Background: an optimization exercise with open tools, aiming at small area and a short achievable clock period. Do not read the settings as production practice. RTL that was checked went through simulation tests only; none was proved equivalent to the original. The series may have gaps, and a smaller design here may also do less where the tests do not look. Only the layout flow was run in runs 2 to 4 and 6; the RTL was not checked for function there. Power and IR drop assume default switching activity.

==> flow/design.v <==
module ZeroPadRight(  
  input  [9:0] io_in,  
  output [2:0] io_out  
);
  wire [3:0] _T_9;  
  assign _T_9 = io_in[9:6];  
  assign io_out = _T_9[2:0];  
endmodule
module ShiftRightSticky(  
  input  [9:0] io_in,  
  output [2:0] io_out,  
  output       io_sticky  
);
  wire [9:0] padding_io_in;  
  wire [2:0] padding_io_out;  
  wire  valVectorOfVecs_0_2;  
  wire  valVectorOfVecs_0_1;  
  wire  valVectorOfVecs_0_0;  
  wire [2:0] valVector_0;  
  wire  valVectorOfVecs_1_2;  
  wire  valVectorOfVecs_1_1;  
  wire  valVectorOfVecs_1_0;  
  wire [2:0] valVector_1;  
  wire  valVectorOfVecs_2_2;  
  wire  valVectorOfVecs_2_1;  
  wire [1:0] _T_109;  
  wire  valVectorOfVecs_2_0;  
  wire [6:0] _T_141;  
  wire  valStickyVec_0;  
  wire [2:0] valSticky;  
  ZeroPadRight padding (  
    .io_in(padding_io_in),
    .io_out(padding_io_out)
  );
  assign valVectorOfVecs_0_2 = padding_io_out[2];  
  assign valVectorOfVecs_0_1 = padding_io_out[1];  
  assign valVectorOfVecs_0_0 = padding_io_out[0];  
  assign valVector_0 = {valVectorOfVecs_0_2,valVectorOfVecs_0_1,valVectorOfVecs_0_0};  
  assign valVectorOfVecs_1_2 = valVector_0[2];  
  assign valVectorOfVecs_1_1 = valVector_0[1];  
  assign valVectorOfVecs_1_0 = valVector_0[0];  
  assign valVector_1 = {valVectorOfVecs_1_2,valVectorOfVecs_1_1,valVectorOfVecs_1_0};  
  assign valVectorOfVecs_2_2 = valVector_1[2];  
  assign valVectorOfVecs_2_1 = valVector_1[1];  
  assign _T_109 = {valVectorOfVecs_2_2,valVectorOfVecs_2_1};  
  assign valVectorOfVecs_2_0 = valVector_1[0];  
  assign _T_141 = io_in[6:0];  
  assign valStickyVec_0 = _T_141 != 7'h0;  
  assign valSticky = {valStickyVec_0,valStickyVec_0,valStickyVec_0};  
  assign io_out = {_T_109,valVectorOfVecs_2_0};  
  assign io_sticky = valSticky[2];  
  assign padding_io_in = io_in;  
endmodule
module ZeroPadRight_1(  
  input  [3:0] io_in,  
  output [1:0] io_out  
);
  wire [2:0] _T_9;  
  assign _T_9 = io_in[3:1];  
  assign io_out = _T_9[1:0];  
endmodule
module PositMultiply(  
  input        io_a_isZero,  
  input        io_a_isInf,  
  input        io_a_sign,  
  input  [4:0] io_a_exponent,  
  input  [3:0] io_a_fraction,  
  input        io_b_isZero,  
  input        io_b_isInf,  
  input        io_b_sign,  
  input  [4:0] io_b_exponent,  
  input  [3:0] io_b_fraction,  
  output       io_out_isZero,  
  output       io_out_isInf,  
  output       io_out_sign,  
  output [4:0] io_out_exponent,  
  output [3:0] io_out_fraction,  
  output [1:0] io_trailingBits,  
  output       io_stickyBit  
);
  wire [9:0] shiftRightWithSticky_io_in;  
  wire [2:0] shiftRightWithSticky_io_out;  
  wire  shiftRightWithSticky_io_sticky;  
  wire [3:0] zeroPadRight_io_in;  
  wire [1:0] zeroPadRight_io_out;  
  wire [4:0] _T_33;  
  wire [4:0] _T_35;  
  wire [9:0] abUnshiftedProduct;  
  wire  abExpShift;  
  wire [8:0] _T_43;  
  wire [9:0] _T_45;  
  wire [9:0] abShiftedProduct;  
  wire  abSign;  
  wire [5:0] _T_38;  
  wire [4:0] _T_39;  
  wire [4:0] _GEN_8;  
  wire [5:0] _T_40;  
  wire [4:0] _T_41;  
  wire [5:0] abExp;  
  wire  abExpTooSmall;  
  wire  abExpTooLarge;  
  wire [6:0] _T_51;  
  wire [6:0] _T_52;  
  wire [5:0] finalExpExtended;  
  wire [4:0] finalExp;  
  wire  _T_62;  
  wire  _T_63;  
  wire  _T_69;  
  wire [4:0] _GEN_1;  
  wire  _T_73;  
  wire  _T_75;  
  wire [3:0] _T_77;  
  wire  _T_78;  
  wire  _T_79;  
  wire  _T_81;  
  wire [2:0] underflowProduct;  
  wire [1:0] _T_84;  
  wire [1:0] normalTrailingBits;  
  wire [1:0] _GEN_4;  
  wire  underflowSticky;  
  wire [1:0] _T_91;  
  wire  normalStickyBit;  
  wire  _GEN_6;  
  ShiftRightSticky shiftRightWithSticky (  
    .io_in(shiftRightWithSticky_io_in),
    .io_out(shiftRightWithSticky_io_out),
    .io_sticky(shiftRightWithSticky_io_sticky)
  );
  ZeroPadRight_1 zeroPadRight (  
    .io_in(zeroPadRight_io_in),
    .io_out(zeroPadRight_io_out)
  );
  assign _T_33 = {1'h1,io_a_fraction};  
  assign _T_35 = {1'h1,io_b_fraction};  
  assign abUnshiftedProduct = _T_33 * _T_35;  
  assign abExpShift = abUnshiftedProduct[9];  
  assign _T_43 = abUnshiftedProduct[8:0];  
  assign _T_45 = {_T_43,1'h0};  
  assign abShiftedProduct = abExpShift ? abUnshiftedProduct : _T_45;  
  assign abSign = io_a_sign ^ io_b_sign;  
  assign _T_38 = io_a_exponent + io_b_exponent;  
  assign _T_39 = io_a_exponent + io_b_exponent;  
  assign _GEN_8 = {{4'd0}, abExpShift};  
  assign _T_40 = _T_39 + _GEN_8;  
  assign _T_41 = _T_39 + _GEN_8;  
  assign abExp = _T_38 + {{5'd0}, abExpShift};  
  assign abExpTooSmall = abExp < 6'hc;  
  assign abExpTooLarge = abExp > 6'h24;  
  assign _T_51 = abExp - 6'hc;  
  assign _T_52 = $unsigned(_T_51);  
  assign finalExpExtended = _T_52[5:0];  
  assign finalExp = finalExpExtended[4:0];  
  assign _T_62 = io_out_isInf == 1'h0;  
  assign _T_63 = io_a_isZero | io_b_isZero;  
  assign _T_69 = io_out_isZero | io_out_isInf;  
  assign _GEN_1 = abExpTooLarge ? 5'h18 : (abExpTooSmall ? 5'h0 : finalExp);  
  assign _T_73 = io_out_isInf | io_out_isZero;  
  assign _T_75 = _T_73 | abExpTooLarge | abExpTooSmall;  
  assign _T_77 = abShiftedProduct[8:5];  
  assign _T_78 = io_out_isInf | io_a_isZero;  
  assign _T_79 = _T_78 | io_b_isZero;  
  assign _T_81 = _T_79 | abExpTooLarge;  
  assign underflowProduct = shiftRightWithSticky_io_out;  
  assign _T_84 = underflowProduct[1:0];  
  assign normalTrailingBits = zeroPadRight_io_out;  
  assign _GEN_4 = abExpTooSmall ? _T_84 : normalTrailingBits;  
  assign underflowSticky = shiftRightWithSticky_io_sticky;  
  assign _T_91 = abShiftedProduct[1:0];  
  assign normalStickyBit = _T_91 != 2'h0;  
  assign _GEN_6 = abExpTooSmall ? underflowSticky : normalStickyBit;  
  assign io_out_isZero = _T_62 & _T_63;  
  assign io_out_isInf = io_a_isInf | io_b_isInf;  
  assign io_out_sign = _T_62 & abSign;  
  assign io_out_exponent = _T_69 ? 5'h0 : _GEN_1;  
  assign io_out_fraction = _T_75 ? 4'h0 : _T_77;  
  assign io_trailingBits = _T_81 ? 2'h0 : _GEN_4;  
  assign io_stickyBit = _T_81 ? 1'h0 : _GEN_6;  
  assign shiftRightWithSticky_io_in = abExpShift ? abUnshiftedProduct : _T_45;  
  assign zeroPadRight_io_in = abShiftedProduct[3:0];  
endmodule
module PositEncode(  
  input        io_in_isZero,  
  input        io_in_isInf,  
  input        io_in_sign,  
  input  [4:0] io_in_exponent,  
  input  [3:0] io_in_fraction,  
  output [7:0] io_out_bits  
);
  wire [3:0] _T_26;  
  wire [4:0] _T_28;  
  wire [4:0] _T_29;  
  wire [3:0] _T_30;  
  wire [3:0] signedRegime;  
  wire  posRegime;  
  wire [1:0] firstBits;  
  wire  _T_20;  
  wire [6:0] _T_22;  
  wire [6:0] esAndFraction;  
  wire [2:0] _T_36;  
  wire [2:0] _T_38;  
  wire [2:0] shiftBits;  
  wire [6:0] esAndFractionShifted;  
  wire  _T_84;  
  wire  _GEN_3;  
  wire  outBitsVec_1;  
  wire  _T_85;  
  wire  _GEN_2;  
  wire  outBitsVec_0;  
  wire  _T_82;  
  wire  _GEN_5;  
  wire  outBitsVec_3;  
  wire  _T_83;  
  wire  _GEN_4;  
  wire  outBitsVec_2;  
  wire [3:0] _T_54;  
  wire  _T_80;  
  wire  _GEN_7;  
  wire  outBitsVec_5;  
  wire  _T_81;  
  wire  _GEN_6;  
  wire  outBitsVec_4;  
  wire  _GEN_9;  
  wire  outBitsVec_7;  
  wire  _T_79;  
  wire  _GEN_8;  
  wire  outBitsVec_6;  
  wire [3:0] _T_57;  
  assign _T_26 = io_in_exponent[4:1];  
  assign _T_28 = _T_26 - 4'h6;  
  assign _T_29 = $unsigned(_T_28);  
  assign _T_30 = _T_29[3:0];  
  assign signedRegime = $signed(_T_30);  
  assign posRegime = $signed(signedRegime) >= $signed(4'sh0);  
  assign firstBits = posRegime ? 2'h2 : 2'h1;  
  assign _T_20 = io_in_exponent[0];  
  assign _T_22 = {firstBits,_T_20,io_in_fraction};  
  assign esAndFraction = $signed(_T_22);  
  assign _T_36 = signedRegime[2:0];  
  assign _T_38 = ~ _T_36;  
  assign shiftBits = posRegime ? _T_36 : _T_38;  
  assign esAndFractionShifted = $signed(esAndFraction) >>> shiftBits;  
  assign _T_84 = esAndFractionShifted[1];  
  assign _GEN_3 = io_in_isInf ? 1'h0 : _T_84;  
  assign outBitsVec_1 = io_in_isZero ? 1'h0 : _GEN_3;  
  assign _T_85 = esAndFractionShifted[0];  
  assign _GEN_2 = io_in_isInf ? 1'h0 : _T_85;  
  assign outBitsVec_0 = io_in_isZero ? 1'h0 : _GEN_2;  
  assign _T_82 = esAndFractionShifted[3];  
  assign _GEN_5 = io_in_isInf ? 1'h0 : _T_82;  
  assign outBitsVec_3 = io_in_isZero ? 1'h0 : _GEN_5;  
  assign _T_83 = esAndFractionShifted[2];  
  assign _GEN_4 = io_in_isInf ? 1'h0 : _T_83;  
  assign outBitsVec_2 = io_in_isZero ? 1'h0 : _GEN_4;  
  assign _T_54 = {outBitsVec_3,outBitsVec_2,outBitsVec_1,outBitsVec_0};  
  assign _T_80 = esAndFractionShifted[5];  
  assign _GEN_7 = io_in_isInf ? 1'h0 : _T_80;  
  assign outBitsVec_5 = io_in_isZero ? 1'h0 : _GEN_7;  
  assign _T_81 = esAndFractionShifted[4];  
  assign _GEN_6 = io_in_isInf ? 1'h0 : _T_81;  
  assign outBitsVec_4 = io_in_isZero ? 1'h0 : _GEN_6;  
  assign _GEN_9 = io_in_isInf ? 1'h1 : io_in_sign;  
  assign outBitsVec_7 = io_in_isZero ? 1'h0 : _GEN_9;  
  assign _T_79 = esAndFractionShifted[6];  
  assign _GEN_8 = io_in_isInf ? 1'h0 : _T_79;  
  assign outBitsVec_6 = io_in_isZero ? 1'h0 : _GEN_8;  
  assign _T_57 = {outBitsVec_7,outBitsVec_6,outBitsVec_5,outBitsVec_4};  
  assign io_out_bits = {_T_57,_T_54};  
endmodule
module CountLeadingZerosTree(  
  input        io_left,  
  input        io_right,  
  output [1:0] io_out  
);
  wire  rCount;  
  wire  lCount;  
  wire  _T_27;  
  wire  _T_33;  
  wire [1:0] _T_35;  
  wire [1:0] _GEN_0;  
  assign rCount = ~ io_right;  
  assign lCount = ~ io_left;  
  assign _T_27 = lCount & rCount;  
  assign _T_33 = lCount == 1'h0;  
  assign _T_35 = {1'h0,lCount};  
  assign _GEN_0 = _T_33 ? _T_35 : 2'h1;  
  assign io_out = _T_27 ? 2'h2 : _GEN_0;  
endmodule
module CountLeadingZerosTree_2(  
  input  [1:0] io_left,  
  input  [1:0] io_right,  
  output [2:0] io_out  
);
  wire  CountLeadingZerosTree_io_left;  
  wire  CountLeadingZerosTree_io_right;  
  wire [1:0] CountLeadingZerosTree_io_out;  
  wire  CountLeadingZerosTree_1_io_left;  
  wire  CountLeadingZerosTree_1_io_right;  
  wire [1:0] CountLeadingZerosTree_1_io_out;  
  wire [1:0] rCount;  
  wire  rCountExtendVec_1;  
  wire  rCountExtendVec_0;  
  wire [1:0] rCountExtend;  
  wire [1:0] lCount;  
  wire  _T_28;  
  wire  _T_29;  
  wire  _T_30;  
  wire  _T_36;  
  wire [2:0] _T_38;  
  wire  _T_40;  
  wire [2:0] _T_41;  
  wire [2:0] _GEN_0;  
  CountLeadingZerosTree CountLeadingZerosTree (  
    .io_left(CountLeadingZerosTree_io_left),
    .io_right(CountLeadingZerosTree_io_right),
    .io_out(CountLeadingZerosTree_io_out)
  );
  CountLeadingZerosTree CountLeadingZerosTree_1 (  
    .io_left(CountLeadingZerosTree_1_io_left),
    .io_right(CountLeadingZerosTree_1_io_right),
    .io_out(CountLeadingZerosTree_1_io_out)
  );
  assign rCount = CountLeadingZerosTree_1_io_out;  
  assign rCountExtendVec_1 = rCount[1];  
  assign rCountExtendVec_0 = rCount[0];  
  assign rCountExtend = {rCountExtendVec_1,rCountExtendVec_0};  
  assign lCount = CountLeadingZerosTree_io_out;  
  assign _T_28 = lCount[1];  
  assign _T_29 = rCountExtend[1];  
  assign _T_30 = _T_28 & _T_29;  
  assign _T_36 = _T_28 == 1'h0;  
  assign _T_38 = {1'h0,lCount};  
  assign _T_40 = rCountExtend[0];  
  assign _T_41 = {2'h1,_T_40};  
  assign _GEN_0 = _T_36 ? _T_38 : _T_41;  
  assign io_out = _T_30 ? 3'h4 : _GEN_0;  
  assign CountLeadingZerosTree_io_left = io_left[1];  
  assign CountLeadingZerosTree_io_right = io_left[0];  
  assign CountLeadingZerosTree_1_io_left = io_right[1];  
  assign CountLeadingZerosTree_1_io_right = io_right[0];  
endmodule
module CountLeadingZerosTree_4(  
  input  [3:0] io_left,  
  input  [1:0] io_right,  
  output [2:0] io_out  
);
  wire [1:0] CountLeadingZerosTree_io_left;  
  wire [1:0] CountLeadingZerosTree_io_right;  
  wire [2:0] CountLeadingZerosTree_io_out;  
  wire  CountLeadingZerosTree_1_io_left;  
  wire  CountLeadingZerosTree_1_io_right;  
  wire [1:0] CountLeadingZerosTree_1_io_out;  
  wire [1:0] rCount;  
  wire  rCountExtendVec_1;  
  wire  rCountExtendVec_0;  
  wire [2:0] rCountExtend;  
  wire [2:0] lCount;  
  wire  _T_31;  
  wire  _T_32;  
  wire  _T_33;  
  wire  _T_39;  
  wire [3:0] _T_41;  
  wire [1:0] _T_43;  
  wire [3:0] _T_44;  
  wire [3:0] _GEN_0;  
  wire [3:0] _GEN_1;  
  CountLeadingZerosTree_2 CountLeadingZerosTree (  
    .io_left(CountLeadingZerosTree_io_left),
    .io_right(CountLeadingZerosTree_io_right),
    .io_out(CountLeadingZerosTree_io_out)
  );
  CountLeadingZerosTree CountLeadingZerosTree_1 (  
    .io_left(CountLeadingZerosTree_1_io_left),
    .io_right(CountLeadingZerosTree_1_io_right),
    .io_out(CountLeadingZerosTree_1_io_out)
  );
  assign rCount = CountLeadingZerosTree_1_io_out;  
  assign rCountExtendVec_1 = rCount[1];  
  assign rCountExtendVec_0 = rCount[0];  
  assign rCountExtend = {1'h0,rCountExtendVec_1,rCountExtendVec_0};  
  assign lCount = CountLeadingZerosTree_io_out;  
  assign _T_31 = lCount[2];  
  assign _T_32 = rCountExtend[2];  
  assign _T_33 = _T_31 & _T_32;  
  assign _T_39 = _T_31 == 1'h0;  
  assign _T_41 = {1'h0,lCount};  
  assign _T_43 = rCountExtend[1:0];  
  assign _T_44 = {2'h1,_T_43};  
  assign _GEN_0 = _T_39 ? _T_41 : _T_44;  
  assign _GEN_1 = _T_33 ? 4'h4 : _GEN_0;  
  assign io_out = _GEN_1[2:0];  
  assign CountLeadingZerosTree_io_left = io_left[3:2];  
  assign CountLeadingZerosTree_io_right = io_left[1:0];  
  assign CountLeadingZerosTree_1_io_left = io_right[1];  
  assign CountLeadingZerosTree_1_io_right = io_right[0];  
endmodule
module CountLeadingZeros(  
  input  [5:0] io_in,  
  output [2:0] io_out  
);
  wire [3:0] tree_io_left;  
  wire [1:0] tree_io_right;  
  wire [2:0] tree_io_out;  
  wire  inPadVec_5;  
  wire  inPadVec_4;  
  wire  inPadVec_3;  
  wire  inPadVec_2;  
  wire  inPadVec_1;  
  wire  inPadVec_0;  
  wire [5:0] inPad;  
  CountLeadingZerosTree_4 tree (  
    .io_left(tree_io_left),
    .io_right(tree_io_right),
    .io_out(tree_io_out)
  );
  assign inPadVec_5 = io_in[5];  
  assign inPadVec_4 = io_in[4];  
  assign inPadVec_3 = io_in[3];  
  assign inPadVec_2 = io_in[2];  
  assign inPadVec_1 = io_in[1];  
  assign inPadVec_0 = io_in[0];  
  assign inPad = {inPadVec_5,inPadVec_4,inPadVec_3,inPadVec_2,inPadVec_1,inPadVec_0};  
  assign io_out = tree_io_out;  
  assign tree_io_left = inPad[5:2];  
  assign tree_io_right = io_in[1:0];  
endmodule
module PositDecode(  
  input  [7:0] io_in_bits,  
  output       io_out_isZero,  
  output       io_out_isInf,  
  output       io_out_sign,  
  output [4:0] io_out_exponent,  
  output [3:0] io_out_fraction  
);
  wire [5:0] countingLeadingZeros_io_in;  
  wire [2:0] countingLeadingZeros_io_out;  
  wire [6:0] remainderBits;  
  wire  _T_28;  
  wire  _T_29;  
  wire  remainderXorVec_5;  
  wire  _T_32;  
  wire  remainderXorVec_4;  
  wire  _T_35;  
  wire  remainderXorVec_3;  
  wire  _T_38;  
  wire  remainderXorVec_2;  
  wire  _T_41;  
  wire  remainderXorVec_1;  
  wire  _T_44;  
  wire  remainderXorVec_0;  
  wire [2:0] _T_47;  
  wire [2:0] _T_49;  
  wire [4:0] _T_51;  
  wire [2:0] cl0;  
  wire [11:0] _GEN_2;  
  wire [11:0] _T_52;  
  wire  _T_56;  
  wire  isSpecial;  
  wire [2:0] _T_67;  
  wire [3:0] _T_68;  
  wire [2:0] _T_69;  
  wire [3:0] cl0extended;  
  wire [3:0] _GEN_0;  
  wire [3:0] unsignedRegime;  
  wire  _T_70;  
  wire  _T_75;  
  wire  _T_79;  
  wire [4:0] esAndFractionBits;  
  wire  _T_84;  
  CountLeadingZeros countingLeadingZeros (  
    .io_in(countingLeadingZeros_io_in),
    .io_out(countingLeadingZeros_io_out)
  );
  assign remainderBits = io_in_bits[6:0];  
  assign _T_28 = remainderBits[6];  
  assign _T_29 = remainderBits[5];  
  assign remainderXorVec_5 = _T_28 ^ _T_29;  
  assign _T_32 = remainderBits[4];  
  assign remainderXorVec_4 = _T_29 ^ _T_32;  
  assign _T_35 = remainderBits[3];  
  assign remainderXorVec_3 = _T_32 ^ _T_35;  
  assign _T_38 = remainderBits[2];  
  assign remainderXorVec_2 = _T_35 ^ _T_38;  
  assign _T_41 = remainderBits[1];  
  assign remainderXorVec_1 = _T_38 ^ _T_41;  
  assign _T_44 = remainderBits[0];  
  assign remainderXorVec_0 = _T_41 ^ _T_44;  
  assign _T_47 = {remainderXorVec_2,remainderXorVec_1,remainderXorVec_0};  
  assign _T_49 = {remainderXorVec_5,remainderXorVec_4,remainderXorVec_3};  
  assign _T_51 = remainderBits[4:0];  
  assign cl0 = countingLeadingZeros_io_out;  
  assign _GEN_2 = {{7'd0}, _T_51};  
  assign _T_52 = _GEN_2 << cl0;  
  assign _T_56 = remainderBits != 7'h0;  
  assign isSpecial = _T_56 == 1'h0;  
  assign _T_67 = ~ cl0;  
  assign _T_68 = 3'h6 + _T_67;  
  assign _T_69 = 3'h6 + _T_67;  
  assign cl0extended = {{1'd0}, cl0};  
  assign _GEN_0 = _T_28 ? (4'h6 + cl0extended) : {{1'd0}, _T_69};  
  assign unsignedRegime = isSpecial ? 4'h0 : _GEN_0;  
  assign _T_70 = io_in_bits[7];  
  assign _T_75 = _T_70 == 1'h0;  
  assign _T_79 = isSpecial == 1'h0;  
  assign esAndFractionBits = _T_52[4:0];  
  assign _T_84 = esAndFractionBits[4];  
  assign io_out_isZero = _T_75 & isSpecial;  
  assign io_out_isInf = _T_70 & isSpecial;  
  assign io_out_sign = _T_79 & _T_70;  
  assign io_out_exponent = {unsignedRegime,_T_84};  
  assign io_out_fraction = esAndFractionBits[3:0];  
  assign countingLeadingZeros_io_in = {_T_49,_T_47};  
endmodule
module PositMultiplyPackedToPacked(  
  input  [7:0] io_a_bits,  
  input  [7:0] io_b_bits,  
  output [7:0] io_out_bits  
);
  wire [7:0] decodeA_io_in_bits;  
  wire  decodeA_io_out_isZero;  
  wire  decodeA_io_out_isInf;  
  wire  decodeA_io_out_sign;  
  wire [4:0] decodeA_io_out_exponent;  
  wire [3:0] decodeA_io_out_fraction;  
  wire [7:0] decodeB_io_in_bits;  
  wire  decodeB_io_out_isZero;  
  wire  decodeB_io_out_isInf;  
  wire  decodeB_io_out_sign;  
  wire [4:0] decodeB_io_out_exponent;  
  wire [3:0] decodeB_io_out_fraction;  
  wire  multiply_io_a_isZero;  
  wire  multiply_io_a_isInf;  
  wire  multiply_io_a_sign;  
  wire [4:0] multiply_io_a_exponent;  
  wire [3:0] multiply_io_a_fraction;  
  wire  multiply_io_b_isZero;  
  wire  multiply_io_b_isInf;  
  wire  multiply_io_b_sign;  
  wire [4:0] multiply_io_b_exponent;  
  wire [3:0] multiply_io_b_fraction;  
  wire  multiply_io_out_isZero;  
  wire  multiply_io_out_isInf;  
  wire  multiply_io_out_sign;  
  wire [4:0] multiply_io_out_exponent;  
  wire [3:0] multiply_io_out_fraction;  
  wire [1:0] multiply_io_trailingBits;  
  wire  multiply_io_stickyBit;  
  wire  encode_io_in_isZero;  
  wire  encode_io_in_isInf;  
  wire  encode_io_in_sign;  
  wire [4:0] encode_io_in_exponent;  
  wire [3:0] encode_io_in_fraction;  
  wire [7:0] encode_io_out_bits;  
  PositDecode decodeA (  
    .io_in_bits(decodeA_io_in_bits),
    .io_out_isZero(decodeA_io_out_isZero),
    .io_out_isInf(decodeA_io_out_isInf),
    .io_out_sign(decodeA_io_out_sign),
    .io_out_exponent(decodeA_io_out_exponent),
    .io_out_fraction(decodeA_io_out_fraction)
  );
  PositDecode decodeB (  
    .io_in_bits(decodeB_io_in_bits),
    .io_out_isZero(decodeB_io_out_isZero),
    .io_out_isInf(decodeB_io_out_isInf),
    .io_out_sign(decodeB_io_out_sign),
    .io_out_exponent(decodeB_io_out_exponent),
    .io_out_fraction(decodeB_io_out_fraction)
  );
  PositMultiply multiply (  
    .io_a_isZero(multiply_io_a_isZero),
    .io_a_isInf(multiply_io_a_isInf),
    .io_a_sign(multiply_io_a_sign),
    .io_a_exponent(multiply_io_a_exponent),
    .io_a_fraction(multiply_io_a_fraction),
    .io_b_isZero(multiply_io_b_isZero),
    .io_b_isInf(multiply_io_b_isInf),
    .io_b_sign(multiply_io_b_sign),
    .io_b_exponent(multiply_io_b_exponent),
    .io_b_fraction(multiply_io_b_fraction),
    .io_out_isZero(multiply_io_out_isZero),
    .io_out_isInf(multiply_io_out_isInf),
    .io_out_sign(multiply_io_out_sign),
    .io_out_exponent(multiply_io_out_exponent),
    .io_out_fraction(multiply_io_out_fraction),
    .io_trailingBits(multiply_io_trailingBits),
    .io_stickyBit(multiply_io_stickyBit)
  );
  PositEncode encode (  
    .io_in_isZero(encode_io_in_isZero),
    .io_in_isInf(encode_io_in_isInf),
    .io_in_sign(encode_io_in_sign),
    .io_in_exponent(encode_io_in_exponent),
    .io_in_fraction(encode_io_in_fraction),
    .io_out_bits(encode_io_out_bits)
  );
  assign io_out_bits = encode_io_out_bits;  
  assign decodeA_io_in_bits = io_a_bits;  
  assign decodeB_io_in_bits = io_b_bits;  
  assign multiply_io_a_isZero = decodeA_io_out_isZero;  
  assign multiply_io_a_isInf = decodeA_io_out_isInf;  
  assign multiply_io_a_sign = decodeA_io_out_sign;  
  assign multiply_io_a_exponent = decodeA_io_out_exponent;  
  assign multiply_io_a_fraction = decodeA_io_out_fraction;  
  assign multiply_io_b_isZero = decodeB_io_out_isZero;  
  assign multiply_io_b_isInf = decodeB_io_out_isInf;  
  assign multiply_io_b_sign = decodeB_io_out_sign;  
  assign multiply_io_b_exponent = decodeB_io_out_exponent;  
  assign multiply_io_b_fraction = decodeB_io_out_fraction;  
  assign encode_io_in_isZero = multiply_io_out_isZero;  
  assign encode_io_in_isInf = multiply_io_out_isInf;  
  assign encode_io_in_sign = multiply_io_out_sign;  
  assign encode_io_in_exponent = multiply_io_out_exponent;  
  assign encode_io_in_fraction = multiply_io_out_fraction;  
endmodule
module posit8_mul (
  input        clock,
  input  [7:0] io_a_bits,
  input  [7:0] io_b_bits,
  output [7:0] io_out_bits
);
  reg  [7:0] a_q;
  reg  [7:0] b_q;
  reg  [7:0] out_q;
  wire [7:0] prod;
  PositMultiplyPackedToPacked mul (
    .io_a_bits(a_q),
    .io_b_bits(b_q),
    .io_out_bits(prod)
  );
  always @(posedge clock) begin
    a_q   <= io_a_bits;
    b_q   <= io_b_bits;
    out_q <= prod;
  end
  assign io_out_bits = out_q;
endmodule
==> flow/run.sh <==
#!/bin/bash
# synth_recipe.tcl (not shown) runs the flow's synth.tcl, then flattens the netlist and writes it again
# the make line also repeats each setting of config.mk as NAME=value (left out here)
make -C /OpenROAD-flow-scripts/flow DESIGN_CONFIG=/design/flow/config.mk WORK_HOME=/design/flow/orfs CLKGATE_MAP_FILE= SYNTH_SCRIPT=/design/flow/synth_recipe.tcl finish
==> flow/config.mk <==
export PLATFORM = sky130hd
export DESIGN_NAME = posit8_mul
export DESIGN_NICKNAME = posit8_mul
export VERILOG_FILES = /design/flow/design.v
export SDC_FILE = /design/flow/constraint.sdc
export NUM_CORES = 4
export LEC_CHECK = 0
export CAP_MARGIN = 20
export CORE_MARGIN = 2
export CORE_UTILIZATION = 40
export SLEW_MARGIN = 20
==> flow/constraint.sdc <==
create_clock -name core_clock -period 9.0 [get_ports {clock}]
set_input_delay 1.8000 -clock core_clock [delete_from_list [all_inputs] [get_ports {clock}]]
set_output_delay 1.8000 -clock core_clock [all_outputs]
set_load 0.01 [all_outputs]
**Run 1: routed clock nets over the placement**

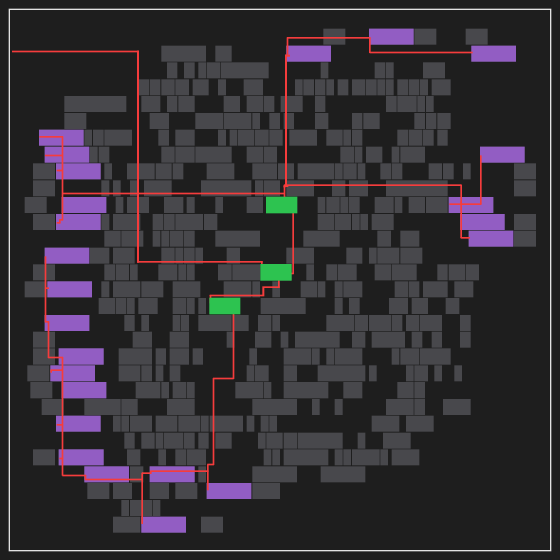
red -> clock wires  # length 389 um
purple -> flip-flops  # count 24
green -> cells driving clock nets  # count 3
routed clock nets = 4
flops lie = spread over the die

**Run 1: clock wiring as the flow saved it**

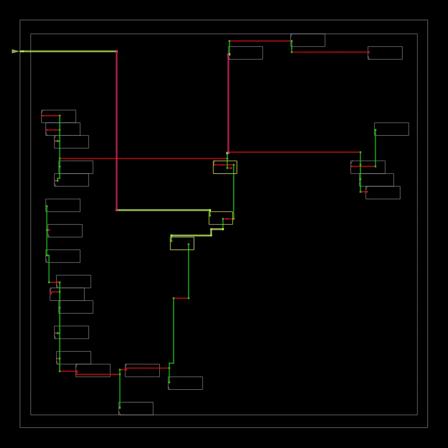
clock group total power: 0.0655 mW
clock network latency to the later pin of the worst-skew pair: 0.27 ns
number of buffers inserted during clock tree synthesis: 3
total of clock buffers placed in the layout: 3
total clock sinks: 24

**Run 1: placement density heat map**

Bar = 20 um. 9 x 9 tiles, from black (low) to pale yellow (high), 0 to 100% covered.
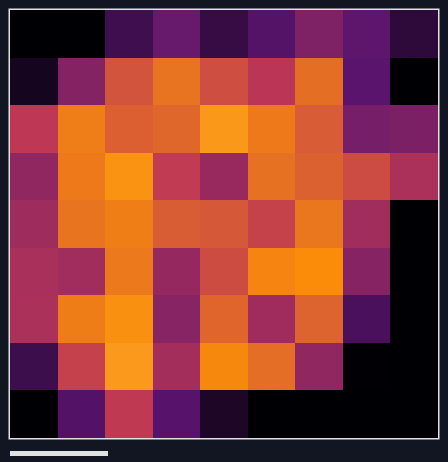
mean over tiles = 41%
fullest tile = 78%
emptiest ninth of the die = lower right
nearly empty tiles = 16%
tiles over 75% full = 4.9%

==> run notes, run 1 <==
| Group | Item | Value |
| --- | --- | --- |
| yosys | Sequential fraction of the synthesis area | 17.3% |
| route | Wire length per cell after detailed routing | 13.2 um |
| clocking | Clk buf depth | 2 |
| clocking | CTS clock-pin slew for the worst setup and hold paths | 0.10 ns |
| route | Pre-Repair DR Iteration Count | 4 |
| route | Uppermost layer routed | met4 |
| place | Total half-perimeter wirelength after legalization and detailed placement | 4860 um |
| route | Detail Route met2 WL | 2870 um |
| clocking | H-tree depth | 1 |
| yosys | Post-Synthesis Net Count | 400 |
| sta | RSZ-0062 raised after global routing | no |
| global routing | Total global routing track utilization | 17.0% |
| yosys | Fraction of registers with async set/reset | 0% |
| setup path | Worst setup EP type | register |
| die | Std-Cell Core Area | 6760 um^2 |
| setup path | Launching element type of the critical path | register |
| global routing | Initial antenna violation count | 0 |
| sta | Final number of setup-violating endpoints | 0 |
| clocking | Cell at the root of the clock tree | sky130_fd_sc_hd__clkbuf_8 |
| yosys | Yosys warning total | 1 |
| route | Wire length on met1 | 2770 um |
| route | Total met3 wirelength after detailed routing | 221 um |
| pwr | IR drop worst, VDD | 0.000148 V |
| yosys | Post-Synthesis Cell Area | 2780 um^2 |
| yosys | Number of instances in the synthesized netlist | 344 |
| die | Die ar. | 7620 um^2 |
| setup path | Critical path fanouts, max | 18 |
| yosys | XOR/XNOR Fraction of Synth Area | 6.85% |
| yosys | Synth Area in Simple Gates | 22.2% |
| setup path | Largest stage delay on the critical path | 0.54 ns |
| sta | Worst slew pin tran | 0.396 ns |
| yosys | Multiplexer area fraction after synthesis | 5.05% |
| yosys | Library cells used by synthesis | 67 |
| cells and area | Area Overhead vs Synth | 17.0% |
| global routing | Global route overflow | 0 |
| setup path | CP Buf/Inv Count | 6 |
| route | Total vias in the final route | 2458 |
| pwr | Standby leakage power | 1.44 nW |
| route | Detail-routed via count per cell | 5.44 |
| cells and area | Most frequent standard cell in the layout excluding fill and tap cells | sky130_fd_sc_hd__inv_1 |
| cells and area | Most frequent cells in the layout | sky130_fd_sc_hd__inv_1, sky130_fd_sc_hd__ha_1, sky130_fd_sc_hd__nand2_1, sky130_fd_sc_hd__nor2_1, sky130_fd_sc_hd__a21oi_1 |
| yosys | Post-synthesis average cell area | 8.07 um^2 |
| setup path | WP data arrival | 8.63 ns |
| yosys | Adder and majority cell fraction of the synthesized area | 20.3% |
| place | Number of buffer cells added on primary ports | 24 |
| setup path | Cell with the largest stage delay on the worst path | sky130_fd_sc_hd__fa_1 |
| route | Number of DRC markers in iteration 0 | 52 |
| sta | Setup TNS Final | 0 ns |
| sta | Clock Skews | 0.0143 ns |
| route | DRC | 0 |
| sta | Final hold viol count | 0 |
| yosys | Register bit total from synthesis | 24 |
| worst hold path | Worst hold path type | register to register |
| cells and area | Final Net Count | 430 |
| pwr | Total chip power | 1.10 mW |
| die | Initial core utilization | 41.1% |
| yosys | Combinational family with the most area after synthesis | simple AND/OR/NAND/NOR gates |
| setup path | Crit path max-delay family | adder cells |
| global routing | Via count of the first global-routing pass | 2367 |
| sta | Final worst path period need | 8.46 ns |
| yosys | Post-synth EDFFs | 0 |
| cells and area | Fin cells | 452 |
| outcome | Status | finished clean |
| die | Number of core rows | 30 |
| die | Die span in y | 87.3 um |
| sta | Final count of pins violating max slew | 0 |
| cells and area | Layout cells sized above 1 | 11.3% |
| route | WL final | 5970 um |
| die | Count of boundary I/O pins | 25 |
| sta | Share of the clock period used by the worst path | 94.0% |
| place | Global placement routability congestion | 0.840 |
| global routing | Global-route wire length before repair | 10500 um |
| setup path | Crit Path Class | register to register |
| sta | Fmax achieved | 0.118 GHz |
| cells and area | Antenna Diode Count | 0 |
| setup path | Data required time at the worst endpoint | 9.17 ns |
| job | Max-Cap Viols | 0 |
| die | Die Width | 87.3 um |
| clocking | Clock tree from TritonCTS | yes |
| clocking | Count of hold buffers inserted by post-cts repair | 0 |
| sta | Max_slew headroom | 73.3% |
| global routing | Maximum number of pins on one net before global-route repair | 19 |
| yosys | Post-synthesis compound-gate area fraction | 21.3% |
| pwr | Cell Pwr Density | 339 nW/um^2 |
| place | # placed instances | 447 |
| route | Count of nets left with antenna violations after detail routing | 0 |
| yosys | Most common flop cell mapped by yosys | sky130_fd_sc_hd__dfxtp_1 |
## run 1: state kept, by name, summed over array words and instances, names as in the netlist
signal	flops
b_q	8
out_q	8
a_q	8
## run 1: cells in the mapped netlist, types with 2 or more instances
cell type                    n  area share, %
sky130_fd_sc_hd__a211oi_1    3           0.81
sky130_fd_sc_hd__a21boi_0    2           0.54
sky130_fd_sc_hd__a21o_1      3           0.81
sky130_fd_sc_hd__a21oi_1    26            4.7
sky130_fd_sc_hd__a221o_1     2           0.72
sky130_fd_sc_hd__a31oi_1     4           0.90
sky130_fd_sc_hd__a41oi_1     2           0.63
sky130_fd_sc_hd__and2_1      2           0.45
sky130_fd_sc_hd__and3_1      4           0.90
sky130_fd_sc_hd__buf_2       5           0.90
sky130_fd_sc_hd__clkbuf_1    6           0.81
sky130_fd_sc_hd__dfxtp_1    24             17
sky130_fd_sc_hd__fa_1       10            7.2
sky130_fd_sc_hd__ha_1       29             13
sky130_fd_sc_hd__inv_1      39            5.3
sky130_fd_sc_hd__mux2_4      2            1.1
sky130_fd_sc_hd__mux2i_1    11            4.0
sky130_fd_sc_hd__nand2_1    28            3.8
sky130_fd_sc_hd__nand2b_1    4           0.90
sky130_fd_sc_hd__nand3_1     7            1.3
sky130_fd_sc_hd__nand4_1     3           0.68
sky130_fd_sc_hd__nor2_1     28            3.8
sky130_fd_sc_hd__nor2b_1     9            2.0
sky130_fd_sc_hd__nor3_1      6            1.1
sky130_fd_sc_hd__nor3b_1     2           0.54
sky130_fd_sc_hd__nor4_1      3           0.68
sky130_fd_sc_hd__nor4b_1     2           0.63
sky130_fd_sc_hd__o2111ai_1   2           0.63
sky130_fd_sc_hd__o21ai_0    18            3.2
sky130_fd_sc_hd__o22ai_1     3           0.68
sky130_fd_sc_hd__o311ai_0    2           0.63
sky130_fd_sc_hd__o31ai_1     3           0.81
sky130_fd_sc_hd__or2_2       2           0.45
sky130_fd_sc_hd__or3_1       2           0.45
sky130_fd_sc_hd__xnor2_1    11            3.5
sky130_fd_sc_hd__xor2_1      2           0.63
sky130_fd_sc_hd__xor2_2      3            1.8
## run 1: path summary, 6_finish.rpt
kind	from	endpoint	slack (ns)	cells past startpoint
worst min-delay path	a_q[7]	out_q[7]	0.48	2
worst max-delay path	b_q[5]	out_q[0]	0.54	35
worst max register to register	b_q[5]	out_q[0]	0.54	35
worst min register to register	a_q[7]	out_q[7]	0.48	2
## run 1: cells by family after synthesis
family | Yosys count
xor gates and xnor gates | 17
AOI/OAI and AO/OA | 86
and+or+nand+nor | 115
muxes | 13
DFF | 24
adders and majority gates | 39
buffers and inverters | 50
## run 1: worst register-to-register path, delay by kind of cell (launching register included)
family | cells | cell delay, ns
AND/OR/NAND/NOR | 8 | 1.37
buffers and inverters | 6 | 0.62
flip-flops | 1 | 0.37
XOR/XNOR | 2 | 0.37
adder cells (fa/ha/maj) | 9 | 3.22
multiplexers | 1 | 0.16
AO/OA/AOI/OAI | 9 | 2.23
## run 1: cell type report
type	count	area (um^2)
sequential	24	480
fill	672	3510
multi-input combinational	270	2150
timing repair buffer	36	330
tap	80	100
inverter	39	146
clock buffer	3	41.3
## run 1: layer usage
layer	global-route usage, %	vias to the layer above
met4	5.31	0
li1	-	1267
met3	1.99	8
met5	0	-
met2	29.2	55
met1	22.1	1128
## run 1: where the power goes
part / internal (mW) / leakage [nW] / switching (mW)
clock: 0.0300 / 0.0216 / 0.0355
sequential: 0.132 / 0.202 / 0.00809
combinational: 0.389 / 1.22 / 0.504
## run 1: per-stage QoR
step / setup slack [ns] / utilization [%] / instance area [um^2] / hold slack, ns
floorplan: 0.205 / - / 2780 / 0.436
global placement: 0.272 / 46.5 / 3140 / 0.465
CTS: 0.0716 / 47.1 / 3180 / 0.474
finish: 0.541 / 48.0 / 3250 / 0.476
detailed placement: 0.110 / 46.5 / 3140 / 0.457
global route: 0.00207 / 48.0 / 3250 / 0.524
## run 1: what timing repair did
| item | 4_1_cts | 5_1_grt |
|---|---|---|
| buffers inserted | 0 | 2 |
| resized for setup | 0 | 12 |
| setup endpoints to repair | 0 | 5 |
## Run 2: files that changed since run 1, shown whole
==> flow/design.v <==
module posit8_decode (
  input  [6:0] m,
  output [4:0] scale,
  output [3:0] frac
);
  wire       s = m[6];
  wire [5:0] x = m[5:0] ^ {6{s}};    
  reg  [2:0] lz;
  always @* begin
    casez (x)
      6'b1?????: lz = 3'd0;
      6'b01????: lz = 3'd1;
      6'b001???: lz = 3'd2;
      6'b0001??: lz = 3'd3;
      6'b00001?: lz = 3'd4;
      6'b000001: lz = 3'd5;
      default:   lz = 3'd6;
    endcase
  end
  wire [4:0] rest = m[4:0] << lz;
  wire [3:0] regime = s ? {1'b0, lz} : ~{1'b0, lz};
  assign scale = {regime, rest[4]};
  assign frac  = rest[3:0];
endmodule
module posit8_mul_operands (
  input  [7:0] a,
  input  [7:0] b,
  output [5:0] ssum,      
  output [3:0] fa,
  output [3:0] fb,
  output       special,   
  output       sign       
);
  wire za = a[6:0] == 7'd0;
  wire zb = b[6:0] == 7'd0;
  wire nar = (za & a[7]) | (zb & b[7]);
  wire [4:0] sa, sb;
  posit8_decode da (.m(a[6:0]), .scale(sa), .frac(fa));
  posit8_decode db (.m(b[6:0]), .scale(sb), .frac(fb));
  assign ssum    = {sa[4], sa} + {sb[4], sb};
  assign special = za | zb;
  assign sign    = nar | (~special & (a[7] ^ b[7]));
endmodule
module posit8_mul_product (
  input  [5:0] ssum,
  input  [3:0] fa,
  input  [3:0] fb,
  input        special,
  input        sign,
  output [7:0] out
);
  wire [9:0] p = {1'b1, fa} * {1'b1, fb};
  wire       c = p[9];
  wire [3:0] f = c ? p[8:5] : p[7:4];
  wire signed [6:0] s = $signed({ssum[5], ssum}) + $signed({1'b0, c});
  reg [6:0] mag;
  always @* begin
    if (s >= 7'sd12)       mag = 7'h7f;
    else if (s <= -7'sd12) mag = 7'h01;
    else begin : enc
      reg signed [3:0] r;
      reg [2:0] sh;
      reg signed [7:0] w;
      r = s[4:1];
      if (!r[3]) begin sh = r[2:0];  w = {2'b10, s[0], f, 1'b0}; end
      else       begin sh = ~r[2:0]; w = {2'b01, s[0], f, 1'b0}; end
      w = w >>> sh;
      mag = w[7:1];
    end
  end
  assign out = {sign, special ? 7'd0 : mag};
endmodule
module posit8_mul (
  input        clock,
  input  [7:0] io_a_bits,
  input  [7:0] io_b_bits,
  output [7:0] io_out_bits
);
  wire [5:0] ssum;
  wire [3:0] fa, fb;
  wire       special, sign;
  reg  [5:0] ssum_q;
  reg  [3:0] fa_q, fb_q;
  reg        special_q, sign_q;
  reg  [7:0] out_q;
  wire [7:0] prod;
  posit8_mul_operands ops (
    .a(io_a_bits), .b(io_b_bits),
    .ssum(ssum), .fa(fa), .fb(fb), .special(special), .sign(sign)
  );
  posit8_mul_product mul (
    .ssum(ssum_q), .fa(fa_q), .fb(fb_q), .special(special_q), .sign(sign_q),
    .out(prod)
  );
  always @(posedge clock) begin
    ssum_q    <= ssum;
    fa_q      <= fa;
    fb_q      <= fb;
    special_q <= special;
    sign_q    <= sign;
    out_q     <= prod;
  end
  assign io_out_bits = out_q;
endmodule
==> flow/config.mk <==
export PLATFORM = sky130hd
export DESIGN_NAME = posit8_mul
export DESIGN_NICKNAME = posit8_mul
export VERILOG_FILES = /design/flow/design.v
export SDC_FILE = /design/flow/constraint.sdc
export NUM_CORES = 4
export LEC_CHECK = 0
export ABC_AREA = 1
export CAP_MARGIN = 20
export CORE_MARGIN = 2
export CORE_UTILIZATION = 40
export SLEW_MARGIN = 20
**Run 2: routed clock nets over the placement**

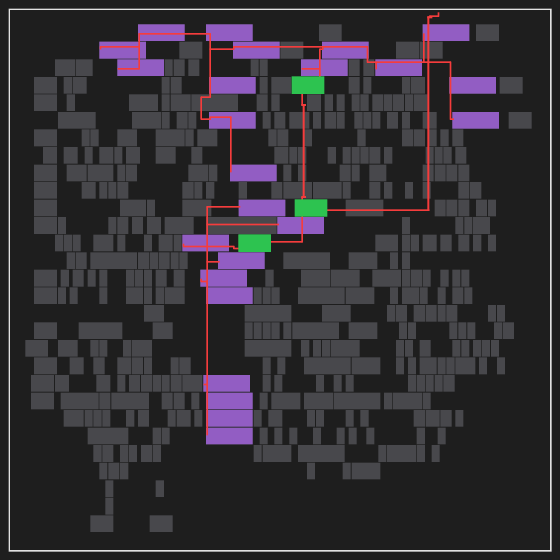
purple -> flip-flops  # count 24
red -> clock wires  # length 278 um
green -> cells driving clock nets  # count 3
routed clock nets = 4

**Run 2: placement density heat map**

Bar = 20 um. 8 x 8 tiles, from black (low) to pale yellow (high), 0 to 100% covered.
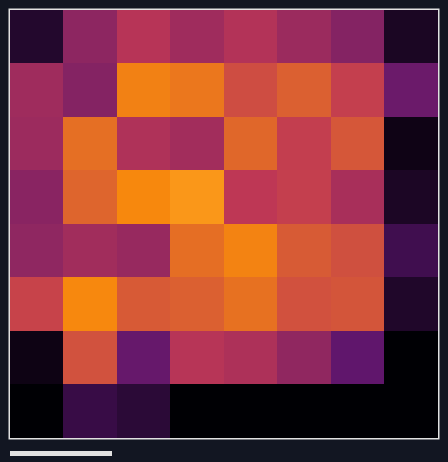
emptiest ninth of the die = lower right
tiles over 75% full = 1.6%
densest ninth of the die = centre
nearly empty tiles = 11%
mean over tiles = 40%
Std-Cell Core Area: 6240 um^2
initial core utilization: 40.8%
final core occ: 46.9%

**Run 2: congestion heat map**

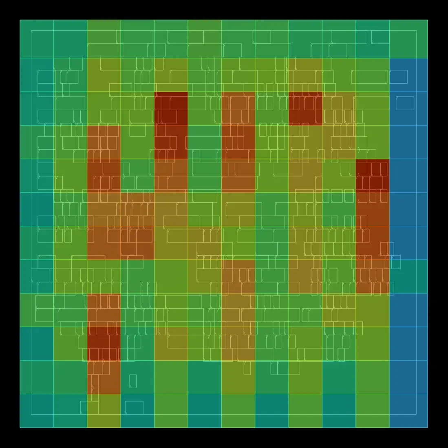
global routing's busiest layer: met2
met3 track demand over resource in global routing: 1.19%
total global routing track utilization: 14.0%

**Run 2: nets reached from selected ports**

Bar = 20 um.
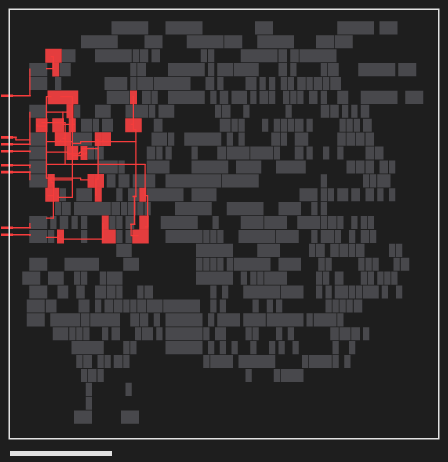
red -> `io_a_bits`  # bits 8, direction input, edge left, end cells 26, buffers 8, wire 260 um

==> run 2 against run 1 <==
  * Flip-flop and latch count unchanged
  * Sequential share of layout area up 1.6 points
  * Hold slack got worse by 0.14 ns
  * Critical path depth shrank 8
  * Clock power increased by 41%
  * Setup slack improved by 3.6 ns
  * Design area down 9.8%
  * Critical endpoint is now out_q[0]
  * Largest cell class unchanged
==> run notes, run 2 <==
| Group | Item | Value |
| --- | --- | --- |
| job | Max-Cap Viols | 0 |
| yosys | Yosys warning total | 3 |
| place | Global placement routability congestion | 0.858 |
| sta | Setup TNS Final | 0 ns |
| sta | Fmax achieved | 0.206 GHz |
| route | Pre-Repair DR Iteration Count | 4 |
| sta | Final count of pins violating max slew | 0 |
| global routing | Maximum number of pins on one net before global-route repair | 15 |
| yosys | Synth area leader | sky130_fd_sc_hd__dfxtp_1 |
| setup path | Top cell by count, worst path | sky130_fd_sc_hd__nand2_1 |
| place | Total half-perimeter wirelength after legalization and detailed placement | 4090 um |
| setup path | Startpoint of the most critical setup path | fb_q[3] |
| yosys | XOR/XNOR Fraction of Synth Area | 7.08% |
| setup path | Data required time at the worst endpoint | 9.21 ns |
| pwr | Standby leakage power | 1.60 nW |
| setup path | Worst setup EP type | register |
| clocking | Clock network latency to the later pin of the worst-skew pair | 0.27 ns |
| worst hold path | Worst hold path type | register to register |
| yosys | Sequential fraction of the synthesis area | 18.9% |
| cells and area | Top Registers | out_q x8, ssum_q x6 |
| yosys | Library cells used by synthesis | 37 |
| worst hold path | Startpoint of the tightest hold check path | sign_q |
| clocking | Total clock sinks | 24 |
| outcome | Status | finished clean |
| die | Die Width | 83.7 um |
| clocking | Post-CTS Setup Repair Bufs | 0 |
| cells and area | Most frequent standard cell in the layout excluding fill and tap cells | sky130_fd_sc_hd__nand2_1 |
| clocking | Cell at the root of the clock tree | sky130_fd_sc_hd__clkbuf_8 |
| yosys | Register bit total from synthesis | 24 |
| clocking | Number of buffers inserted during clock tree synthesis | 3 |
| cells and area | Layout cells sized above 1 | 8.60% |
| die | Die ar. | 7010 um^2 |
| yosys | Post-synthesis average cell area | 6.68 um^2 |
| setup path | CP Buf/Inv Count | 4 |
| clocking | Clk buf depth | 2 |
| cells and area | Max FFs per register | 8 |
| yosys | Most common flop cell mapped by yosys | sky130_fd_sc_hd__dfxtp_1 |
| die | Die span in y | 83.7 um |
| cells and area | Area Overhead vs Synth | 15.2% |
| route | Total vias in the final route | 2263 |
| sta | Worst slew pin tran | 0.507 ns |
| yosys | Post-Synthesis Net Count | 429 |
| setup path | Crit Path Class | register to register |
| place | Cell area after placement | 2860 um^2 |
| clocking | Count of cells resized by post-cts repair | 0 |
| sta | Final worst path period need | 4.86 ns |
| route | Detail-routed via count per cell | 4.68 |
| yosys | Ranking of synthesized cells by area | sky130_fd_sc_hd__dfxtp_1, sky130_fd_sc_hd__nand2_1, sky130_fd_sc_hd__ha_1 |
| sta | Max_slew headroom | 66.1% |
| sta | Final hold viol count | 0 |
| place | Number of buffer cells added on primary ports | 24 |
| cells and area | Most frequent cells in the layout | sky130_fd_sc_hd__nand2_1, sky130_fd_sc_hd__inv_1, sky130_fd_sc_hd__nand3_1 |
| yosys | Synth top cells by count | sky130_fd_sc_hd__nand2_1, sky130_fd_sc_hd__inv_1, sky130_fd_sc_hd__nand3_1 |
| setup path | Crit path max-delay family | adder cells |
| yosys | Synth Area in Simple Gates | 30.1% |
| cells and area | Total of fill cells in the finished design | 682 |
| cells and area | Final std cell area, no fill | 2930 um^2 |
| yosys | Combinational family with the most area after synthesis | simple AND/OR/NAND/NOR gates |
| pwr | IR drop worst, VDD | 0.000173 V |
| setup path | Cell with the largest stage delay on the worst path | sky130_fd_sc_hd__fa_1 |
| yosys | Adder and majority cell fraction of the synthesized area | 17.9% |
| sta | Share of the clock period used by the worst path | 54.0% |
| die | Number of core rows | 29 |
| setup path | Largest stage delay on the critical path | 0.51 ns |
| route | DRC | 0 |
| yosys | Fraction of registers with async set/reset | 0% |
| global routing | Global route overflow | 0 |
| yosys | Post-Synthesis Cell Area | 2540 um^2 |
| yosys | Most repeated cell in the gate-level netlist after synthesis | sky130_fd_sc_hd__nand2_1 |
| pwr | Cell Pwr Density | 300 nW/um^2 |
| clocking | Count of hold buffers inserted by post-cts repair | 0 |
| yosys | Post-synth top area share | 18.9% |
| route | WL final | 4600 um |
| yosys | Number of instances in the synthesized netlist | 381 |
| global routing | Global-route wire length before repair | 8390 um |
| route | Number of DRC markers in iteration 0 | 65 |
| sta | Final number of setup-violating endpoints | 0 |
| global routing | Via count of the first global-routing pass | 2185 |
| cells and area | Final Net Count | 456 |
| yosys | Multiplexer area fraction after synthesis | 0% |
| setup path | Launching element type of the critical path | register |
| setup path | Startpoint of the worst register-to-register path | fb_q[3] |
| global routing | Initial antenna violation count | 0 |
| sta | RSZ-0062 raised after global routing | no |
| clocking | H-tree depth | 1 |
| setup path | Setup slack of the most critical reg-to-reg path | 4.14 ns |
| route | Count of nets left with antenna violations after detail routing | 0 |
| setup path | WP data arrival | 5.07 ns |
| route | Wire length per cell after detailed routing | 9.51 um |
| cells and area | Top register by number of flip-flops | out_q |
| sta | Clock Skews | 0.00954 ns |
| die | Count of boundary I/O pins | 25 |
| yosys | Post-synth EDFFs | 0 |
| cells and area | Antenna Diode Count | 0 |
| setup path | Critical path fanouts, max | 6 |
| clocking | Clock tree from TritonCTS | yes |
| yosys | Post-synthesis compound-gate area fraction | 13.5% |
| clocking | CTS clock-pin slew for the worst setup and hold paths | 0.09 ns |
-- run 2: cell families (layout without fill, tap and decap cells) --
logic type,count (synthesis),after routing
compound gates,57,57
xor+xnor,18,18
fa+ha+maj,31,31
buf+inv,81,107
flops,24,24
simple gates,170,170
-- run 2: where the power goes --
group | leakage [nW] | internal (mW) | switching [mW]
sequential | 0.202 | 0.141 | 0.0171
combinational | 1.36 | 0.247 | 0.380
clock | 0.0357 | 0.0594 | 0.0327
-- run 2: final cells by class --
cell class                      count  area [um^2]  share of cell area (%)
Sequential cell                    24          480                    16.4
Clock buffer                        3         41.3                    1.41
Timing Repair Buffer               24          240                    8.20
Inverter                           79          297                    10.1
Clock inverter                      1         30.0                    1.03
Tap cell                           77         96.3                    3.29
Multi-Input combinational cell    276         1740                    59.5
-- run 2: routing by layer --
layer  vias up  share of wire (%)  GRT usage (%)  routed length (um)
li1       1247                  -              -                   -
met1       966                 48           16.4                2230
met2        38                 47           26.2                2190
met3        12                1.9           1.19                  87
met4         0                2.1           4.99                  98
met5         -                  0              0                   0
-- run 2: stage by stage --
stage	utilization, %	cells	hold WS [ns]	setup WS [ns]	power (mW)
3_5_place_dp	45.8	480	0.314	3.98	0.790
4_1_cts	46.9	484	0.335	4.10	0.887
3_3_place_gp	45.8	480	0.311	4.12	0.786
5_1_grt	46.9	484	0.346	3.62	0.999
2_1_floorplan	-	381	0.310	4.57	0.650
6_report	46.9	484	0.333	4.14	0.877
-- run 2: path summary, 6_finish.rpt --
path                            endpoint  cells after the start
worst max-delay path            out_q[0]                     27
worst min-delay path            out_q[7]                      0
worst max register to register  out_q[0]                     27
worst min register to register  out_q[7]                      0
--- run 3 (diff from run 2) ---
--- a/flow/config.mk
+++ b/flow/config.mk
@@ -9,4 +9,5 @@
 export CAP_MARGIN = 20
 export CORE_MARGIN = 2
 export CORE_UTILIZATION = 40
+export SETUP_SLACK_MARGIN = 5
 export SLEW_MARGIN = 20
**Run 3: cells by drive strength**

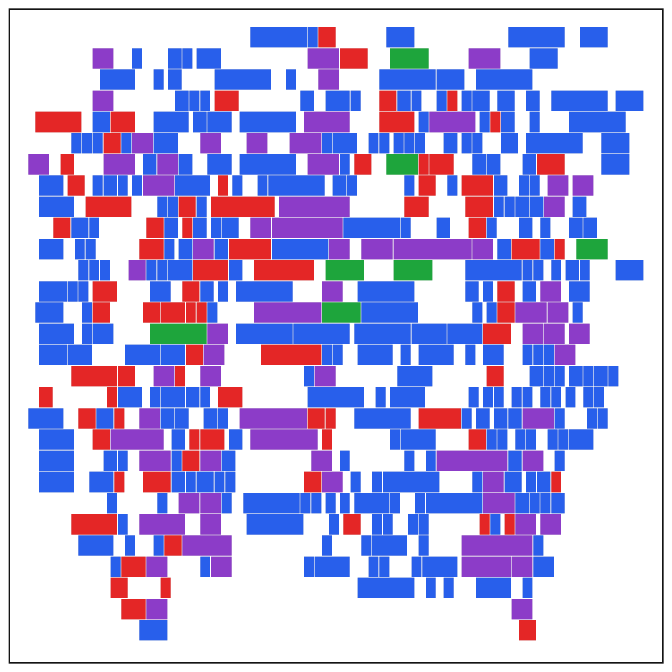
red -> drive 2  # cells 78, share 17%, most used inv_2
blue -> drive 1 or less  # cells 297, share 66%, most used nand2_1
green -> drive 6 and up  # cells 7, share 1.6%, most used clkbuf_8
purple -> drive 3 to 4  # cells 69, share 15%, most used buf_4
min setup slack post-route: 4.65 ns
final std cell area, no fill: 3570 um^2
Area Overhead vs Synth: 40.4%
number of non-clock buffers in the layout: 68

**Run 3: placement density heat map**

Bar = 20 um. 8 x 8 tiles, from black (low) to pale yellow (high), 0 to 100% covered.
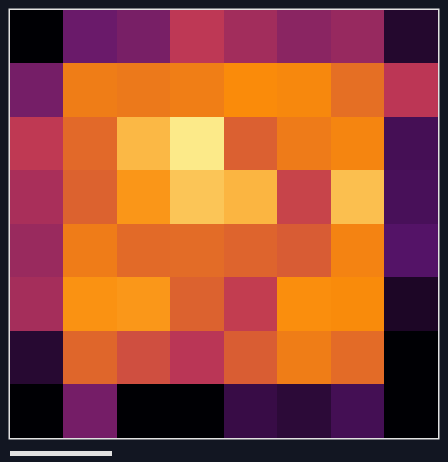
fullest tile = 95%
densest ninth of the die = centre
nearly empty tiles = 9.4%
tiles over 75% full = 14%
mean over tiles = 50%
emptiest ninth of the die = lower right
final core occ: 57.2%

**Run 3: routed clock nets over the placement**

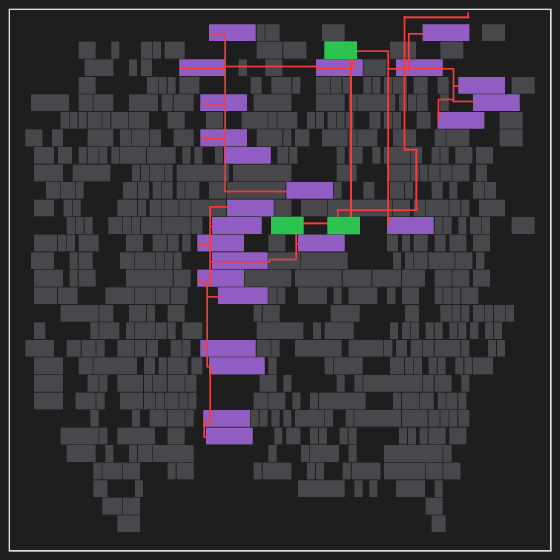
green -> cells driving clock nets  # count 3
red -> clock wires  # length 311 um
purple -> flip-flops  # count 24
routed clock nets = 4

**Run 3: congestion heat map**

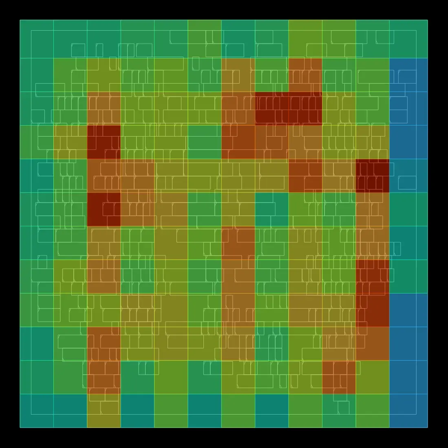
met1 Use GR: 19.2%
GR Util met2: 29.5%

==> run 3 against run 2 <==
  * Sequential power hardly changed
  * Via count is 12% higher
  * Die area is the same
  * Core utilization up 10 points
  * Design area grew 22%
  * Flip-flop and latch count unchanged
  * Cell count is 9.1% higher
  * Largest cell class unchanged
==> run notes, run 3 <==
| Group | Item | Value |
| --- | --- | --- |
| yosys | Post-Synthesis Cell Area | 2540 um^2 |
| setup path | Reg-to-reg critical path endpoint | out_q[2] |
| clocking | Number of buffers inserted during clock tree synthesis | 3 |
| clocking | Clk buf depth | 2 |
| cells and area | Final Net Count | 500 |
| place | Global placement routability congestion | 0.857 |
| cells and area | Antenna Diode Count | 0 |
| setup path | Crit path to | out_q[2] |
| sta | Fmax achieved | 0.230 GHz |
| yosys | Synth top cells by count | sky130_fd_sc_hd__nand2_1, sky130_fd_sc_hd__inv_1, sky130_fd_sc_hd__nand3_1 |
| sta | Final count of pins violating max slew | 0 |
| route | DRC | 0 |
| route | Detail-routed via count per cell | 4.82 |
| setup path | Startpoint of the worst register-to-register path | fb_q[3] |
| setup path | Setup slack of the most critical reg-to-reg path | 4.65 ns |
| yosys | Post-synth top area share | 18.9% |
| place | Total half-perimeter wirelength after legalization and detailed placement | 4250 um |
| global routing | Total global routing track utilization | 16.0% |
| yosys | Most repeated cell in the gate-level netlist after synthesis | sky130_fd_sc_hd__nand2_1 |
| die | Number of core rows | 29 |
| yosys | Synth area leader | sky130_fd_sc_hd__dfxtp_1 |
| clocking | Total clock sinks | 24 |
| yosys | Sequential fraction of the synthesis area | 18.9% |
| sta | RSZ-0062 raised after global routing | yes |
| clocking | Clock tree from TritonCTS | yes |
| route | Number of DRC markers in iteration 0 | 55 |
| cells and area | Layout cells sized above 1 | 34.1% |
| cells and area | Fin cells | 528 |
| global routing | Global route overflow | 0 |
| place | Number of buffer cells added on primary ports | 24 |
| yosys | Most common flop cell mapped by yosys | sky130_fd_sc_hd__dfxtp_1 |
| sta | Clock Skews | 0.0109 ns |
| yosys | Fraction of registers with async set/reset | 0% |
| route | Pre-Repair DR Iteration Count | 4 |
| setup path | Depth of the worst register-to-register path | 29 |
| clocking | H-tree depth | 1 |
| global routing | Maximum number of pins on one net before global-route repair | 14 |
| yosys | Yosys warning total | 3 |
| die | Std-Cell Core Area | 6240 um^2 |
| yosys | Post-synth EDFFs | 0 |
| pwr | Cell Pwr Density | 313 nW/um^2 |
| yosys | Post-synthesis average cell area | 6.68 um^2 |
| sta | Share of the clock period used by the worst path | 48.3% |
| sta | Setup TNS Final | 0 ns |
| die | Initial core utilization | 40.8% |
| pwr | IR drop worst, VDD | 0.000271 V |
| yosys | Ranking of synthesized cells by area | sky130_fd_sc_hd__dfxtp_1, sky130_fd_sc_hd__nand2_1, sky130_fd_sc_hd__ha_1 |
| outcome | Status | finished clean |
| yosys | Number of instances in the synthesized netlist | 381 |
| setup path | Worst setup EP type | register |
| global routing | Global-route wire length before repair | 9490 um |
| cells and area | Total of fill cells in the finished design | 604 |
| die | Die Width | 83.7 um |
| route | WL final | 5740 um |
| sta | Max_slew headroom | 78.3% |
| route | Total vias in the final route | 2545 |
| setup path | Launching element type of the critical path | register |
| sta | Final worst path period need | 4.35 ns |
| setup path | WP data arrival | 4.51 ns |
| route | Wire length per cell after detailed routing | 10.9 um |
| setup path | Cell with the largest stage delay on the worst path | sky130_fd_sc_hd__fa_1 |
| clocking | CTS clock-pin slew for the worst setup and hold paths | 0.08 ns |
| die | Die span in y | 83.7 um |
| job | Max-Cap Viols | 0 |
[run 3: changes by cell type in the layout (fill, tap and decap cells not counted), sizes merged]
cell,delta
dlymetal6s2s,+7
clkbuf,+2
dlygate4sd2,+2
clkinv,-1
inv,+1
clkdlybuf4s50,-12
buf,+46
bufinv,-1
[run 3: logic make-up (layout without fill, tap and decap cells)]
kind of cell | count (synthesis) | after routing | share of synthesized area, %
AOI/OAI and AO/OA | 57 | 57 | 13.5
xor gates and xnor gates | 18 | 18 | 7.08
adders and majority gates | 31 | 31 | 17.9
buffers and inverters | 81 | 151 | 12.5
DFF | 24 | 24 | 18.9
and+or+nand+nor | 170 | 170 | 30.1
[run 3: repair_timing]
action	4_1_cts	5_1_grt
pin swaps	22	30
gates resized for setup	36	64
cloned	0	0
hold buffers	0	0
setup buffers	29	15
endpoints found under the setup margin	11	12
[run 3: power breakdown]
| group | internal, mW | leakage [nW] | switching [mW] | total [mW] |
|---|---|---|---|---|
| clock | 0.0391 | 0.0288 | 0.0326 | 0.0717 |
| sequential | 0.142 | 0.203 | 0.0183 | 0.161 |
| combinational | 0.396 | 1.70 | 0.489 | 0.884 |
[run 3: layer usage]
metal	vias up	part of all wire, %	GRT usage [%]
met4	0	2.6	5.87
met3	10	2.3	1.48
met1	1147	44	19.2
met5	-	0	0
li1	1344	-	-
met2	44	51	29.5
[run 3: how the worst min path moves through the flow]
| stage | startpoint | endpoint | slack (ns) | depth (start not counted) |
|---|---|---|---|---|
| final | sign_q | out_q[7] | 0.32 | 0 |
| after global routing | sign_q | out_q[7] | 0.33 | 0 |
| after CTS | sign_q | out_q[7] | 0.33 | 0 |
| after detailed placement | sign_q | out_q[7] | 0.33 | 0 |
| after global placement | sign_q | out_q[7] | 0.31 | 0 |
| after floorplan | sign_q | out_q[7] | 0.31 | 0 |
[run 3: worst max-delay path, delay by kind of cell (launching register included)]
family                     cells  cell delay (ns)
adders and majority gates      6             1.98
DFF                            1             0.35
AOI/OAI and AO/OA              1             0.07
buffers and inverters          6             0.45
xor gates and xnor gates       1             0.23
and+or+nand+nor               15             1.16
[run 3: through the flow]
stage	util (%)	power, mW	worst slack, ns	cell area (um^2)	hold WS (ns)
CTS	53.0	1.01	4.64	3310	0.331
global route	57.2	1.24	4.41	3570	0.332
floorplan	-	0.705	4.80	2640	0.310
detailed placement	47.3	0.849	4.02	2950	0.327
finish	57.2	1.12	4.65	3570	0.324
global placement	47.3	0.846	4.12	2950	0.312
[run 3: cell type report]
| class | instances | area (um^2) | share of cell area [%] |
|---|---|---|---|
| multi-input combinational | 276 | 2050 | 57.3 |
| inverter | 79 | 299 | 8.37 |
| timing repair buffer | 68 | 581 | 16.3 |
| sequential | 24 | 494 | 13.8 |
| clock buffer | 4 | 55.1 | 1.54 |
| tap | 77 | 96.3 | 2.70 |
--- run 4 (diff from run 3) ---
==> flow/flow/run.sh (new file) <==
#!/bin/bash
# Standard ORFS layout with three changes: adders are left to ABC (no
# extract_fa / adder cells), and ports are buffered with a small buffer.
set -euo pipefail
bash standard.sh ADDER_MAP_FILE= \
  "BUFFER_PORTS_ARGS=-buffer_cell sky130_fd_sc_hd__buf_2" \
  finish > flow_make.log 2>&1
==> flow/standard.sh (new file) <==
#!/bin/bash
# synth_recipe.tcl (not shown) runs the flow's synth.tcl, then flattens the netlist and writes it again
# the make line also repeats each setting of config.mk as NAME=value (left out here)
make -C /OpenROAD-flow-scripts/flow DESIGN_CONFIG=/design/flow/config.mk WORK_HOME=/design/flow/orfs CLKGATE_MAP_FILE= SYNTH_SCRIPT=/design/flow/synth_recipe.tcl "${@:-finish}"
--- a/flow/config.mk
+++ b/flow/config.mk
@@ -9,5 +9,4 @@
 export CAP_MARGIN = 20
 export CORE_MARGIN = 2
 export CORE_UTILIZATION = 40
-export SETUP_SLACK_MARGIN = 5
 export SLEW_MARGIN = 20
removed: flow/run.sh
**Run 4: congestion heat map**

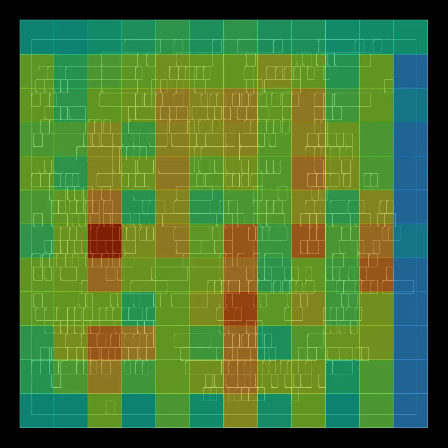
wire length per cell after detailed routing: 9.35 um
met1 Use GR: 21.5%
final core occ: 46.4%
GR Util met2: 26.5%

**Run 4: clock wiring as the flow saved it**

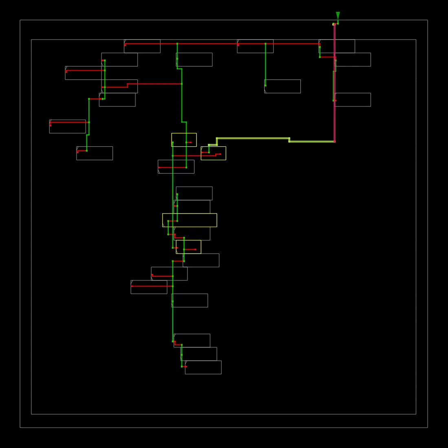
clock group total power: 0.0930 mW
Clock Skews: 0.0183 ns
final sequential cell count: 24

**Run 4: cells by drive strength**

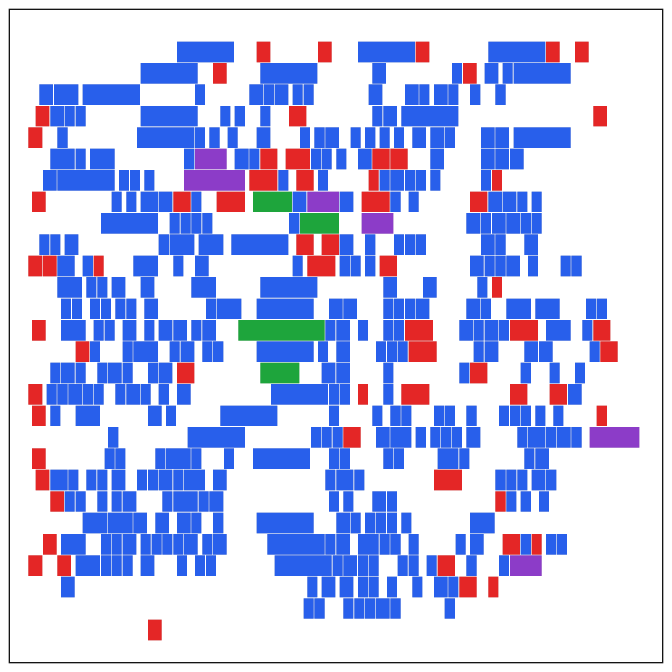
purple -> drive 3 to 4  # cells 6, share 1.3%, most used nand2_4
blue -> drive 1 or less  # cells 396, share 84%, most used nand2_1
red -> drive 2  # cells 63, share 13%, most used buf_2
green -> drive 6 and up  # cells 4, share 0.85%, most used clkbuf_8
min setup slack post-route: 4.94 ns
final std cell area, no fill: 2760 um^2

**Run 4: placement density heat map**

Bar = 20 um. 8 x 8 tiles, from black (low) to pale yellow (high), 0 to 100% covered.
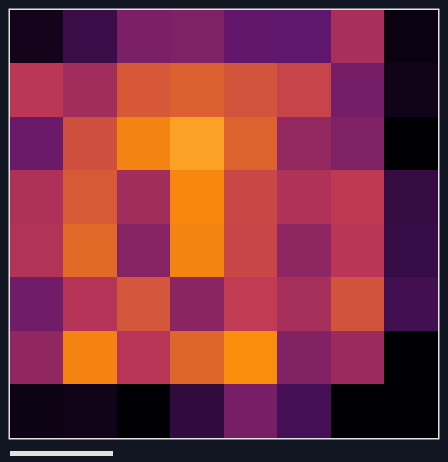
tiles over 75% full = 3.1%
densest ninth of the die = centre
emptiest ninth of the die = lower right
mean over tiles = 39%
fullest tile = 80%
nearly empty tiles = 7.8%

==> run 4 against run 3 <==
  * Die area fell by 2.1%
  * Synthesized area down 2.2%
  * Wire length decreased by 11%
  * Non-clock buffer count is 44 lower
  * Via count rose by 1.6%
  * Critical path depth decreased by 9
  * Critical endpoint is now ssum_q[5]
  * Clock power is about 30% higher
  * Synthesized cell count rose by 16%
  * Setup slack improved by 0.29 ns
  * Sequential power rose by 4%
==> run notes, run 4 <==
| Group | Item | Value |
| --- | --- | --- |
| clocking | Post-CTS Setup Repair Bufs | 0 |
| yosys | Post-synth EDFFs | 0 |
| cells and area | Most frequent standard cell in the layout excluding fill and tap cells | sky130_fd_sc_hd__nand2_1 |
| cells and area | Total of fill cells in the finished design | 666 |
| clocking | Count of hold buffers inserted by post-cts repair | 0 |
| die | Die ar. | 6860 um^2 |
| yosys | Yosys warning total | 3 |
| place | Number of buffer cells added on primary ports | 24 |
| global routing | Global route overflow | 0 |
| pwr | Cell Pwr Density | 301 nW/um^2 |
| die | Count of boundary I/O pins | 25 |
| yosys | Synth top cells by count | sky130_fd_sc_hd__nand2_1, sky130_fd_sc_hd__inv_1, sky130_fd_sc_hd__nand3_1 |
| outcome | Status | finished clean |
| clocking | Number of buffers inserted during clock tree synthesis | 3 |
| worst hold path | Worst hold path type | register to register |
| sta | RSZ-0062 raised after global routing | no |
| sta | Final number of setup-violating endpoints | 0 |
| sta | Fmax achieved | 0.247 GHz |
| global routing | Total global routing track utilization | 15.6% |
| sta | Max_slew headroom | 67.1% |
| clocking | Clock network latency to the later pin of the worst-skew pair | 0.27 ns |
| pwr | Internal power consumption | 0.403 mW |
| route | Total vias in the final route | 2586 |
| place | Global placement routability congestion | 0.797 |
| place | Cell area after placement | 2690 um^2 |
| pwr | Standby leakage power | 1.57 nW |
| global routing | Initial antenna violation count | 0 |
| place | Total half-perimeter wirelength after legalization and detailed placement | 4410 um |
| global routing | Via count of the first global-routing pass | 2294 |
| sta | Final hold viol count | 0 |
| sta | Final count of pins violating max slew | 0 |
| cells and area | Top register by number of flip-flops | out_q |
| setup path | Data required time at the worst endpoint | 9.16 ns |
| sta | Worst slew pin tran | 0.489 ns |
| die | Die span in y | 82.9 um |
| route | Detail-routed via count per cell | 4.75 |
| pwr | Total chip power | 0.832 mW |
| clocking | Clk buf depth | 2 |
| setup path | Crit Path Class | input pin to register |
| pwr | Part of the power in the clock network | 11.2% |
| pwr | IR drop worst, VDD | 0.000121 V |
| route | WL final | 5090 um |
| die | Initial core utilization | 41.8% |
| route | Pre-Repair DR Iteration Count | 4 |
| cells and area | Antenna Diode Count | 0 |
| pwr | Switch share | 51.6% |
| yosys | Post-synthesis average cell area | 5.61 um^2 |
| yosys | Post-Synthesis Net Count | 460 |
| pwr | Net switching power of the design | 0.430 mW |
| setup path | Critical path fanouts, max | 9 |
| clocking | Count of cells resized by post-cts repair | 0 |
| sta | Worst hold margin | 0.337 ns |
| route | DRC | 0 |
| die | Number of core rows | 28 |
| sta | Setup TNS Final | 0 ns |
| clocking | H-tree depth | 1 |
| yosys | Fraction of registers with async set/reset | 0% |
| yosys | Post-Synthesis Cell Area | 2490 um^2 |
| yosys | Library cells used by synthesis | 31 |
| yosys | Synth area leader | sky130_fd_sc_hd__nand2_1 |
| clocking | Cell at the root of the clock tree | sky130_fd_sc_hd__clkbuf_8 |
| cells and area | Top Registers | out_q x8, ssum_q x6 |
| cells and area | Layout cells sized above 1 | 15.6% |
| clocking | Clock tree from TritonCTS | yes |
| sta | Final worst path period need | 4.06 ns |
| clocking | Total clock sinks | 24 |
| setup path | Cell with the largest stage delay on the worst path | sky130_fd_sc_hd__o21ai_1 |
| yosys | Number of instances in the synthesized netlist | 443 |
| yosys | Register bit total from synthesis | 24 |
| setup path | Cells along the critical path | buf_2 -> inv_2 -> nand2_1 -> nand2_1 -> nand2_1 -> nor2_1 -> nand2_1 -> o21ai_1 -> inv_1 -> o21ai_1 -> nand2_1 -> o21ai_0 -> nand2_1 -> o21ai_1 -> nand2_1 -> nand2_1 -> and3_1 -> nor2_1 -> nand2_1 -> o21ai_0 |
| sta | Share of the clock period used by the worst path | 45.1% |
| cells and area | Most frequent cells in the layout | sky130_fd_sc_hd__nand2_1, sky130_fd_sc_hd__inv_1, sky130_fd_sc_hd__nand3_1 |
| place | Worst Setup Slack post-DPL | 4.63 ns |
| yosys | Sequential fraction of the synthesis area | 19.3% |
| setup path | Top cell by count, worst path | sky130_fd_sc_hd__nand2_1 |
| route | Number of DRC markers in iteration 0 | 129 |
| setup path | Largest stage delay on the critical path | 0.30 ns |
| yosys | Most common flop cell mapped by yosys | sky130_fd_sc_hd__dfxtp_1 |
| cells and area | Final Net Count | 487 |
| pwr | Sequential fraction of design power | 20.1% |
| setup path | WP data arrival | 4.22 ns |
| place | # placed instances | 540 |
| yosys | Post-synth top area share | 22.0% |
| global routing | Maximum number of pins on one net before global-route repair | 15 |
| die | Std-Cell Core Area | 5960 um^2 |
| clocking | CTS clock-pin slew for the worst setup and hold paths | 0.09 ns |
| job | Max-Cap Viols | 0 |
| cells and area | Fin cells | 544 |
| setup path | Worst setup EP type | register |
| cells and area | Area Overhead vs Synth | 11.1% |
| setup path | Launching element type of the critical path | input pin |
| route | Count of nets left with antenna violations after detail routing | 0 |
| yosys | Ranking of synthesized cells by area | sky130_fd_sc_hd__nand2_1, sky130_fd_sc_hd__dfxtp_1, sky130_fd_sc_hd__inv_1 |
| global routing | Global-route wire length before repair | 9430 um |
| cells and area | Max FFs per register | 8 |
| die | Die Width | 82.9 um |
| yosys | Most repeated cell in the gate-level netlist after synthesis | sky130_fd_sc_hd__nand2_1 |
| pwr | Fraction of power consumed by combinational cells | 68.7% |
## run 4: changes by cell type in the layout (fill, tap and decap cells not counted), moves of 18 or more
cell,previous run,this run
sky130_fd_sc_hd__buf_4,43,0
sky130_fd_sc_hd__nand3_1,23,41
sky130_fd_sc_hd__nor2_1,18,36
sky130_fd_sc_hd__buf_2,1,24
sky130_fd_sc_hd__nand2_1,75,146
sky130_fd_sc_hd__o21ai_0,8,26
## run 4: final cells by class
| type | instances | area (um^2) | share of cell area, % |
|---|---|---|---|
| Timing Repair Buffer | 24 | 120 | 4.35 |
| Clock buffer | 3 | 41.3 | 1.49 |
| Inverter | 71 | 267 | 9.65 |
| Multi-Input combinational cell | 346 | 1730 | 62.6 |
| Clock inverter | 1 | 30.0 | 1.09 |
| Tap cell | 75 | 93.8 | 3.40 |
| Sequential cell | 24 | 480 | 17.4 |
## run 4: final timing paths
kind | slack, ns | depth (start not counted) | to | startpoint
worst min-delay path | 0.34 | 0 | out_q[7] | sign_q
worst max-delay path | 4.94 | 20 | ssum_q[5] | io_b_bits[6]
worst min register to register | 0.34 | 0 | out_q[7] | sign_q
worst max register to register | 5.98 | 22 | out_q[0] | fb_q[2]
## run 4: cells by family after synthesis
group / Yosys count / share of synthesized area, %
buf+inv: 73 / 11.1
xor+xnor: 21 / 7.39
flops: 24 / 19.3
simple gates: 264 / 49.1
compound gates: 61 / 13.0
## run 4: layer usage
layer | GRT usage [%] | up-vias | routed length, um
li1 | - | 1450 | -
met1 | 21.5 | 1096 | 2640
met2 | 26.5 | 36 | 2270
met3 | 1.49 | 4 | 111
met4 | 3.43 | 0 | 54
met5 | 0 | - | 0
## run 4: power by group through the flow
| stage | clock (mW) | combinational [mW] | sequential, mW |
|---|---|---|---|
| 5_1_grt | 0.100 | 0.666 | 0.173 |
| 3_3_place_gp | 0 | 0.569 | 0.169 |
| 6_report | 0.0930 | 0.572 | 0.168 |
| 3_5_place_dp | 0 | 0.574 | 0.170 |
| 2_1_floorplan | 0 | 0.463 | 0.173 |
| 4_1_cts | 0.0961 | 0.576 | 0.167 |
## run 4: critical path: cells and delay by family
family,cells,cell delay [ns]
and+or+nand+nor,12,1.16
AOI/OAI and AO/OA,5,0.84
buffers and inverters,3,0.42
--- run 5 (diff from run 4) ---
==> flow/design.v (replaced) <==
module posit8_decode (
  input  [6:0] m,
  output signed [4:0] scale,
  output [3:0] frac
);
  wire       s = m[6];
  wire [5:0] x = m[5:0] ^ {6{s}};    
  reg  [2:0] lz;
  always @* begin
    casez (x)
      6'b1?????: lz = 3'd0;
      6'b01????: lz = 3'd1;
      6'b001???: lz = 3'd2;
      6'b0001??: lz = 3'd3;
      6'b00001?: lz = 3'd4;
      6'b000001: lz = 3'd5;
      default:   lz = 3'd6;
    endcase
  end
  wire [4:0] rest = m[4:0] << lz;
  wire signed [4:0] regime = s ? {2'b00, lz} : ~{2'b00, lz};
  assign scale = {regime[3:0], rest[4]};
  assign frac  = rest[3:0];
endmodule
module PositMultiplyPackedToPacked (
  input  [7:0] io_a_bits,
  input  [7:0] io_b_bits,
  output [7:0] io_out_bits
);
  wire za = io_a_bits[6:0] == 7'd0;
  wire zb = io_b_bits[6:0] == 7'd0;
  wire nar = (za & io_a_bits[7]) | (zb & io_b_bits[7]);
  wire zero = za | zb;
  wire signed [4:0] sa, sb;
  wire [3:0] fa, fb;
  posit8_decode da (.m(io_a_bits[6:0]), .scale(sa), .frac(fa));
  posit8_decode db (.m(io_b_bits[6:0]), .scale(sb), .frac(fb));
  wire [9:0] p = {1'b1, fa} * {1'b1, fb};
  wire       c = p[9];
  wire [3:0] f = c ? p[8:5] : p[7:4];
  wire signed [6:0] s = sa + sb + $signed({1'b0, c});
  reg [6:0] mag;
  always @* begin
    if (s >= 7'sd12)       mag = 7'h7f;
    else if (s <= -7'sd12) mag = 7'h01;
    else begin : enc
      reg signed [3:0] r;
      reg [2:0] sh;
      reg signed [7:0] w;
      r = s[4:1];
      if (!r[3]) begin sh = r[2:0];  w = {2'b10, s[0], f, 1'b0}; end
      else       begin sh = ~r[2:0]; w = {2'b01, s[0], f, 1'b0}; end
      w = w >>> sh;
      mag = w[7:1];
    end
  end
  assign io_out_bits = nar ? 8'h80 : zero ? 8'h00 : {io_a_bits[7] ^ io_b_bits[7], mag};
endmodule
module posit8_mul (
  input        clock,
  input  [7:0] io_a_bits,
  input  [7:0] io_b_bits,
  output [7:0] io_out_bits
);
  reg  [7:0] a_q;
  reg  [7:0] b_q;
  reg  [7:0] out_q;
  wire [7:0] prod;
  PositMultiplyPackedToPacked mul (
    .io_a_bits(a_q),
    .io_b_bits(b_q),
    .io_out_bits(prod)
  );
  always @(posedge clock) begin
    a_q   <= io_a_bits;
    b_q   <= io_b_bits;
    out_q <= prod;
  end
  assign io_out_bits = out_q;
endmodule
==> flow/run.sh (new file) <==
#!/bin/bash
# synth_recipe.tcl (not shown) runs the flow's synth.tcl, then flattens the netlist and writes it again
# the make line also repeats each setting of config.mk as NAME=value (left out here)
make -C /OpenROAD-flow-scripts/flow DESIGN_CONFIG=/design/flow/config.mk WORK_HOME=/design/flow/orfs CLKGATE_MAP_FILE= SYNTH_SCRIPT=/design/flow/synth_recipe.tcl finish
removed: flow/flow/run.sh
removed: flow/standard.sh
**Run 5: cells by drive strength**

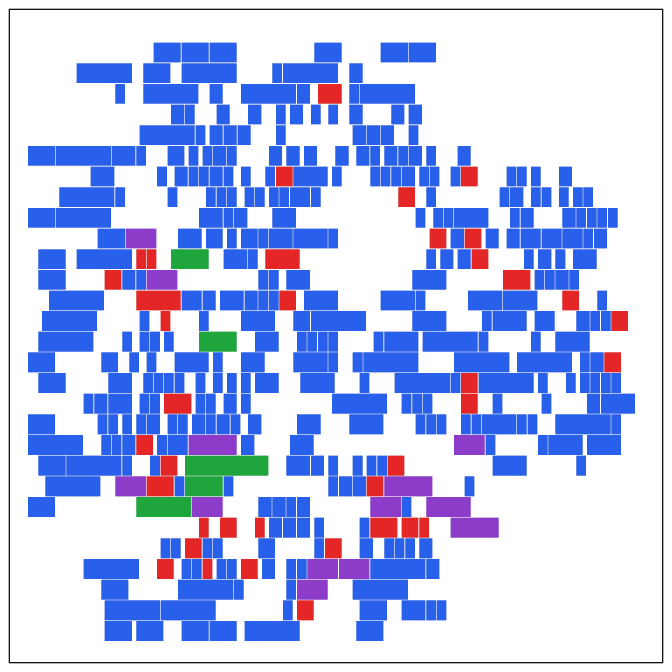
red -> drive 2  # cells 38, share 9.1%, most used nand2_2
blue -> drive 1 or less  # cells 360, share 87%, most used nand2_1
purple -> drive 3 to 4  # cells 13, share 3.1%, most used nor2_4
green -> drive 6 and up  # cells 5, share 1.2%, most used clkbuf_8

**Run 5: clock wiring as the flow saved it**

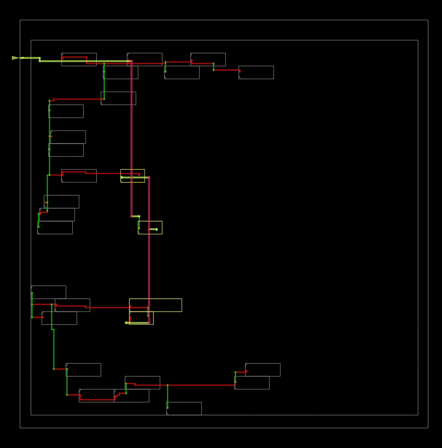
Clock Skews: 0.00424 ns
clock group total power: 0.0941 mW

**Run 5: placement density heat map**

Bar = 20 um. 9 x 9 tiles, from black (low) to pale yellow (high), 0 to 100% covered.
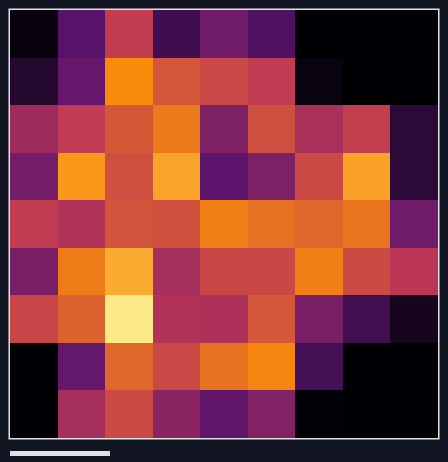
mean over tiles = 40%
fullest tile = 95%
emptiest ninth of the die = lower right

**Run 5: nets reached from selected ports**

Bar = 20 um.
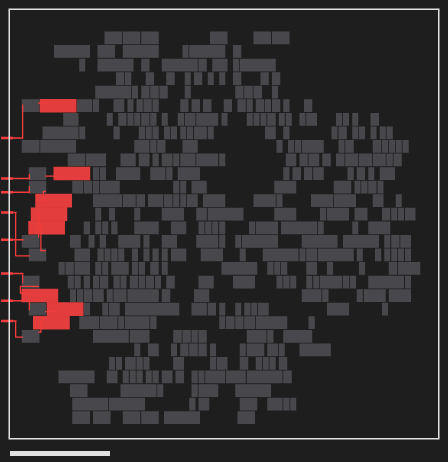
red -> `io_a_bits`  # bits 8, direction input, edge left, end cells 8, buffers 8, wire 75.6 um

==> run 5 against run 4 <==
  * Via count is 8.0% lower
  * Critical path depth is 12 higher
  * Largest power group unchanged
  * Global-route usage is 0.28 points higher
  * Wire length is 6.0% higher
  * First-iteration DRC count is 15% lower
==> run notes, run 5 <==
| Group | Item | Value |
| --- | --- | --- |
| cells and area | Most frequent standard cell in the layout excluding fill and tap cells | sky130_fd_sc_hd__nand2_1 |
| global routing | Met1 Use GR | 22.1% |
| yosys | Library cells used by synthesis | 37 |
| die | Die ar. | 7370 um^2 |
| sta | Fmax achieved | 0.140 GHz |
| clocking | Clock tree from TritonCTS | yes |
| yosys | Yosys warning total | 3 |
| yosys | Post-synthesis average cell area | 6.87 um^2 |
| route | DRC | 0 |
| die | Std-Cell Core Area | 6420 um^2 |
| setup path | Critical path fanouts, max | 11 |
| route | Total vias in the final route | 2380 |
| yosys | Most repeated cell in the gate-level netlist after synthesis | sky130_fd_sc_hd__nand2_1 |
| sta | Final hold viol count | 0 |
| route | Number of DRC markers in iteration 0 | 110 |
| pwr | IR drop worst, VDD | 0.000134 V |
| global routing | Global-route wire length before repair | 9790 um |
| clocking | H-tree depth | 1 |
| cells and area | Most frequent cells in the layout | sky130_fd_sc_hd__nand2_1, sky130_fd_sc_hd__inv_1, sky130_fd_sc_hd__nor2_1 |
| sta | Final count of pins violating max slew | 0 |
| clocking | Number of buffers inserted during clock tree synthesis | 3 |
| route | Pre-Repair DR Iteration Count | 4 |
| route | WL final | 5390 um |
| die | Number of core rows | 29 |
| clocking | Total clock sinks | 24 |
| clocking | Clk buf depth | 2 |
| clocking | CTS clock-pin slew for the worst setup and hold paths | 0.08 ns |
| global routing | GR Util met2 | 26.2% |
| sta | Final number of setup-violating endpoints | 0 |
| yosys | Number of instances in the synthesized netlist | 390 |
| yosys | Fraction of registers with async set/reset | 0% |
| global routing | Total global routing track utilization | 15.9% |
| setup path | WP data arrival | 7.30 ns |
| setup path | Launching element type of the critical path | register |
| die | Die Width | 85.8 um |
| die | Initial core utilization | 41.7% |
| setup path | Crit Path Class | register to register |
| global routing | Via count of the first global-routing pass | 2333 |
| clocking | Count of cells resized by post-cts repair | 0 |
| route | Detail-routed via count per cell | 4.83 |
| sta | Share of the clock period used by the worst path | 79.5% |
| clocking | Count of hold buffers inserted by post-cts repair | 0 |
| job | Max-Cap Viols | 0 |
| clocking | Post-CTS Setup Repair Bufs | 0 |
| sta | RSZ-0062 raised after global routing | no |
| place | Worst Setup Slack post-DPL | 1.97 ns |
| place | Global placement routability congestion | 0.925 |
| yosys | Register bit total from synthesis | 24 |
| cells and area | Antenna Diode Count | 0 |
| yosys | Synth area leader | sky130_fd_sc_hd__dfxtp_1 |
| pwr | Standby leakage power | 1.55 nW |
| setup path | Data required time at the worst endpoint | 9.15 ns |
| cells and area | Top Registers | a_q x8, b_q x8, out_q x8 |
| cells and area | Layout cells sized above 1 | 13.5% |
| pwr | Cell Pwr Density | 269 nW/um^2 |
| clocking | Cell at the root of the clock tree | sky130_fd_sc_hd__clkbuf_8 |
| yosys | Post-Synthesis Cell Area | 2680 um^2 |
| sta | Setup TNS Final | 0 ns |
| global routing | Global routing's busiest layer | met2 |
| pwr | Total chip power | 0.824 mW |
| cells and area | Area Overhead vs Synth | 14.4% |
| outcome | Status | finished clean |
| sta | Max_slew headroom | 50.7% |
| yosys | Post-synth EDFFs | 0 |
| global routing | Met3 track demand over resource in global routing | 1.54% |
| sta | Worst slew pin tran | 0.732 ns |
| cells and area | Final Net Count | 465 |
| setup path | Worst setup EP type | register |
| die | Die span in y | 85.8 um |
| sta | Min setup slack post-route | 1.85 ns |
| route | Wire length per cell after detailed routing | 10.9 um |
| clocking | Clock network latency to the later pin of the worst-skew pair | 0.27 ns |
| global routing | Maximum number of pins on one net before global-route repair | 15 |
| setup path | Cell with the largest stage delay on the worst path | sky130_fd_sc_hd__dfxtp_1 |
| yosys | Synth top cells by count | sky130_fd_sc_hd__nand2_1, sky130_fd_sc_hd__inv_1, sky130_fd_sc_hd__nor2_1 |
| setup path | Largest stage delay on the critical path | 0.61 ns |
| place | Total half-perimeter wirelength after legalization and detailed placement | 4640 um |
| global routing | Global route overflow | 0 |
| die | Count of boundary I/O pins | 25 |
| yosys | Sequential fraction of the synthesis area | 17.9% |
| yosys | Ranking of synthesized cells by area | sky130_fd_sc_hd__dfxtp_1, sky130_fd_sc_hd__nand2_1, sky130_fd_sc_hd__ha_1 |
| global routing | Initial antenna violation count | 0 |
| yosys | Post-Synthesis Net Count | 438 |
| sta | Final worst path period need | 7.15 ns |
| place | Number of buffer cells added on primary ports | 24 |
| yosys | Post-synth top area share | 17.9% |
| yosys | Most common flop cell mapped by yosys | sky130_fd_sc_hd__dfxtp_1 |
| route | Count of nets left with antenna violations after detail routing | 0 |
| worst hold path | Worst hold path type | register to register |
[run 5: routing by layer]
metal | vias up | share of wire, %
met5 | - | 0
met4 | 0 | 1.5
met3 | 7 | 2.1
met2 | 30 | 43
met1 | 1053 | 53
li1 | 1290 | -
[run 5: layout make-up]
class / instances / area, um^2
clock buffer: 3 / 41.3
clock inverter: 1 / 30.0
fill: 630 / 3360
inverter: 66 / 248
multi-input combinational: 298 / 1930
sequential: 24 / 480
tap: 77 / 96.3
timing repair buffer: 24 / 240
[run 5: cell families after synthesis]
group | synth area share (%)
fa+ha+maj | 17.0
buf+inv | 10.1
flops | 17.9
simple gates | 37.8
compound gates | 11.0
xor+xnor | 6.17
[run 5: per-stage QoR]
step / hold slack [ns] / cells / area [um^2] / utilization [%]
detailed placement: 0.494 / 489 / 2990 / 46.6
finish: 0.517 / 493 / 3060 / 47.7
global route: 0.581 / 493 / 3060 / 47.7
floorplan: 0.456 / 390 / 2680 / -
CTS: 0.516 / 493 / 3060 / 47.7
global placement: 0.487 / 489 / 2990 / 46.6
[run 5: worst paths after layout]
path,start,end,slack [ns],cells after the start
setup / recovery,a_q[6],out_q[4],1.85,32
hold / removal,b_q[7],out_q[7],0.52,2
setup reg to reg,a_q[6],out_q[4],1.85,32
hold reg to reg,b_q[7],out_q[7],0.52,2
[run 5: power breakdown]
part	switching, mW	leakage (nW)	internal [mW]
clock network	0.0346	0.0357	0.0595
registers	0.00907	0.202	0.125
logic	0.366	1.31	0.230
[run 5: critical path, delay by kind of cell (launching register included)]
kind | cells | cell delay (ns)
DFF | 1 | 0.61
xor gates and xnor gates | 1 | 0.36
and+or+nand+nor | 14 | 1.94
buffers and inverters | 5 | 0.52
AOI/OAI and AO/OA | 6 | 1.32
adders and majority gates | 6 | 2.27
==> run 6: a larger rewrite; changed files in full <==
removed: flow/run.sh
==> flow/design.v <==
module posit8_decode (
  input  [6:0] m,
  output [4:0] scale,
  output [3:0] frac
);
  wire [5:0] y = ~(m[5:0] ^ {6{m[6]}});
  wire t1 = y[5];
  wire t2 = t1 & y[4];
  wire t3 = t2 & y[3];
  wire t4 = t3 & y[2];
  wire t5 = t4 & y[1];
  wire t6 = t5 & y[0];
  wire [6:0] h = {t6, t5 & ~t6, t4 & ~t5, t3 & ~t4, t2 & ~t3, t1 & ~t2, ~t1};
  wire [2:0] lz = {h[4] | h[5] | h[6], h[2] | h[3] | h[6], h[1] | h[3] | h[5]};
  wire [4:0] rest;
  assign rest[4] = (h[0] & m[4]) | (h[1] & m[3]) | (h[2] & m[2]) | (h[3] & m[1]) | (h[4] & m[0]);
  assign rest[3] = (h[0] & m[3]) | (h[1] & m[2]) | (h[2] & m[1]) | (h[3] & m[0]);
  assign rest[2] = (h[0] & m[2]) | (h[1] & m[1]) | (h[2] & m[0]);
  assign rest[1] = (h[0] & m[1]) | (h[1] & m[0]);
  assign rest[0] = h[0] & m[0];
  wire [3:0] regime = m[6] ? {1'b0, lz} : ~{1'b0, lz};
  assign scale = {regime, rest[4]};
  assign frac  = rest[3:0];
endmodule
module posit8_mul_operands (
  input  [7:0] a,
  input  [7:0] b,
  output [4:0] sa,        
  output [4:0] sb,        
  output [3:0] fa,
  output [3:0] fb,
  output       special,   
  output       sign       
);
  wire za = a[6:0] == 7'd0;
  wire zb = b[6:0] == 7'd0;
  wire nar = (za & a[7]) | (zb & b[7]);
  posit8_decode da (.m(a[6:0]), .scale(sa), .frac(fa));
  posit8_decode db (.m(b[6:0]), .scale(sb), .frac(fb));
  assign special = za | zb;
  assign sign    = nar | (~special & (a[7] ^ b[7]));
endmodule
module posit8_mul_product (
  input  [4:0] sa,
  input  [4:0] sb,
  input  [3:0] fa,
  input  [3:0] fb,
  input        special,
  input        sign,
  output [7:0] out
);
  wire [9:0] p = {1'b1, fa} * {1'b1, fb};
  wire       c = p[9];
  wire [3:0] f = c ? p[8:5] : p[7:4];
  wire signed [6:0] s = $signed(sa) + $signed(sb) + $signed({1'b0, c});
  reg [6:0] mag;
  always @* begin
    if (s >= 7'sd12)       mag = 7'h7f;
    else if (s <= -7'sd12) mag = 7'h01;
    else begin : enc
      reg signed [3:0] r;
      reg [2:0] sh;
      reg signed [7:0] w;
      r = s[4:1];
      if (!r[3]) begin sh = r[2:0];  w = {2'b10, s[0], f, 1'b0}; end
      else       begin sh = ~r[2:0]; w = {2'b01, s[0], f, 1'b0}; end
      w = w >>> sh;
      mag = w[7:1];
    end
  end
  assign out = {sign, special ? 7'd0 : mag};
endmodule
module posit8_mul (
  input        clock,
  input  [7:0] io_a_bits,
  input  [7:0] io_b_bits,
  output [7:0] io_out_bits
);
  wire [4:0] sa, sb;
  wire [3:0] fa, fb;
  wire       special, sign;
  reg  [4:0] sa_q, sb_q;
  reg  [3:0] fa_q, fb_q;
  reg        special_q, sign_q;
  reg  [7:0] out_q;
  wire [7:0] prod;
  posit8_mul_operands ops (
    .a(io_a_bits), .b(io_b_bits),
    .sa(sa), .sb(sb), .fa(fa), .fb(fb), .special(special), .sign(sign)
  );
  posit8_mul_product mul (
    .sa(sa_q), .sb(sb_q), .fa(fa_q), .fb(fb_q), .special(special_q), .sign(sign_q),
    .out(prod)
  );
  always @(posedge clock) begin
    sa_q      <= sa;
    sb_q      <= sb;
    fa_q      <= fa;
    fb_q      <= fb;
    special_q <= special;
    sign_q    <= sign;
    out_q     <= prod;
  end
  assign io_out_bits = out_q;
endmodule
==> flow/flow/run.sh <==
#!/bin/bash
# Layout flow: the standard ORFS flow (standard.sh) with these changes:
#  - synthesis maps the operand stage (input ports to the first registers)
#    and the rest of the logic in two ABC runs, each with its own delay
#    target (flow/synth_stages.tcl, flow/abc_stage*.script);
#  - adders are left to ABC instead of being mapped to adder cells;
#  - ports are buffered with sky130_fd_sc_hd__buf_2.
# Each tool's output goes to the ORFS logs under orfs/logs; make's own
# output goes to flow_make.log.
set -euo pipefail
export STAGE_FLOW="$PWD/flow"
bash standard.sh \
  "SYNTH_SCRIPT=$PWD/flow/synth_stages.tcl" \
  ADDER_MAP_FILE= \
  "BUFFER_PORTS_ARGS=-buffer_cell sky130_fd_sc_hd__buf_2" \
  finish > flow_make.log 2>&1
==> flow/flow/abc_stage1.script <==
strash
dch
map -D 900
topo
buffer -c
upsize -D 900
dnsize -D 900
==> flow/flow/abc_stage2.script <==
strash
dch
map -D 2600
topo
buffer -c
upsize -D 2600
dnsize -D 2600
==> flow/flow/synth_stages.tcl <==
# The standard synthesis (synth_recipe.tcl), except that ABC maps the
# operand stage (input ports to the first registers) and the rest of the
# logic separately, each with a delay target of its own.
proc synth {args} { yosys synth -nofsm -noshare {*}$args }

proc stage_abc {abc_args} {
  set rest {}
  for {set i 0} {$i < [llength $abc_args]} {incr i} {
    set a [lindex $abc_args $i]
    if {$a eq "-script" || $a eq "-D"} { incr i; continue }
    lappend rest $a
  }
  yosys select -set stage1 w:io_a_bits w:io_b_bits %co*:-sky130_fd_sc_hd__dfxtp_1\[D\]
  yosys abc -script $::env(STAGE_FLOW)/abc_stage1.script {*}$rest @stage1
  yosys abc -script $::env(STAGE_FLOW)/abc_stage2.script {*}$rest
  yosys select -clear
}

set fh [open $::env(SCRIPTS_DIR)/synth.tcl]
set synth_src [read $fh]
close $fh
set n [regsub -all {log_cmd abc \{\*\}\$abc_args} $synth_src {stage_abc $abc_args} synth_src]
if { $n != 1 } { error "synth_stages.tcl: expected one abc call in synth.tcl, found $n" }
eval $synth_src

# left out here: clear keep_hierarchy, flatten, clean up, hide names made inside functions, write 1_2_yosys.v
==> flow/standard.sh <==
#!/bin/bash
# synth_recipe.tcl (not shown) runs the flow's synth.tcl, then flattens the netlist and writes it again
# the make line also repeats each setting of config.mk as NAME=value (left out here)
make -C /OpenROAD-flow-scripts/flow DESIGN_CONFIG=/design/flow/config.mk WORK_HOME=/design/flow/orfs CLKGATE_MAP_FILE= SYNTH_SCRIPT=/design/flow/synth_recipe.tcl "${@:-finish}"
**Run 6: clock wiring as the flow saved it**

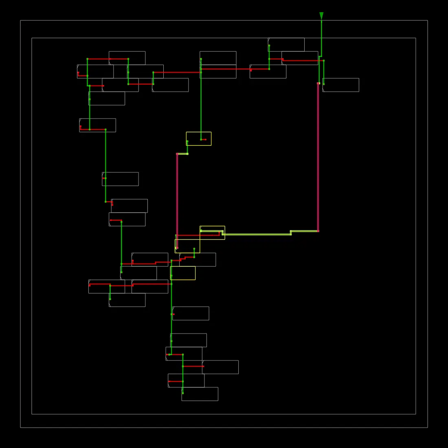
Clock Skews: 0.00503 ns
total of clock buffers placed in the layout: 4
final sequential cell count: 28
total clock sinks: 28

**Run 6: placement density heat map**

Bar = 20 um. 8 x 8 tiles, from black (low) to pale yellow (high), 0 to 100% covered.
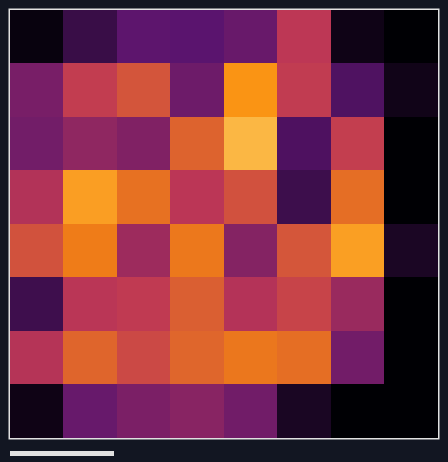
nearly empty tiles = 11%
mean over tiles = 39%
fullest tile = 84%
tiles over 75% full = 6.2%
Std-Cell Core Area: 5920 um^2
initial core utilization: 41.6%
final core occ: 45.8%

**Run 6: routed clock nets over the placement**

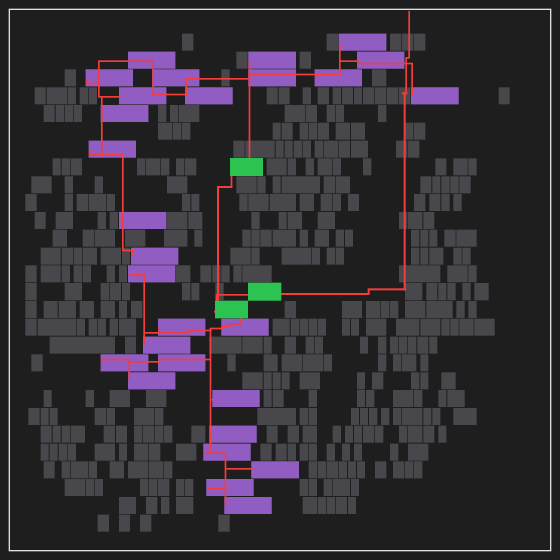
purple -> flip-flops  # count 28
red -> clock wires  # length 319 um
green -> cells driving clock nets  # count 3
routed clock nets = 4
part of the power in the clock network: 11.9%
clock group total power: 0.0741 mW

**Run 6: cells by drive strength**

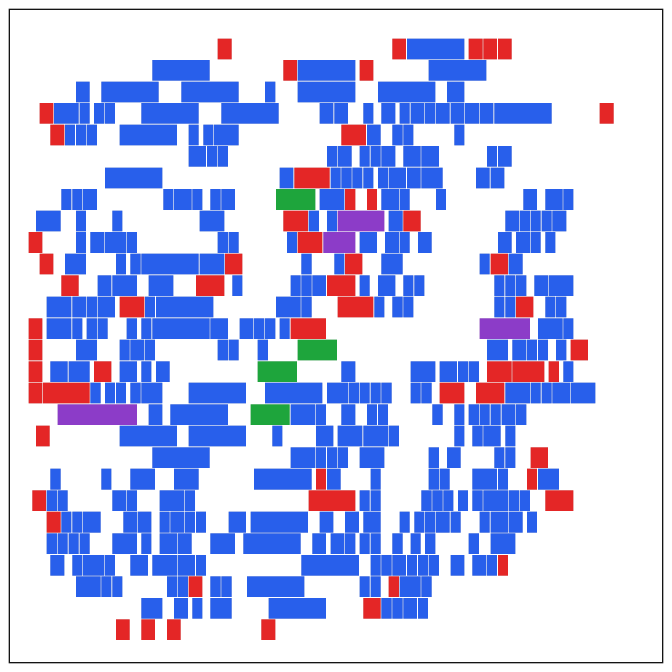
red -> drive 2  # cells 57, share 14%, most used buf_2
green -> drive 6 and up  # cells 4, share 0.97%, most used clkbuf_8
blue -> drive 1 or less  # cells 348, share 84%, most used nand2_1
purple -> drive 3 to 4  # cells 4, share 0.97%
number of non-clock buffers in the layout: 24
min setup slack post-route: 5.23 ns
final std cell area, no fill: 2710 um^2
Area Overhead vs Synth: 10.2%

==> run 6 against run 5 <==
  * Non-clock buffer count stayed put
  * Cell count shrank 1.0%
  * Maximum frequency up 90%
  * Combinational power decreased by 35%
  * Flip-flop and latch count grew 4
  * Critical endpoint is now out_q[0]
==> run notes, run 6 <==
| Group | Item | Value |
| --- | --- | --- |
| yosys | Post-synthesis average cell area | 6.34 um^2 |
| clocking | CTS clock-pin slew for the worst setup and hold paths | 0.09 ns |
| clocking | H-tree depth | 1 |
| sta | Final count of pins violating max slew | 0 |
| setup path | Launching element type of the critical path | register |
| cells and area | Final Net Count | 431 |
| cells and area | Fin cells | 488 |
| yosys | Most repeated cell in the gate-level netlist after synthesis | sky130_fd_sc_hd__nand2_1 |
| sta | Worst hold margin | 0.334 ns |
| global routing | Met1 Use GR | 20.6% |
| clocking | Count of cells resized by post-cts repair | 0 |
| worst hold path | Worst hold path type | register to register |
| global routing | Initial antenna violation count | 0 |
| setup path | WP data arrival | 3.93 ns |
| setup path | Cells along the critical path | nand2_1 -> inv_2 -> nand3_1 -> nand3_1 -> inv_2 -> or2_1 -> xor2_1 -> nor3_1 -> a2111oi_0 -> nand2_1 -> o21ai_2 -> nand3_2 -> nand3_4 -> nand4_2 -> nand2_2 -> nand4_1 -> a221oi_1 -> o22ai_1 -> nand2_1 -> a21oi_1 |
| route | Pre-Repair DR Iteration Count | 7 |
| yosys | Fraction of registers with async set/reset | 0% |
| sta | Fmax achieved | 0.265 GHz |
| yosys | Number of instances in the synthesized netlist | 388 |
| worst hold path | Cell depth of the worst min-delay path | 0 |
| sta | RSZ-0062 raised after global routing | no |
| yosys | Synth top cells by count | sky130_fd_sc_hd__nand2_1, sky130_fd_sc_hd__nor2_1, sky130_fd_sc_hd__inv_1 |
| route | Detail-routed via count per cell | 5.03 |
| route | Total vias in the final route | 2457 |
| place | Total half-perimeter wirelength after legalization and detailed placement | 4270 um |
| clocking | Clock network latency to the later pin of the worst-skew pair | 0.27 ns |
| yosys | Post-synth EDFFs | 0 |
| worst hold path | Startpoint of the tightest hold check path | sign_q |
| sta | Share of the clock period used by the worst path | 41.9% |
| setup path | Cell with the largest stage delay on the worst path | sky130_fd_sc_hd__dfxtp_1 |
| sta | Final hold viol count | 0 |
| die | Die span in y | 82.4 um |
| outcome | Status | finished clean |
| clocking | Count of hold buffers inserted by post-cts repair | 0 |
| route | Number of DRC markers in iteration 0 | 117 |
| setup path | Top cell by count, worst path | sky130_fd_sc_hd__nand2_1 |
| setup path | Depth of the worst register-to-register path | 20 |
| die | Die Width | 82.4 um |
| yosys | Post-synth top area share | 22.8% |
| place | Number of buffer cells added on primary ports | 24 |
| sta | Setup TNS Final | 0 ns |
| place | Global placement routability congestion | 0.930 |
| setup path | Data required time at the worst endpoint | 9.16 ns |
| yosys | Sequential fraction of the synthesis area | 22.8% |
| setup path | Critical path fanouts, max | 9 |
| setup path | Worst setup EP type | register |
| yosys | Post-Synthesis Cell Area | 2460 um^2 |
| yosys | Most common flop cell mapped by yosys | sky130_fd_sc_hd__dfxtp_1 |
| pwr | IR drop worst, VDD | 0.0000882 V |
| setup path | Startpoint of the worst register-to-register path | fb_q[3] |
| sta | Max_slew headroom | 68.8% |
| global routing | Met3 track demand over resource in global routing | 1.30% |
| route | Wire length per cell after detailed routing | 10.5 um |
| pwr | Standby leakage power | 1.33 nW |
| global routing | Global route overflow | 0 |
| cells and area | Antenna Diode Count | 0 |
| global routing | GR Util met2 | 29.0% |
| place | # placed instances | 484 |
| yosys | Ranking of synthesized cells by area | sky130_fd_sc_hd__dfxtp_1, sky130_fd_sc_hd__nand2_1, sky130_fd_sc_hd__nor2_1 |
| setup path | Crit Path Class | register to register |
| clocking | Post-CTS Setup Repair Bufs | 0 |
| route | Count of nets left with antenna violations after detail routing | 0 |
| yosys | Library cells used by synthesis | 48 |
| setup path | Largest stage delay on the critical path | 0.39 ns |
| global routing | Via count of the first global-routing pass | 2097 |
| sta | Final number of setup-violating endpoints | 0 |
| cells and area | Max FFs per register | 8 |
| global routing | Global routing's busiest layer | met2 |
| global routing | Total global routing track utilization | 16.1% |
| route | WL final | 5130 um |
| cells and area | Layout cells sized above 1 | 15.7% |
| setup path | Setup slack of the most critical reg-to-reg path | 5.23 ns |
| die | Die ar. | 6800 um^2 |
| clocking | Number of buffers inserted during clock tree synthesis | 3 |
| sta | Final worst path period need | 3.77 ns |
| route | DRC | 0 |
| clocking | Clk buf depth | 2 |
| pwr | Total chip power | 0.625 mW |
| place | Cell area after placement | 2660 um^2 |
| cells and area | Most frequent cells in the layout | sky130_fd_sc_hd__nand2_1, sky130_fd_sc_hd__nor2_1, sky130_fd_sc_hd__inv_1 |
| die | Count of boundary I/O pins | 25 |
| clocking | Cell at the root of the clock tree | sky130_fd_sc_hd__clkbuf_8 |
| place | Worst Setup Slack post-DPL | 5.27 ns |
| global routing | Maximum number of pins on one net before global-route repair | 16 |
| yosys | Synth area leader | sky130_fd_sc_hd__dfxtp_1 |
| setup path | Reg-to-reg critical path endpoint | out_q[0] |
| cells and area | Top Registers | out_q x8, sa_q x5, sb_q x5 |
| global routing | Global-route wire length before repair | 8750 um |
| job | Max-Cap Viols | 0 |
| pwr | Cell Pwr Density | 231 nW/um^2 |
| yosys | Yosys warning total | 2 |
| yosys | Post-Synthesis Net Count | 405 |
| clocking | Clock tree from TritonCTS | yes |
| worst hold path | Hold Path Sink | out_q[7] |
| die | Number of core rows | 28 |
| cells and area | Total of fill cells in the finished design | 621 |
| cells and area | Most frequent standard cell in the layout excluding fill and tap cells | sky130_fd_sc_hd__nand2_1 |
| sta | Worst slew pin tran | 0.466 ns |
| yosys | Register bit total from synthesis | 28 |
| cells and area | Top register by number of flip-flops | out_q |
[run 6: cell types whose count changed in the layout (fill, tap and decap cells not counted), sizes merged, moves of 5 or more]
| cell | delta |
|---|---|
| fa | -9 |
| clkdlybuf4s50 | -24 |
| xor2 | +7 |
| nand4 | +11 |
| nand2 | -17 |
| inv | -13 |
| ha | -22 |
| nand3 | -8 |
| nor2 | +16 |
| buf | +24 |
| a22oi | +5 |
[run 6: worst max-delay path: cells and delay by family (launching register included)]
kind,cells,cell delay (ns)
compound gates,5,1.13
buf+inv,2,0.12
xor+xnor,1,0.19
simple gates,12,1.81
flops,1,0.39
[run 6: metal layers]
metal  wire [um]  vias to the layer above
li1            -                     1326
met3         170                        4
met5           0                        -
met2        2400                       62
met1        2510                     1065
met4          48                        0
[run 6: report_power, final]
part           leakage, nW  switching, mW  internal [mW]
Sequential           0.235         0.0104          0.150
Clock               0.0288         0.0350         0.0391
Combinational         1.07          0.250          0.140
[run 6: worst max-delay path by stage]
| stage | start | end | cells after the start |
|---|---|---|---|
| 6_report | fb_q[3] | out_q[0] | 20 |
| 4_1_cts | fb_q[3] | out_q[0] | 20 |
| 5_1_grt | fb_q[3] | out_q[0] | 20 |
| 3_5_place_dp | fb_q[3] | out_q[0] | 20 |
| 3_3_place_gp | fb_q[3] | out_q[0] | 20 |
| 2_1_floorplan | io_a_bits[6] | sa_q[2] | 12 |
[run 6: kinds of logic after synthesis]
logic type / Yosys count / share of synthesized area, %
AO/OA/AOI/OAI: 67 / 18.1
XOR/XNOR: 29 / 11.7
buffers and inverters: 56 / 8.85
flip-flops: 28 / 22.8
AND/OR/NAND/NOR: 208 / 38.6
[run 6: area by class of cell]
cell class              instances  area (um^2)  area share [%]
multi-input cells             304         1680            62.1
inverters                      53          199            7.34
flip-flops and latches         28          561            20.7
well taps                      75         93.8            3.46
clock buffers                   4         55.1            2.03
repair buffers                 24          120            4.43
--- run 7 (diff from run 6) ---
==> flow/design.v (replaced) <==
module posit8_decode (
  input  [6:0] m,
  output [3:0] regime,    
  output       exp,
  output [3:0] frac
);
  wire [5:0] y = ~(m[5:0] ^ {6{m[6]}});
  wire t1 = y[5];
  wire t2 = t1 & y[4];
  wire t3 = t2 & y[3];
  wire t4 = t3 & y[2];
  wire t5 = t4 & y[1];
  wire t6 = t5 & y[0];
  wire [6:0] h = {t6, t5 & ~t6, t4 & ~t5, t3 & ~t4, t2 & ~t3, t1 & ~t2, ~t1};
  wire [2:0] lz = {h[4] | h[5] | h[6], h[2] | h[3] | h[6], h[1] | h[3] | h[5]};
  wire [4:0] rest;
  assign rest[4] = (h[0] & m[4]) | (h[1] & m[3]) | (h[2] & m[2]) | (h[3] & m[1]) | (h[4] & m[0]);
  assign rest[3] = (h[0] & m[3]) | (h[1] & m[2]) | (h[2] & m[1]) | (h[3] & m[0]);
  assign rest[2] = (h[0] & m[2]) | (h[1] & m[1]) | (h[2] & m[0]);
  assign rest[1] = (h[0] & m[1]) | (h[1] & m[0]);
  assign rest[0] = h[0] & m[0];
  assign regime = m[6] ? {1'b0, lz} : ~{1'b0, lz};
  assign exp    = rest[4];
  assign frac   = rest[3:0];
endmodule
module posit8_mul_operands (
  input  [7:0] a,
  input  [7:0] b,
  output [3:0] ra,        
  output [3:0] rb,
  output       ea,
  output       eb,
  output [3:0] fa,
  output [3:0] fb,
  output       special,   
  output       sign       
);
  wire za = a[6:0] == 7'd0;
  wire zb = b[6:0] == 7'd0;
  wire nar = (za & a[7]) | (zb & b[7]);
  posit8_decode da (.m(a[6:0]), .regime(ra), .exp(ea), .frac(fa));
  posit8_decode db (.m(b[6:0]), .regime(rb), .exp(eb), .frac(fb));
  assign special = za | zb;
  assign sign    = nar | (~special & (a[7] ^ b[7]));
endmodule
module posit8_mul_product (
  input  [3:0] ra,
  input  [3:0] rb,
  input        ea,
  input        eb,
  input  [3:0] fa,
  input  [3:0] fb,
  input        special,
  input        sign,
  output [7:0] out
);
  wire [9:0] p = {1'b1, fa} * {1'b1, fb};
  wire       c = p[9];
  wire [4:0] rs  = {ra[3], ra} + {rb[3], rb};
  wire [4:0] rs0 = rs + {4'd0, ea & eb};      
  wire [4:0] rs1 = rs + {4'd0, ea | eb};      
  wire       ex  = ea ^ eb;
  wire [6:0] mag0, mag1;
  posit8_encode enc0 (.r(rs0), .w({ex, p[7:4]}), .mag(mag0));
  posit8_encode enc1 (.r(rs1), .w({~ex, p[8:5]}), .mag(mag1));
  wire [6:0] mag = c ? mag1 : mag0;
  assign out = {sign, special ? 7'd0 : mag};
endmodule
module posit8_encode (
  input  [4:0] r,
  input  [4:0] w,
  output [6:0] mag
);
  wire neg = r[4];
  wire sat_hi = ~neg & (r[3:0] >= 4'd6);
  wire sat_lo = neg & (r[3:0] <= 4'd10);      
  wire [2:0] sh = neg ? ~r[2:0] : r[2:0];
  reg [6:0] m;
  always @* begin
    case (sh)
      3'd0: m = {~neg, neg, w};
      3'd1: m = {~neg, ~neg, neg, w[4:1]};
      3'd2: m = {{3{~neg}}, neg, w[4:2]};
      3'd3: m = {{4{~neg}}, neg, w[4:3]};
      3'd4: m = {{5{~neg}}, neg, w[4]};
      default: m = {{6{~neg}}, neg};
    endcase
  end
  assign mag = sat_hi ? 7'h7f : sat_lo ? 7'h01 : m;
endmodule
module posit8_mul (
  input        clock,
  input  [7:0] io_a_bits,
  input  [7:0] io_b_bits,
  output [7:0] io_out_bits
);
  wire [3:0] ra, rb;
  wire       ea, eb;
  wire [3:0] fa, fb;
  wire       special, sign;
  reg  [3:0] ra_q, rb_q;
  reg        ea_q, eb_q;
  reg  [3:0] fa_q, fb_q;
  reg        special_q, sign_q;
  reg  [7:0] out_q;
  wire [7:0] prod;
  posit8_mul_operands ops (
    .a(io_a_bits), .b(io_b_bits),
    .ra(ra), .rb(rb), .ea(ea), .eb(eb), .fa(fa), .fb(fb),
    .special(special), .sign(sign)
  );
  posit8_mul_product mul (
    .ra(ra_q), .rb(rb_q), .ea(ea_q), .eb(eb_q), .fa(fa_q), .fb(fb_q),
    .special(special_q), .sign(sign_q),
    .out(prod)
  );
  always @(posedge clock) begin
    ra_q      <= ra;
    rb_q      <= rb;
    ea_q      <= ea;
    eb_q      <= eb;
    fa_q      <= fa;
    fb_q      <= fb;
    special_q <= special;
    sign_q    <= sign;
    out_q     <= prod;
  end
  assign io_out_bits = out_q;
endmodule
==> flow/flow/abc_stage2.script (replaced) <==
strash
dch
map -D 2200
topo
buffer -c
upsize -D 2200
dnsize -D 2200
**Run 7: congestion heat map**

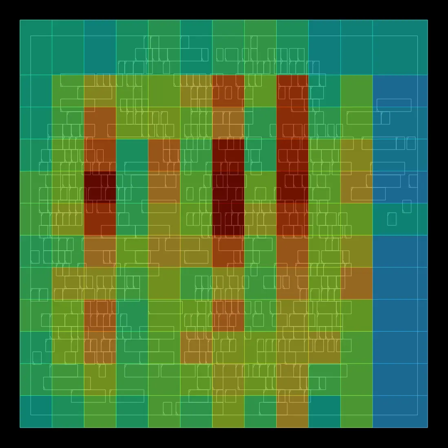
met3 track demand over resource in global routing: 2.26%
final core occ: 45.3%

**Run 7: clock wiring as the flow saved it**

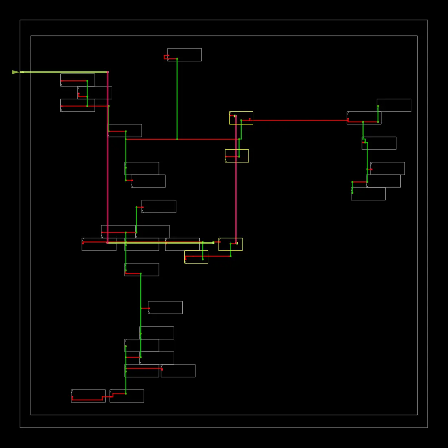
clock network latency to the later pin of the worst-skew pair: 0.28 ns
Clock Skews: 0.0104 ns

**Run 7: nets reached from selected ports**

Bar = 20 um.
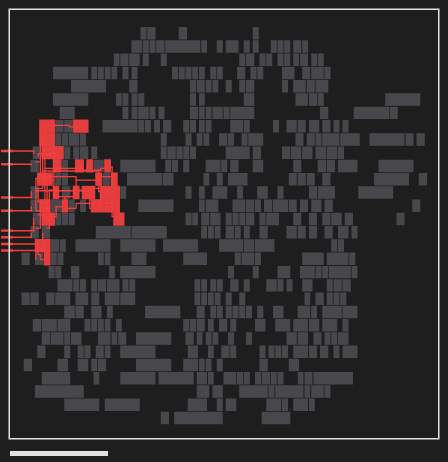
red -> `io_a_bits`  # bits 8, direction input, edge left, end cells 26, buffers 8, wire 282 um

**Run 7: cells by drive strength**

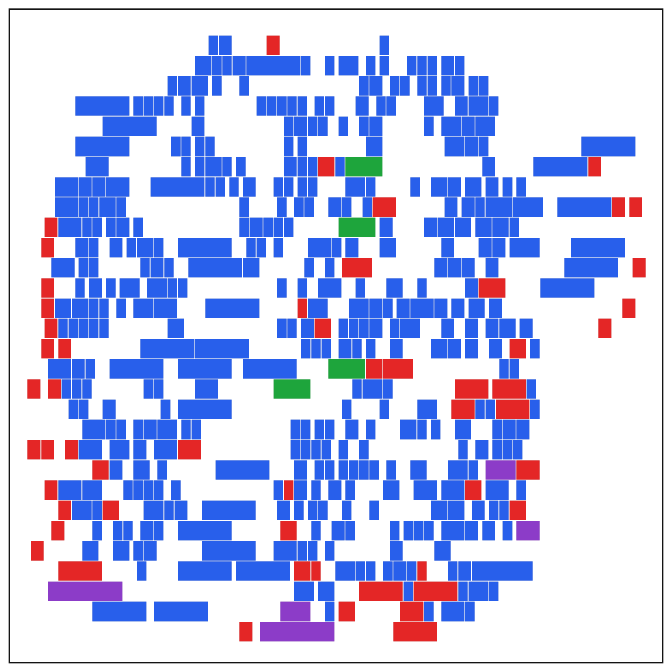
purple -> drive 3 to 4  # cells 5, share 1.0%
green -> drive 6 and up  # cells 4, share 0.84%, most used clkbuf_8
red -> drive 2  # cells 54, share 11%, most used buf_2
blue -> drive 1 or less  # cells 416, share 87%, most used nand2_1
min setup slack post-route: 5.90 ns
Area Overhead vs Synth: 9.86%

==> run 7 against run 6 <==
  * Clock-buffer cell count unchanged
  * Maximum frequency increased by 22%
  * Design area increased by 14%
  * Hold slack improved by 0.0026 ns
  * Critical path type is now input pin to register
  * Total power increased by 7.2%
  * Non-clock buffer count unchanged
  * Synthesized cell count increased by 17%
  * Still clean
  * Largest power group unchanged
  * Highest routed layer unchanged
==> run notes, run 7 <==
| Group | Item | Value |
| --- | --- | --- |
| die | Std-Cell Core Area | 6790 um^2 |
| sta | Max_slew headroom | 60.0% |
| yosys | Synth area leader | sky130_fd_sc_hd__dfxtp_1 |
| clocking | Clock tree from TritonCTS | yes |
| worst hold path | Worst hold path type | register to register |
| clocking | H-tree depth | 1 |
| global routing | Global route overflow | 0 |
| setup path | Critical path fanouts, max | 9 |
| route | Count of nets left with antenna violations after detail routing | 0 |
| sta | Final hold viol count | 0 |
| yosys | Adder and majority cell fraction of the synthesized area | 0% |
| sta | RSZ-0062 raised after global routing | no |
| yosys | Post-Synthesis Net Count | 471 |
| sta | Worst slew pin tran | 0.595 ns |
| setup path | Launching element type of the critical path | input pin |
| clocking | Total clock sinks | 28 |
| cells and area | Layout cells sized above 1 | 13.2% |
| yosys | Post-synthesis compound-gate area fraction | 21.4% |
| setup path | Crit Path Class | input pin to register |
| job | Max-Cap Viols | 0 |
| cells and area | Max FFs per register | 8 |
| global routing | Global-route wire length before repair | 10600 um |
| route | Detail-routed via count per cell | 5.06 |
| route | Number of DRC markers in iteration 0 | 156 |
| yosys | Synth top cells by count | sky130_fd_sc_hd__nand2_1, sky130_fd_sc_hd__nor2_1, sky130_fd_sc_hd__inv_1 |
| pwr | Standby leakage power | 1.49 nW |
| sta | Final worst path period need | 3.10 ns |
| yosys | Post-synthesis average cell area | 6.18 um^2 |
| route | Total vias in the final route | 2907 |
| yosys | Register bit total from synthesis | 28 |
| yosys | Library cells used by synthesis | 53 |
| cells and area | Total of fill cells in the finished design | 709 |
| clocking | Count of cells resized by post-cts repair | 0 |
| yosys | Post-synth top area share | 20.0% |
| cells and area | Combined flip-flop and latch cell area | 561 um^2 |
| clocking | Post-CTS Setup Repair Bufs | 0 |
| route | Wire length per cell after detailed routing | 11.1 um |
| clocking | CTS clock-pin slew for the worst setup and hold paths | 0.10 ns |
| cells and area | Area taken by multi-input logic gates | 1950 um^2 |
| clocking | Clk buf depth | 2 |
| global routing | Total global routing track utilization | 17.0% |
| yosys | Most common flop cell mapped by yosys | sky130_fd_sc_hd__dfxtp_1 |
| place | Global placement routability congestion | 0.919 |
| yosys | Fraction of registers with async set/reset | 0% |
| die | Die ar. | 7700 um^2 |
| setup path | WP data arrival | 3.32 ns |
| place | Number of buffer cells added on primary ports | 24 |
| yosys | Ranking of synthesized cells by area | sky130_fd_sc_hd__dfxtp_1, sky130_fd_sc_hd__nand2_1, sky130_fd_sc_hd__nor2_1 |
| cells and area | Fin cells | 575 |
| yosys | Combinational family with the most area after synthesis | simple AND/OR/NAND/NOR gates |
| cells and area | Most frequent cells in the layout | sky130_fd_sc_hd__nand2_1, sky130_fd_sc_hd__nor2_1, sky130_fd_sc_hd__inv_1 |
| yosys | XOR/XNOR Fraction of Synth Area | 10.1% |
| clocking | Number of buffers inserted during clock tree synthesis | 3 |
| yosys | Post-Synthesis Cell Area | 2800 um^2 |
| route | DRC | 0 |
| clocking | Cell at the root of the clock tree | sky130_fd_sc_hd__clkbuf_8 |
| die | Die span in y | 87.7 um |
| cells and area | Top register by number of flip-flops | out_q |
| setup path | Worst setup EP type | register |
| die | Initial core utilization | 41.3% |
| die | Count of boundary I/O pins | 25 |
| yosys | Most repeated cell in the gate-level netlist after synthesis | sky130_fd_sc_hd__nand2_1 |
| yosys | Synth Area in Simple Gates | 38.2% |
| cells and area | Final Net Count | 497 |
| place | # placed instances | 571 |
| cells and area | Most frequent standard cell in the layout excluding fill and tap cells | sky130_fd_sc_hd__nand2_1 |
| yosys | Multiplexer area fraction after synthesis | 0% |
| sta | Final count of pins violating max slew | 0 |
| global routing | Initial antenna violation count | 0 |
| route | WL final | 6380 um |
| sta | Setup TNS Final | 0 ns |
| yosys | Number of instances in the synthesized netlist | 454 |
| route | Pre-Repair DR Iteration Count | 4 |
| die | Number of core rows | 30 |
| setup path | Data required time at the worst endpoint | 9.22 ns |
| clocking | Count of hold buffers inserted by post-cts repair | 0 |
| place | Total half-perimeter wirelength after legalization and detailed placement | 5340 um |
| yosys | Post-synth EDFFs | 0 |
| yosys | Yosys warning total | 2 |
| global routing | Via count of the first global-routing pass | 2514 |
| sta | Worst hold margin | 0.336 ns |
| die | Die Width | 87.7 um |
| outcome | Status | finished clean |
| pwr | IR drop worst, VDD | 0.0000754 V |
| cells and area | Antenna Diode Count | 0 |
| pwr | Cell Pwr Density | 218 nW/um^2 |
| sta | Final number of setup-violating endpoints | 0 |
| sta | Share of the clock period used by the worst path | 34.5% |
| global routing | Maximum number of pins on one net before global-route repair | 16 |
| yosys | Sequential fraction of the synthesis area | 20.0% |
| sta | Fmax achieved | 0.322 GHz |
[run 7: changes by cell type in the layout (fill, tap and decap cells not counted), sizes merged, moves of 5 or more]
| cell | previous run | this run |
|---|---|---|
| inv | 53 | 71 |
| o21ai | 21 | 26 |
| nor2 | 57 | 79 |
| nor3 | 5 | 11 |
[run 7: worst paths after layout]
check	start	endpoint	slack, ns	cells past startpoint
max reg2reg	fb_q[2]	out_q[3]	5.91	16
max	io_a_bits[6]	ra_q[0]	5.90	11
min reg2reg	sign_q	out_q[7]	0.34	0
min	sign_q	out_q[7]	0.34	0
[run 7: final cells by class]
| type | instances | share of cell area, % |
|---|---|---|
| Multi-Input combinational cell | 351 | 63.4 |
| Inverter | 72 | 8.77 |
| Tap cell | 96 | 3.90 |
| Timing Repair Buffer | 24 | 3.90 |
| Clock buffer | 4 | 1.79 |
| Sequential cell | 28 | 18.2 |
[run 7: logic make-up after synthesis]
| logic type | Yosys count |
|---|---|
| simple gates | 239 |
| flops | 28 |
| buf+inv | 75 |
| xor+xnor | 23 |
| compound gates | 89 |
[run 7: through the flow]
| step | util [%] | setup slack, ns | total power, mW | cell area, um^2 |
|---|---|---|---|---|
| 6_report | 45.3 | 5.90 | 0.670 | 3080 |
| 5_1_grt | 45.3 | 5.58 | 0.733 | 3080 |
| 4_1_cts | 45.3 | 5.92 | 0.671 | 3080 |
| 3_5_place_dp | 44.5 | 5.62 | 0.590 | 3030 |
| 3_3_place_gp | 44.5 | 5.71 | 0.589 | 3030 |
| 2_1_floorplan | - | 5.66 | 0.498 | 2800 |
[run 7: layer usage]
metal  track usage, %  routed length (um)  up-vias
li1                 -                   -     1548
met2             29.3                2990       79
met5                0                   0        -
met4             5.87                 113        0
met3             2.26                 307        8
met1             21.6                2970     1272
[run 7: report_power, final]
part           leakage (nW)  switching [mW]  internal [mW]
sequential            0.235          0.0120          0.151
combinational          1.22           0.273          0.156
clock                0.0288          0.0395         0.0392
[run 7: critical path, cell delays in order]
cell and delay, ns:
sky130_fd_sc_hd__buf_2 0.16, sky130_fd_sc_hd__inv_1 0.16, sky130_fd_sc_hd__nor2_1 0.06, sky130_fd_sc_hd__nor2_1 0.31, sky130_fd_sc_hd__a21oi_1 0.09, sky130_fd_sc_hd__inv_1 0.10, sky130_fd_sc_hd__nor2_1 0.06, sky130_fd_sc_hd__inv_1 0.10
sky130_fd_sc_hd__nor2_1 0.07, sky130_fd_sc_hd__nor3_1 0.25, sky130_fd_sc_hd__xor2_1 0.16

==> screenshots <==
Nets reached from selected ports.
Bar = 20 um.
image #1
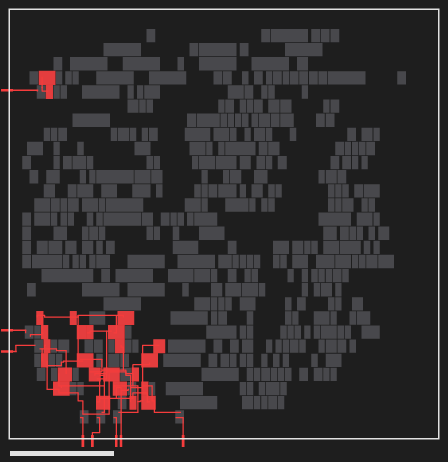
image #2
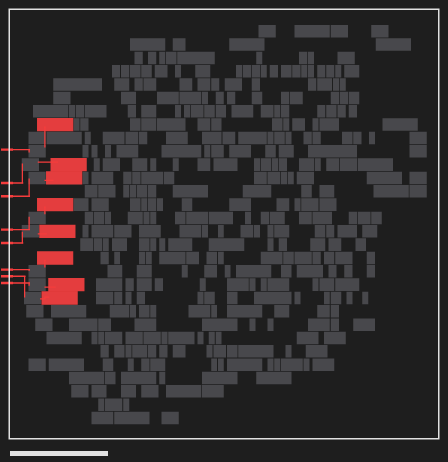
image #3
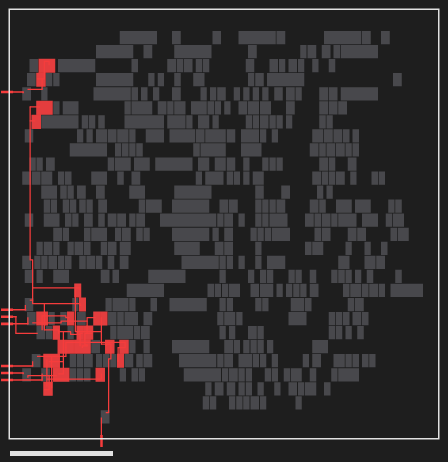
| picture | from |
|---|---|
| image #3 | run 4 |
| image #1 | run 6 |
| image #2 | run 1 |


==> layout pictures side by side <==
Routed clock nets over the placement.
picture 1
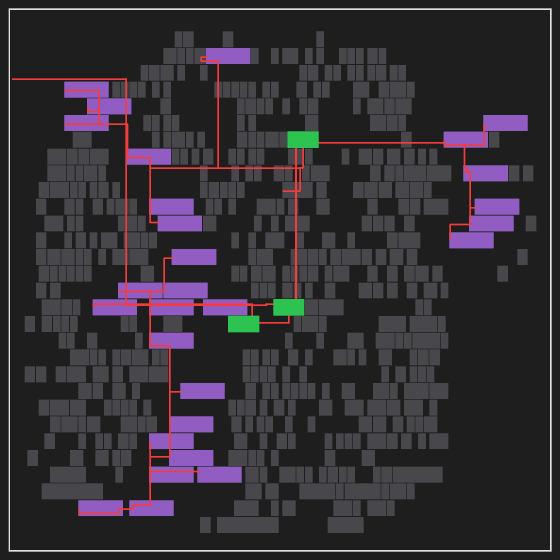
picture 2
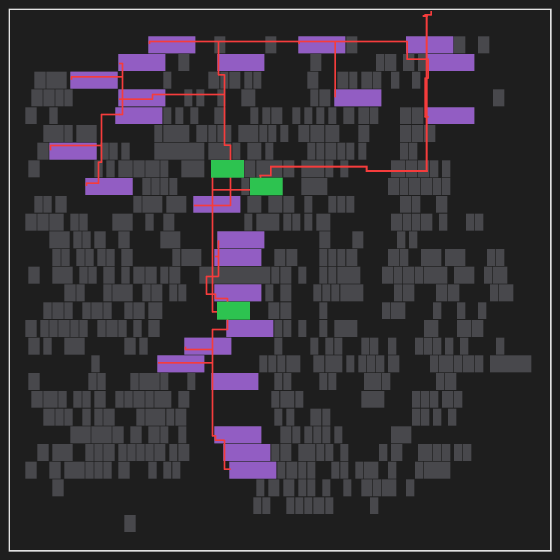
picture 3
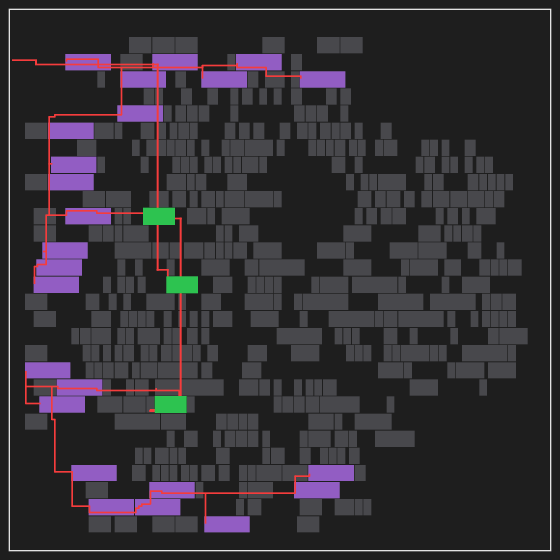
Picture 3 comes from run 5.
Picture 1 comes from run 7.
Picture 2 comes from run 4.

Key to picture 1:
red -> clock wires  # length 391 um
green -> cells driving clock nets  # count 3
purple -> flip-flops  # count 28
routed clock nets = 4

-- what the ideal ports hide --
The flow's constraints put no driver on any port. The routed layouts listed below were extracted and timed again, unchanged, in two steps.
Step 1 (the two cells are an assumption about what drives the block):
set clk [get_ports {clock}]
set_driving_cell -lib_cell sky130_fd_sc_hd__clkbuf_16 $clk
set_driving_cell -lib_cell sky130_fd_sc_hd__buf_2 [delete_from_list [all_inputs] $clk]
Step 2 times the ports against the registers' clock, not the clock port: input delays grow and output delays shrink by t, the midpoint of the rising clock arrivals with the driver on.
a / b / c = ideal / step 1 / step 2; a / b = the first two.
run	t, ns	slack for setup (ns)	worst setup path after step 2
run 1	0.295	0.541 / 0.541 / 0.541	register to register
run 2	0.287	4.136 / 4.136 / 3.987	input to register
run 3	0.291	4.653 / 4.653 / 4.653	register to register
run 4	0.288	4.944 / 4.954 / 4.665	input to register
run 5	0.294	1.847 / 1.847 / 1.847	register to register
run 6	0.293	5.231 / 5.231 / 5.231	register to register
run 7	0.305	5.898 / 5.909 / 5.604	input to register
After both steps every run listed still meets setup and hold. The setup slack of run 7, which loses most, moves by +0.011 ns with the drivers and by -0.294 ns with both steps.
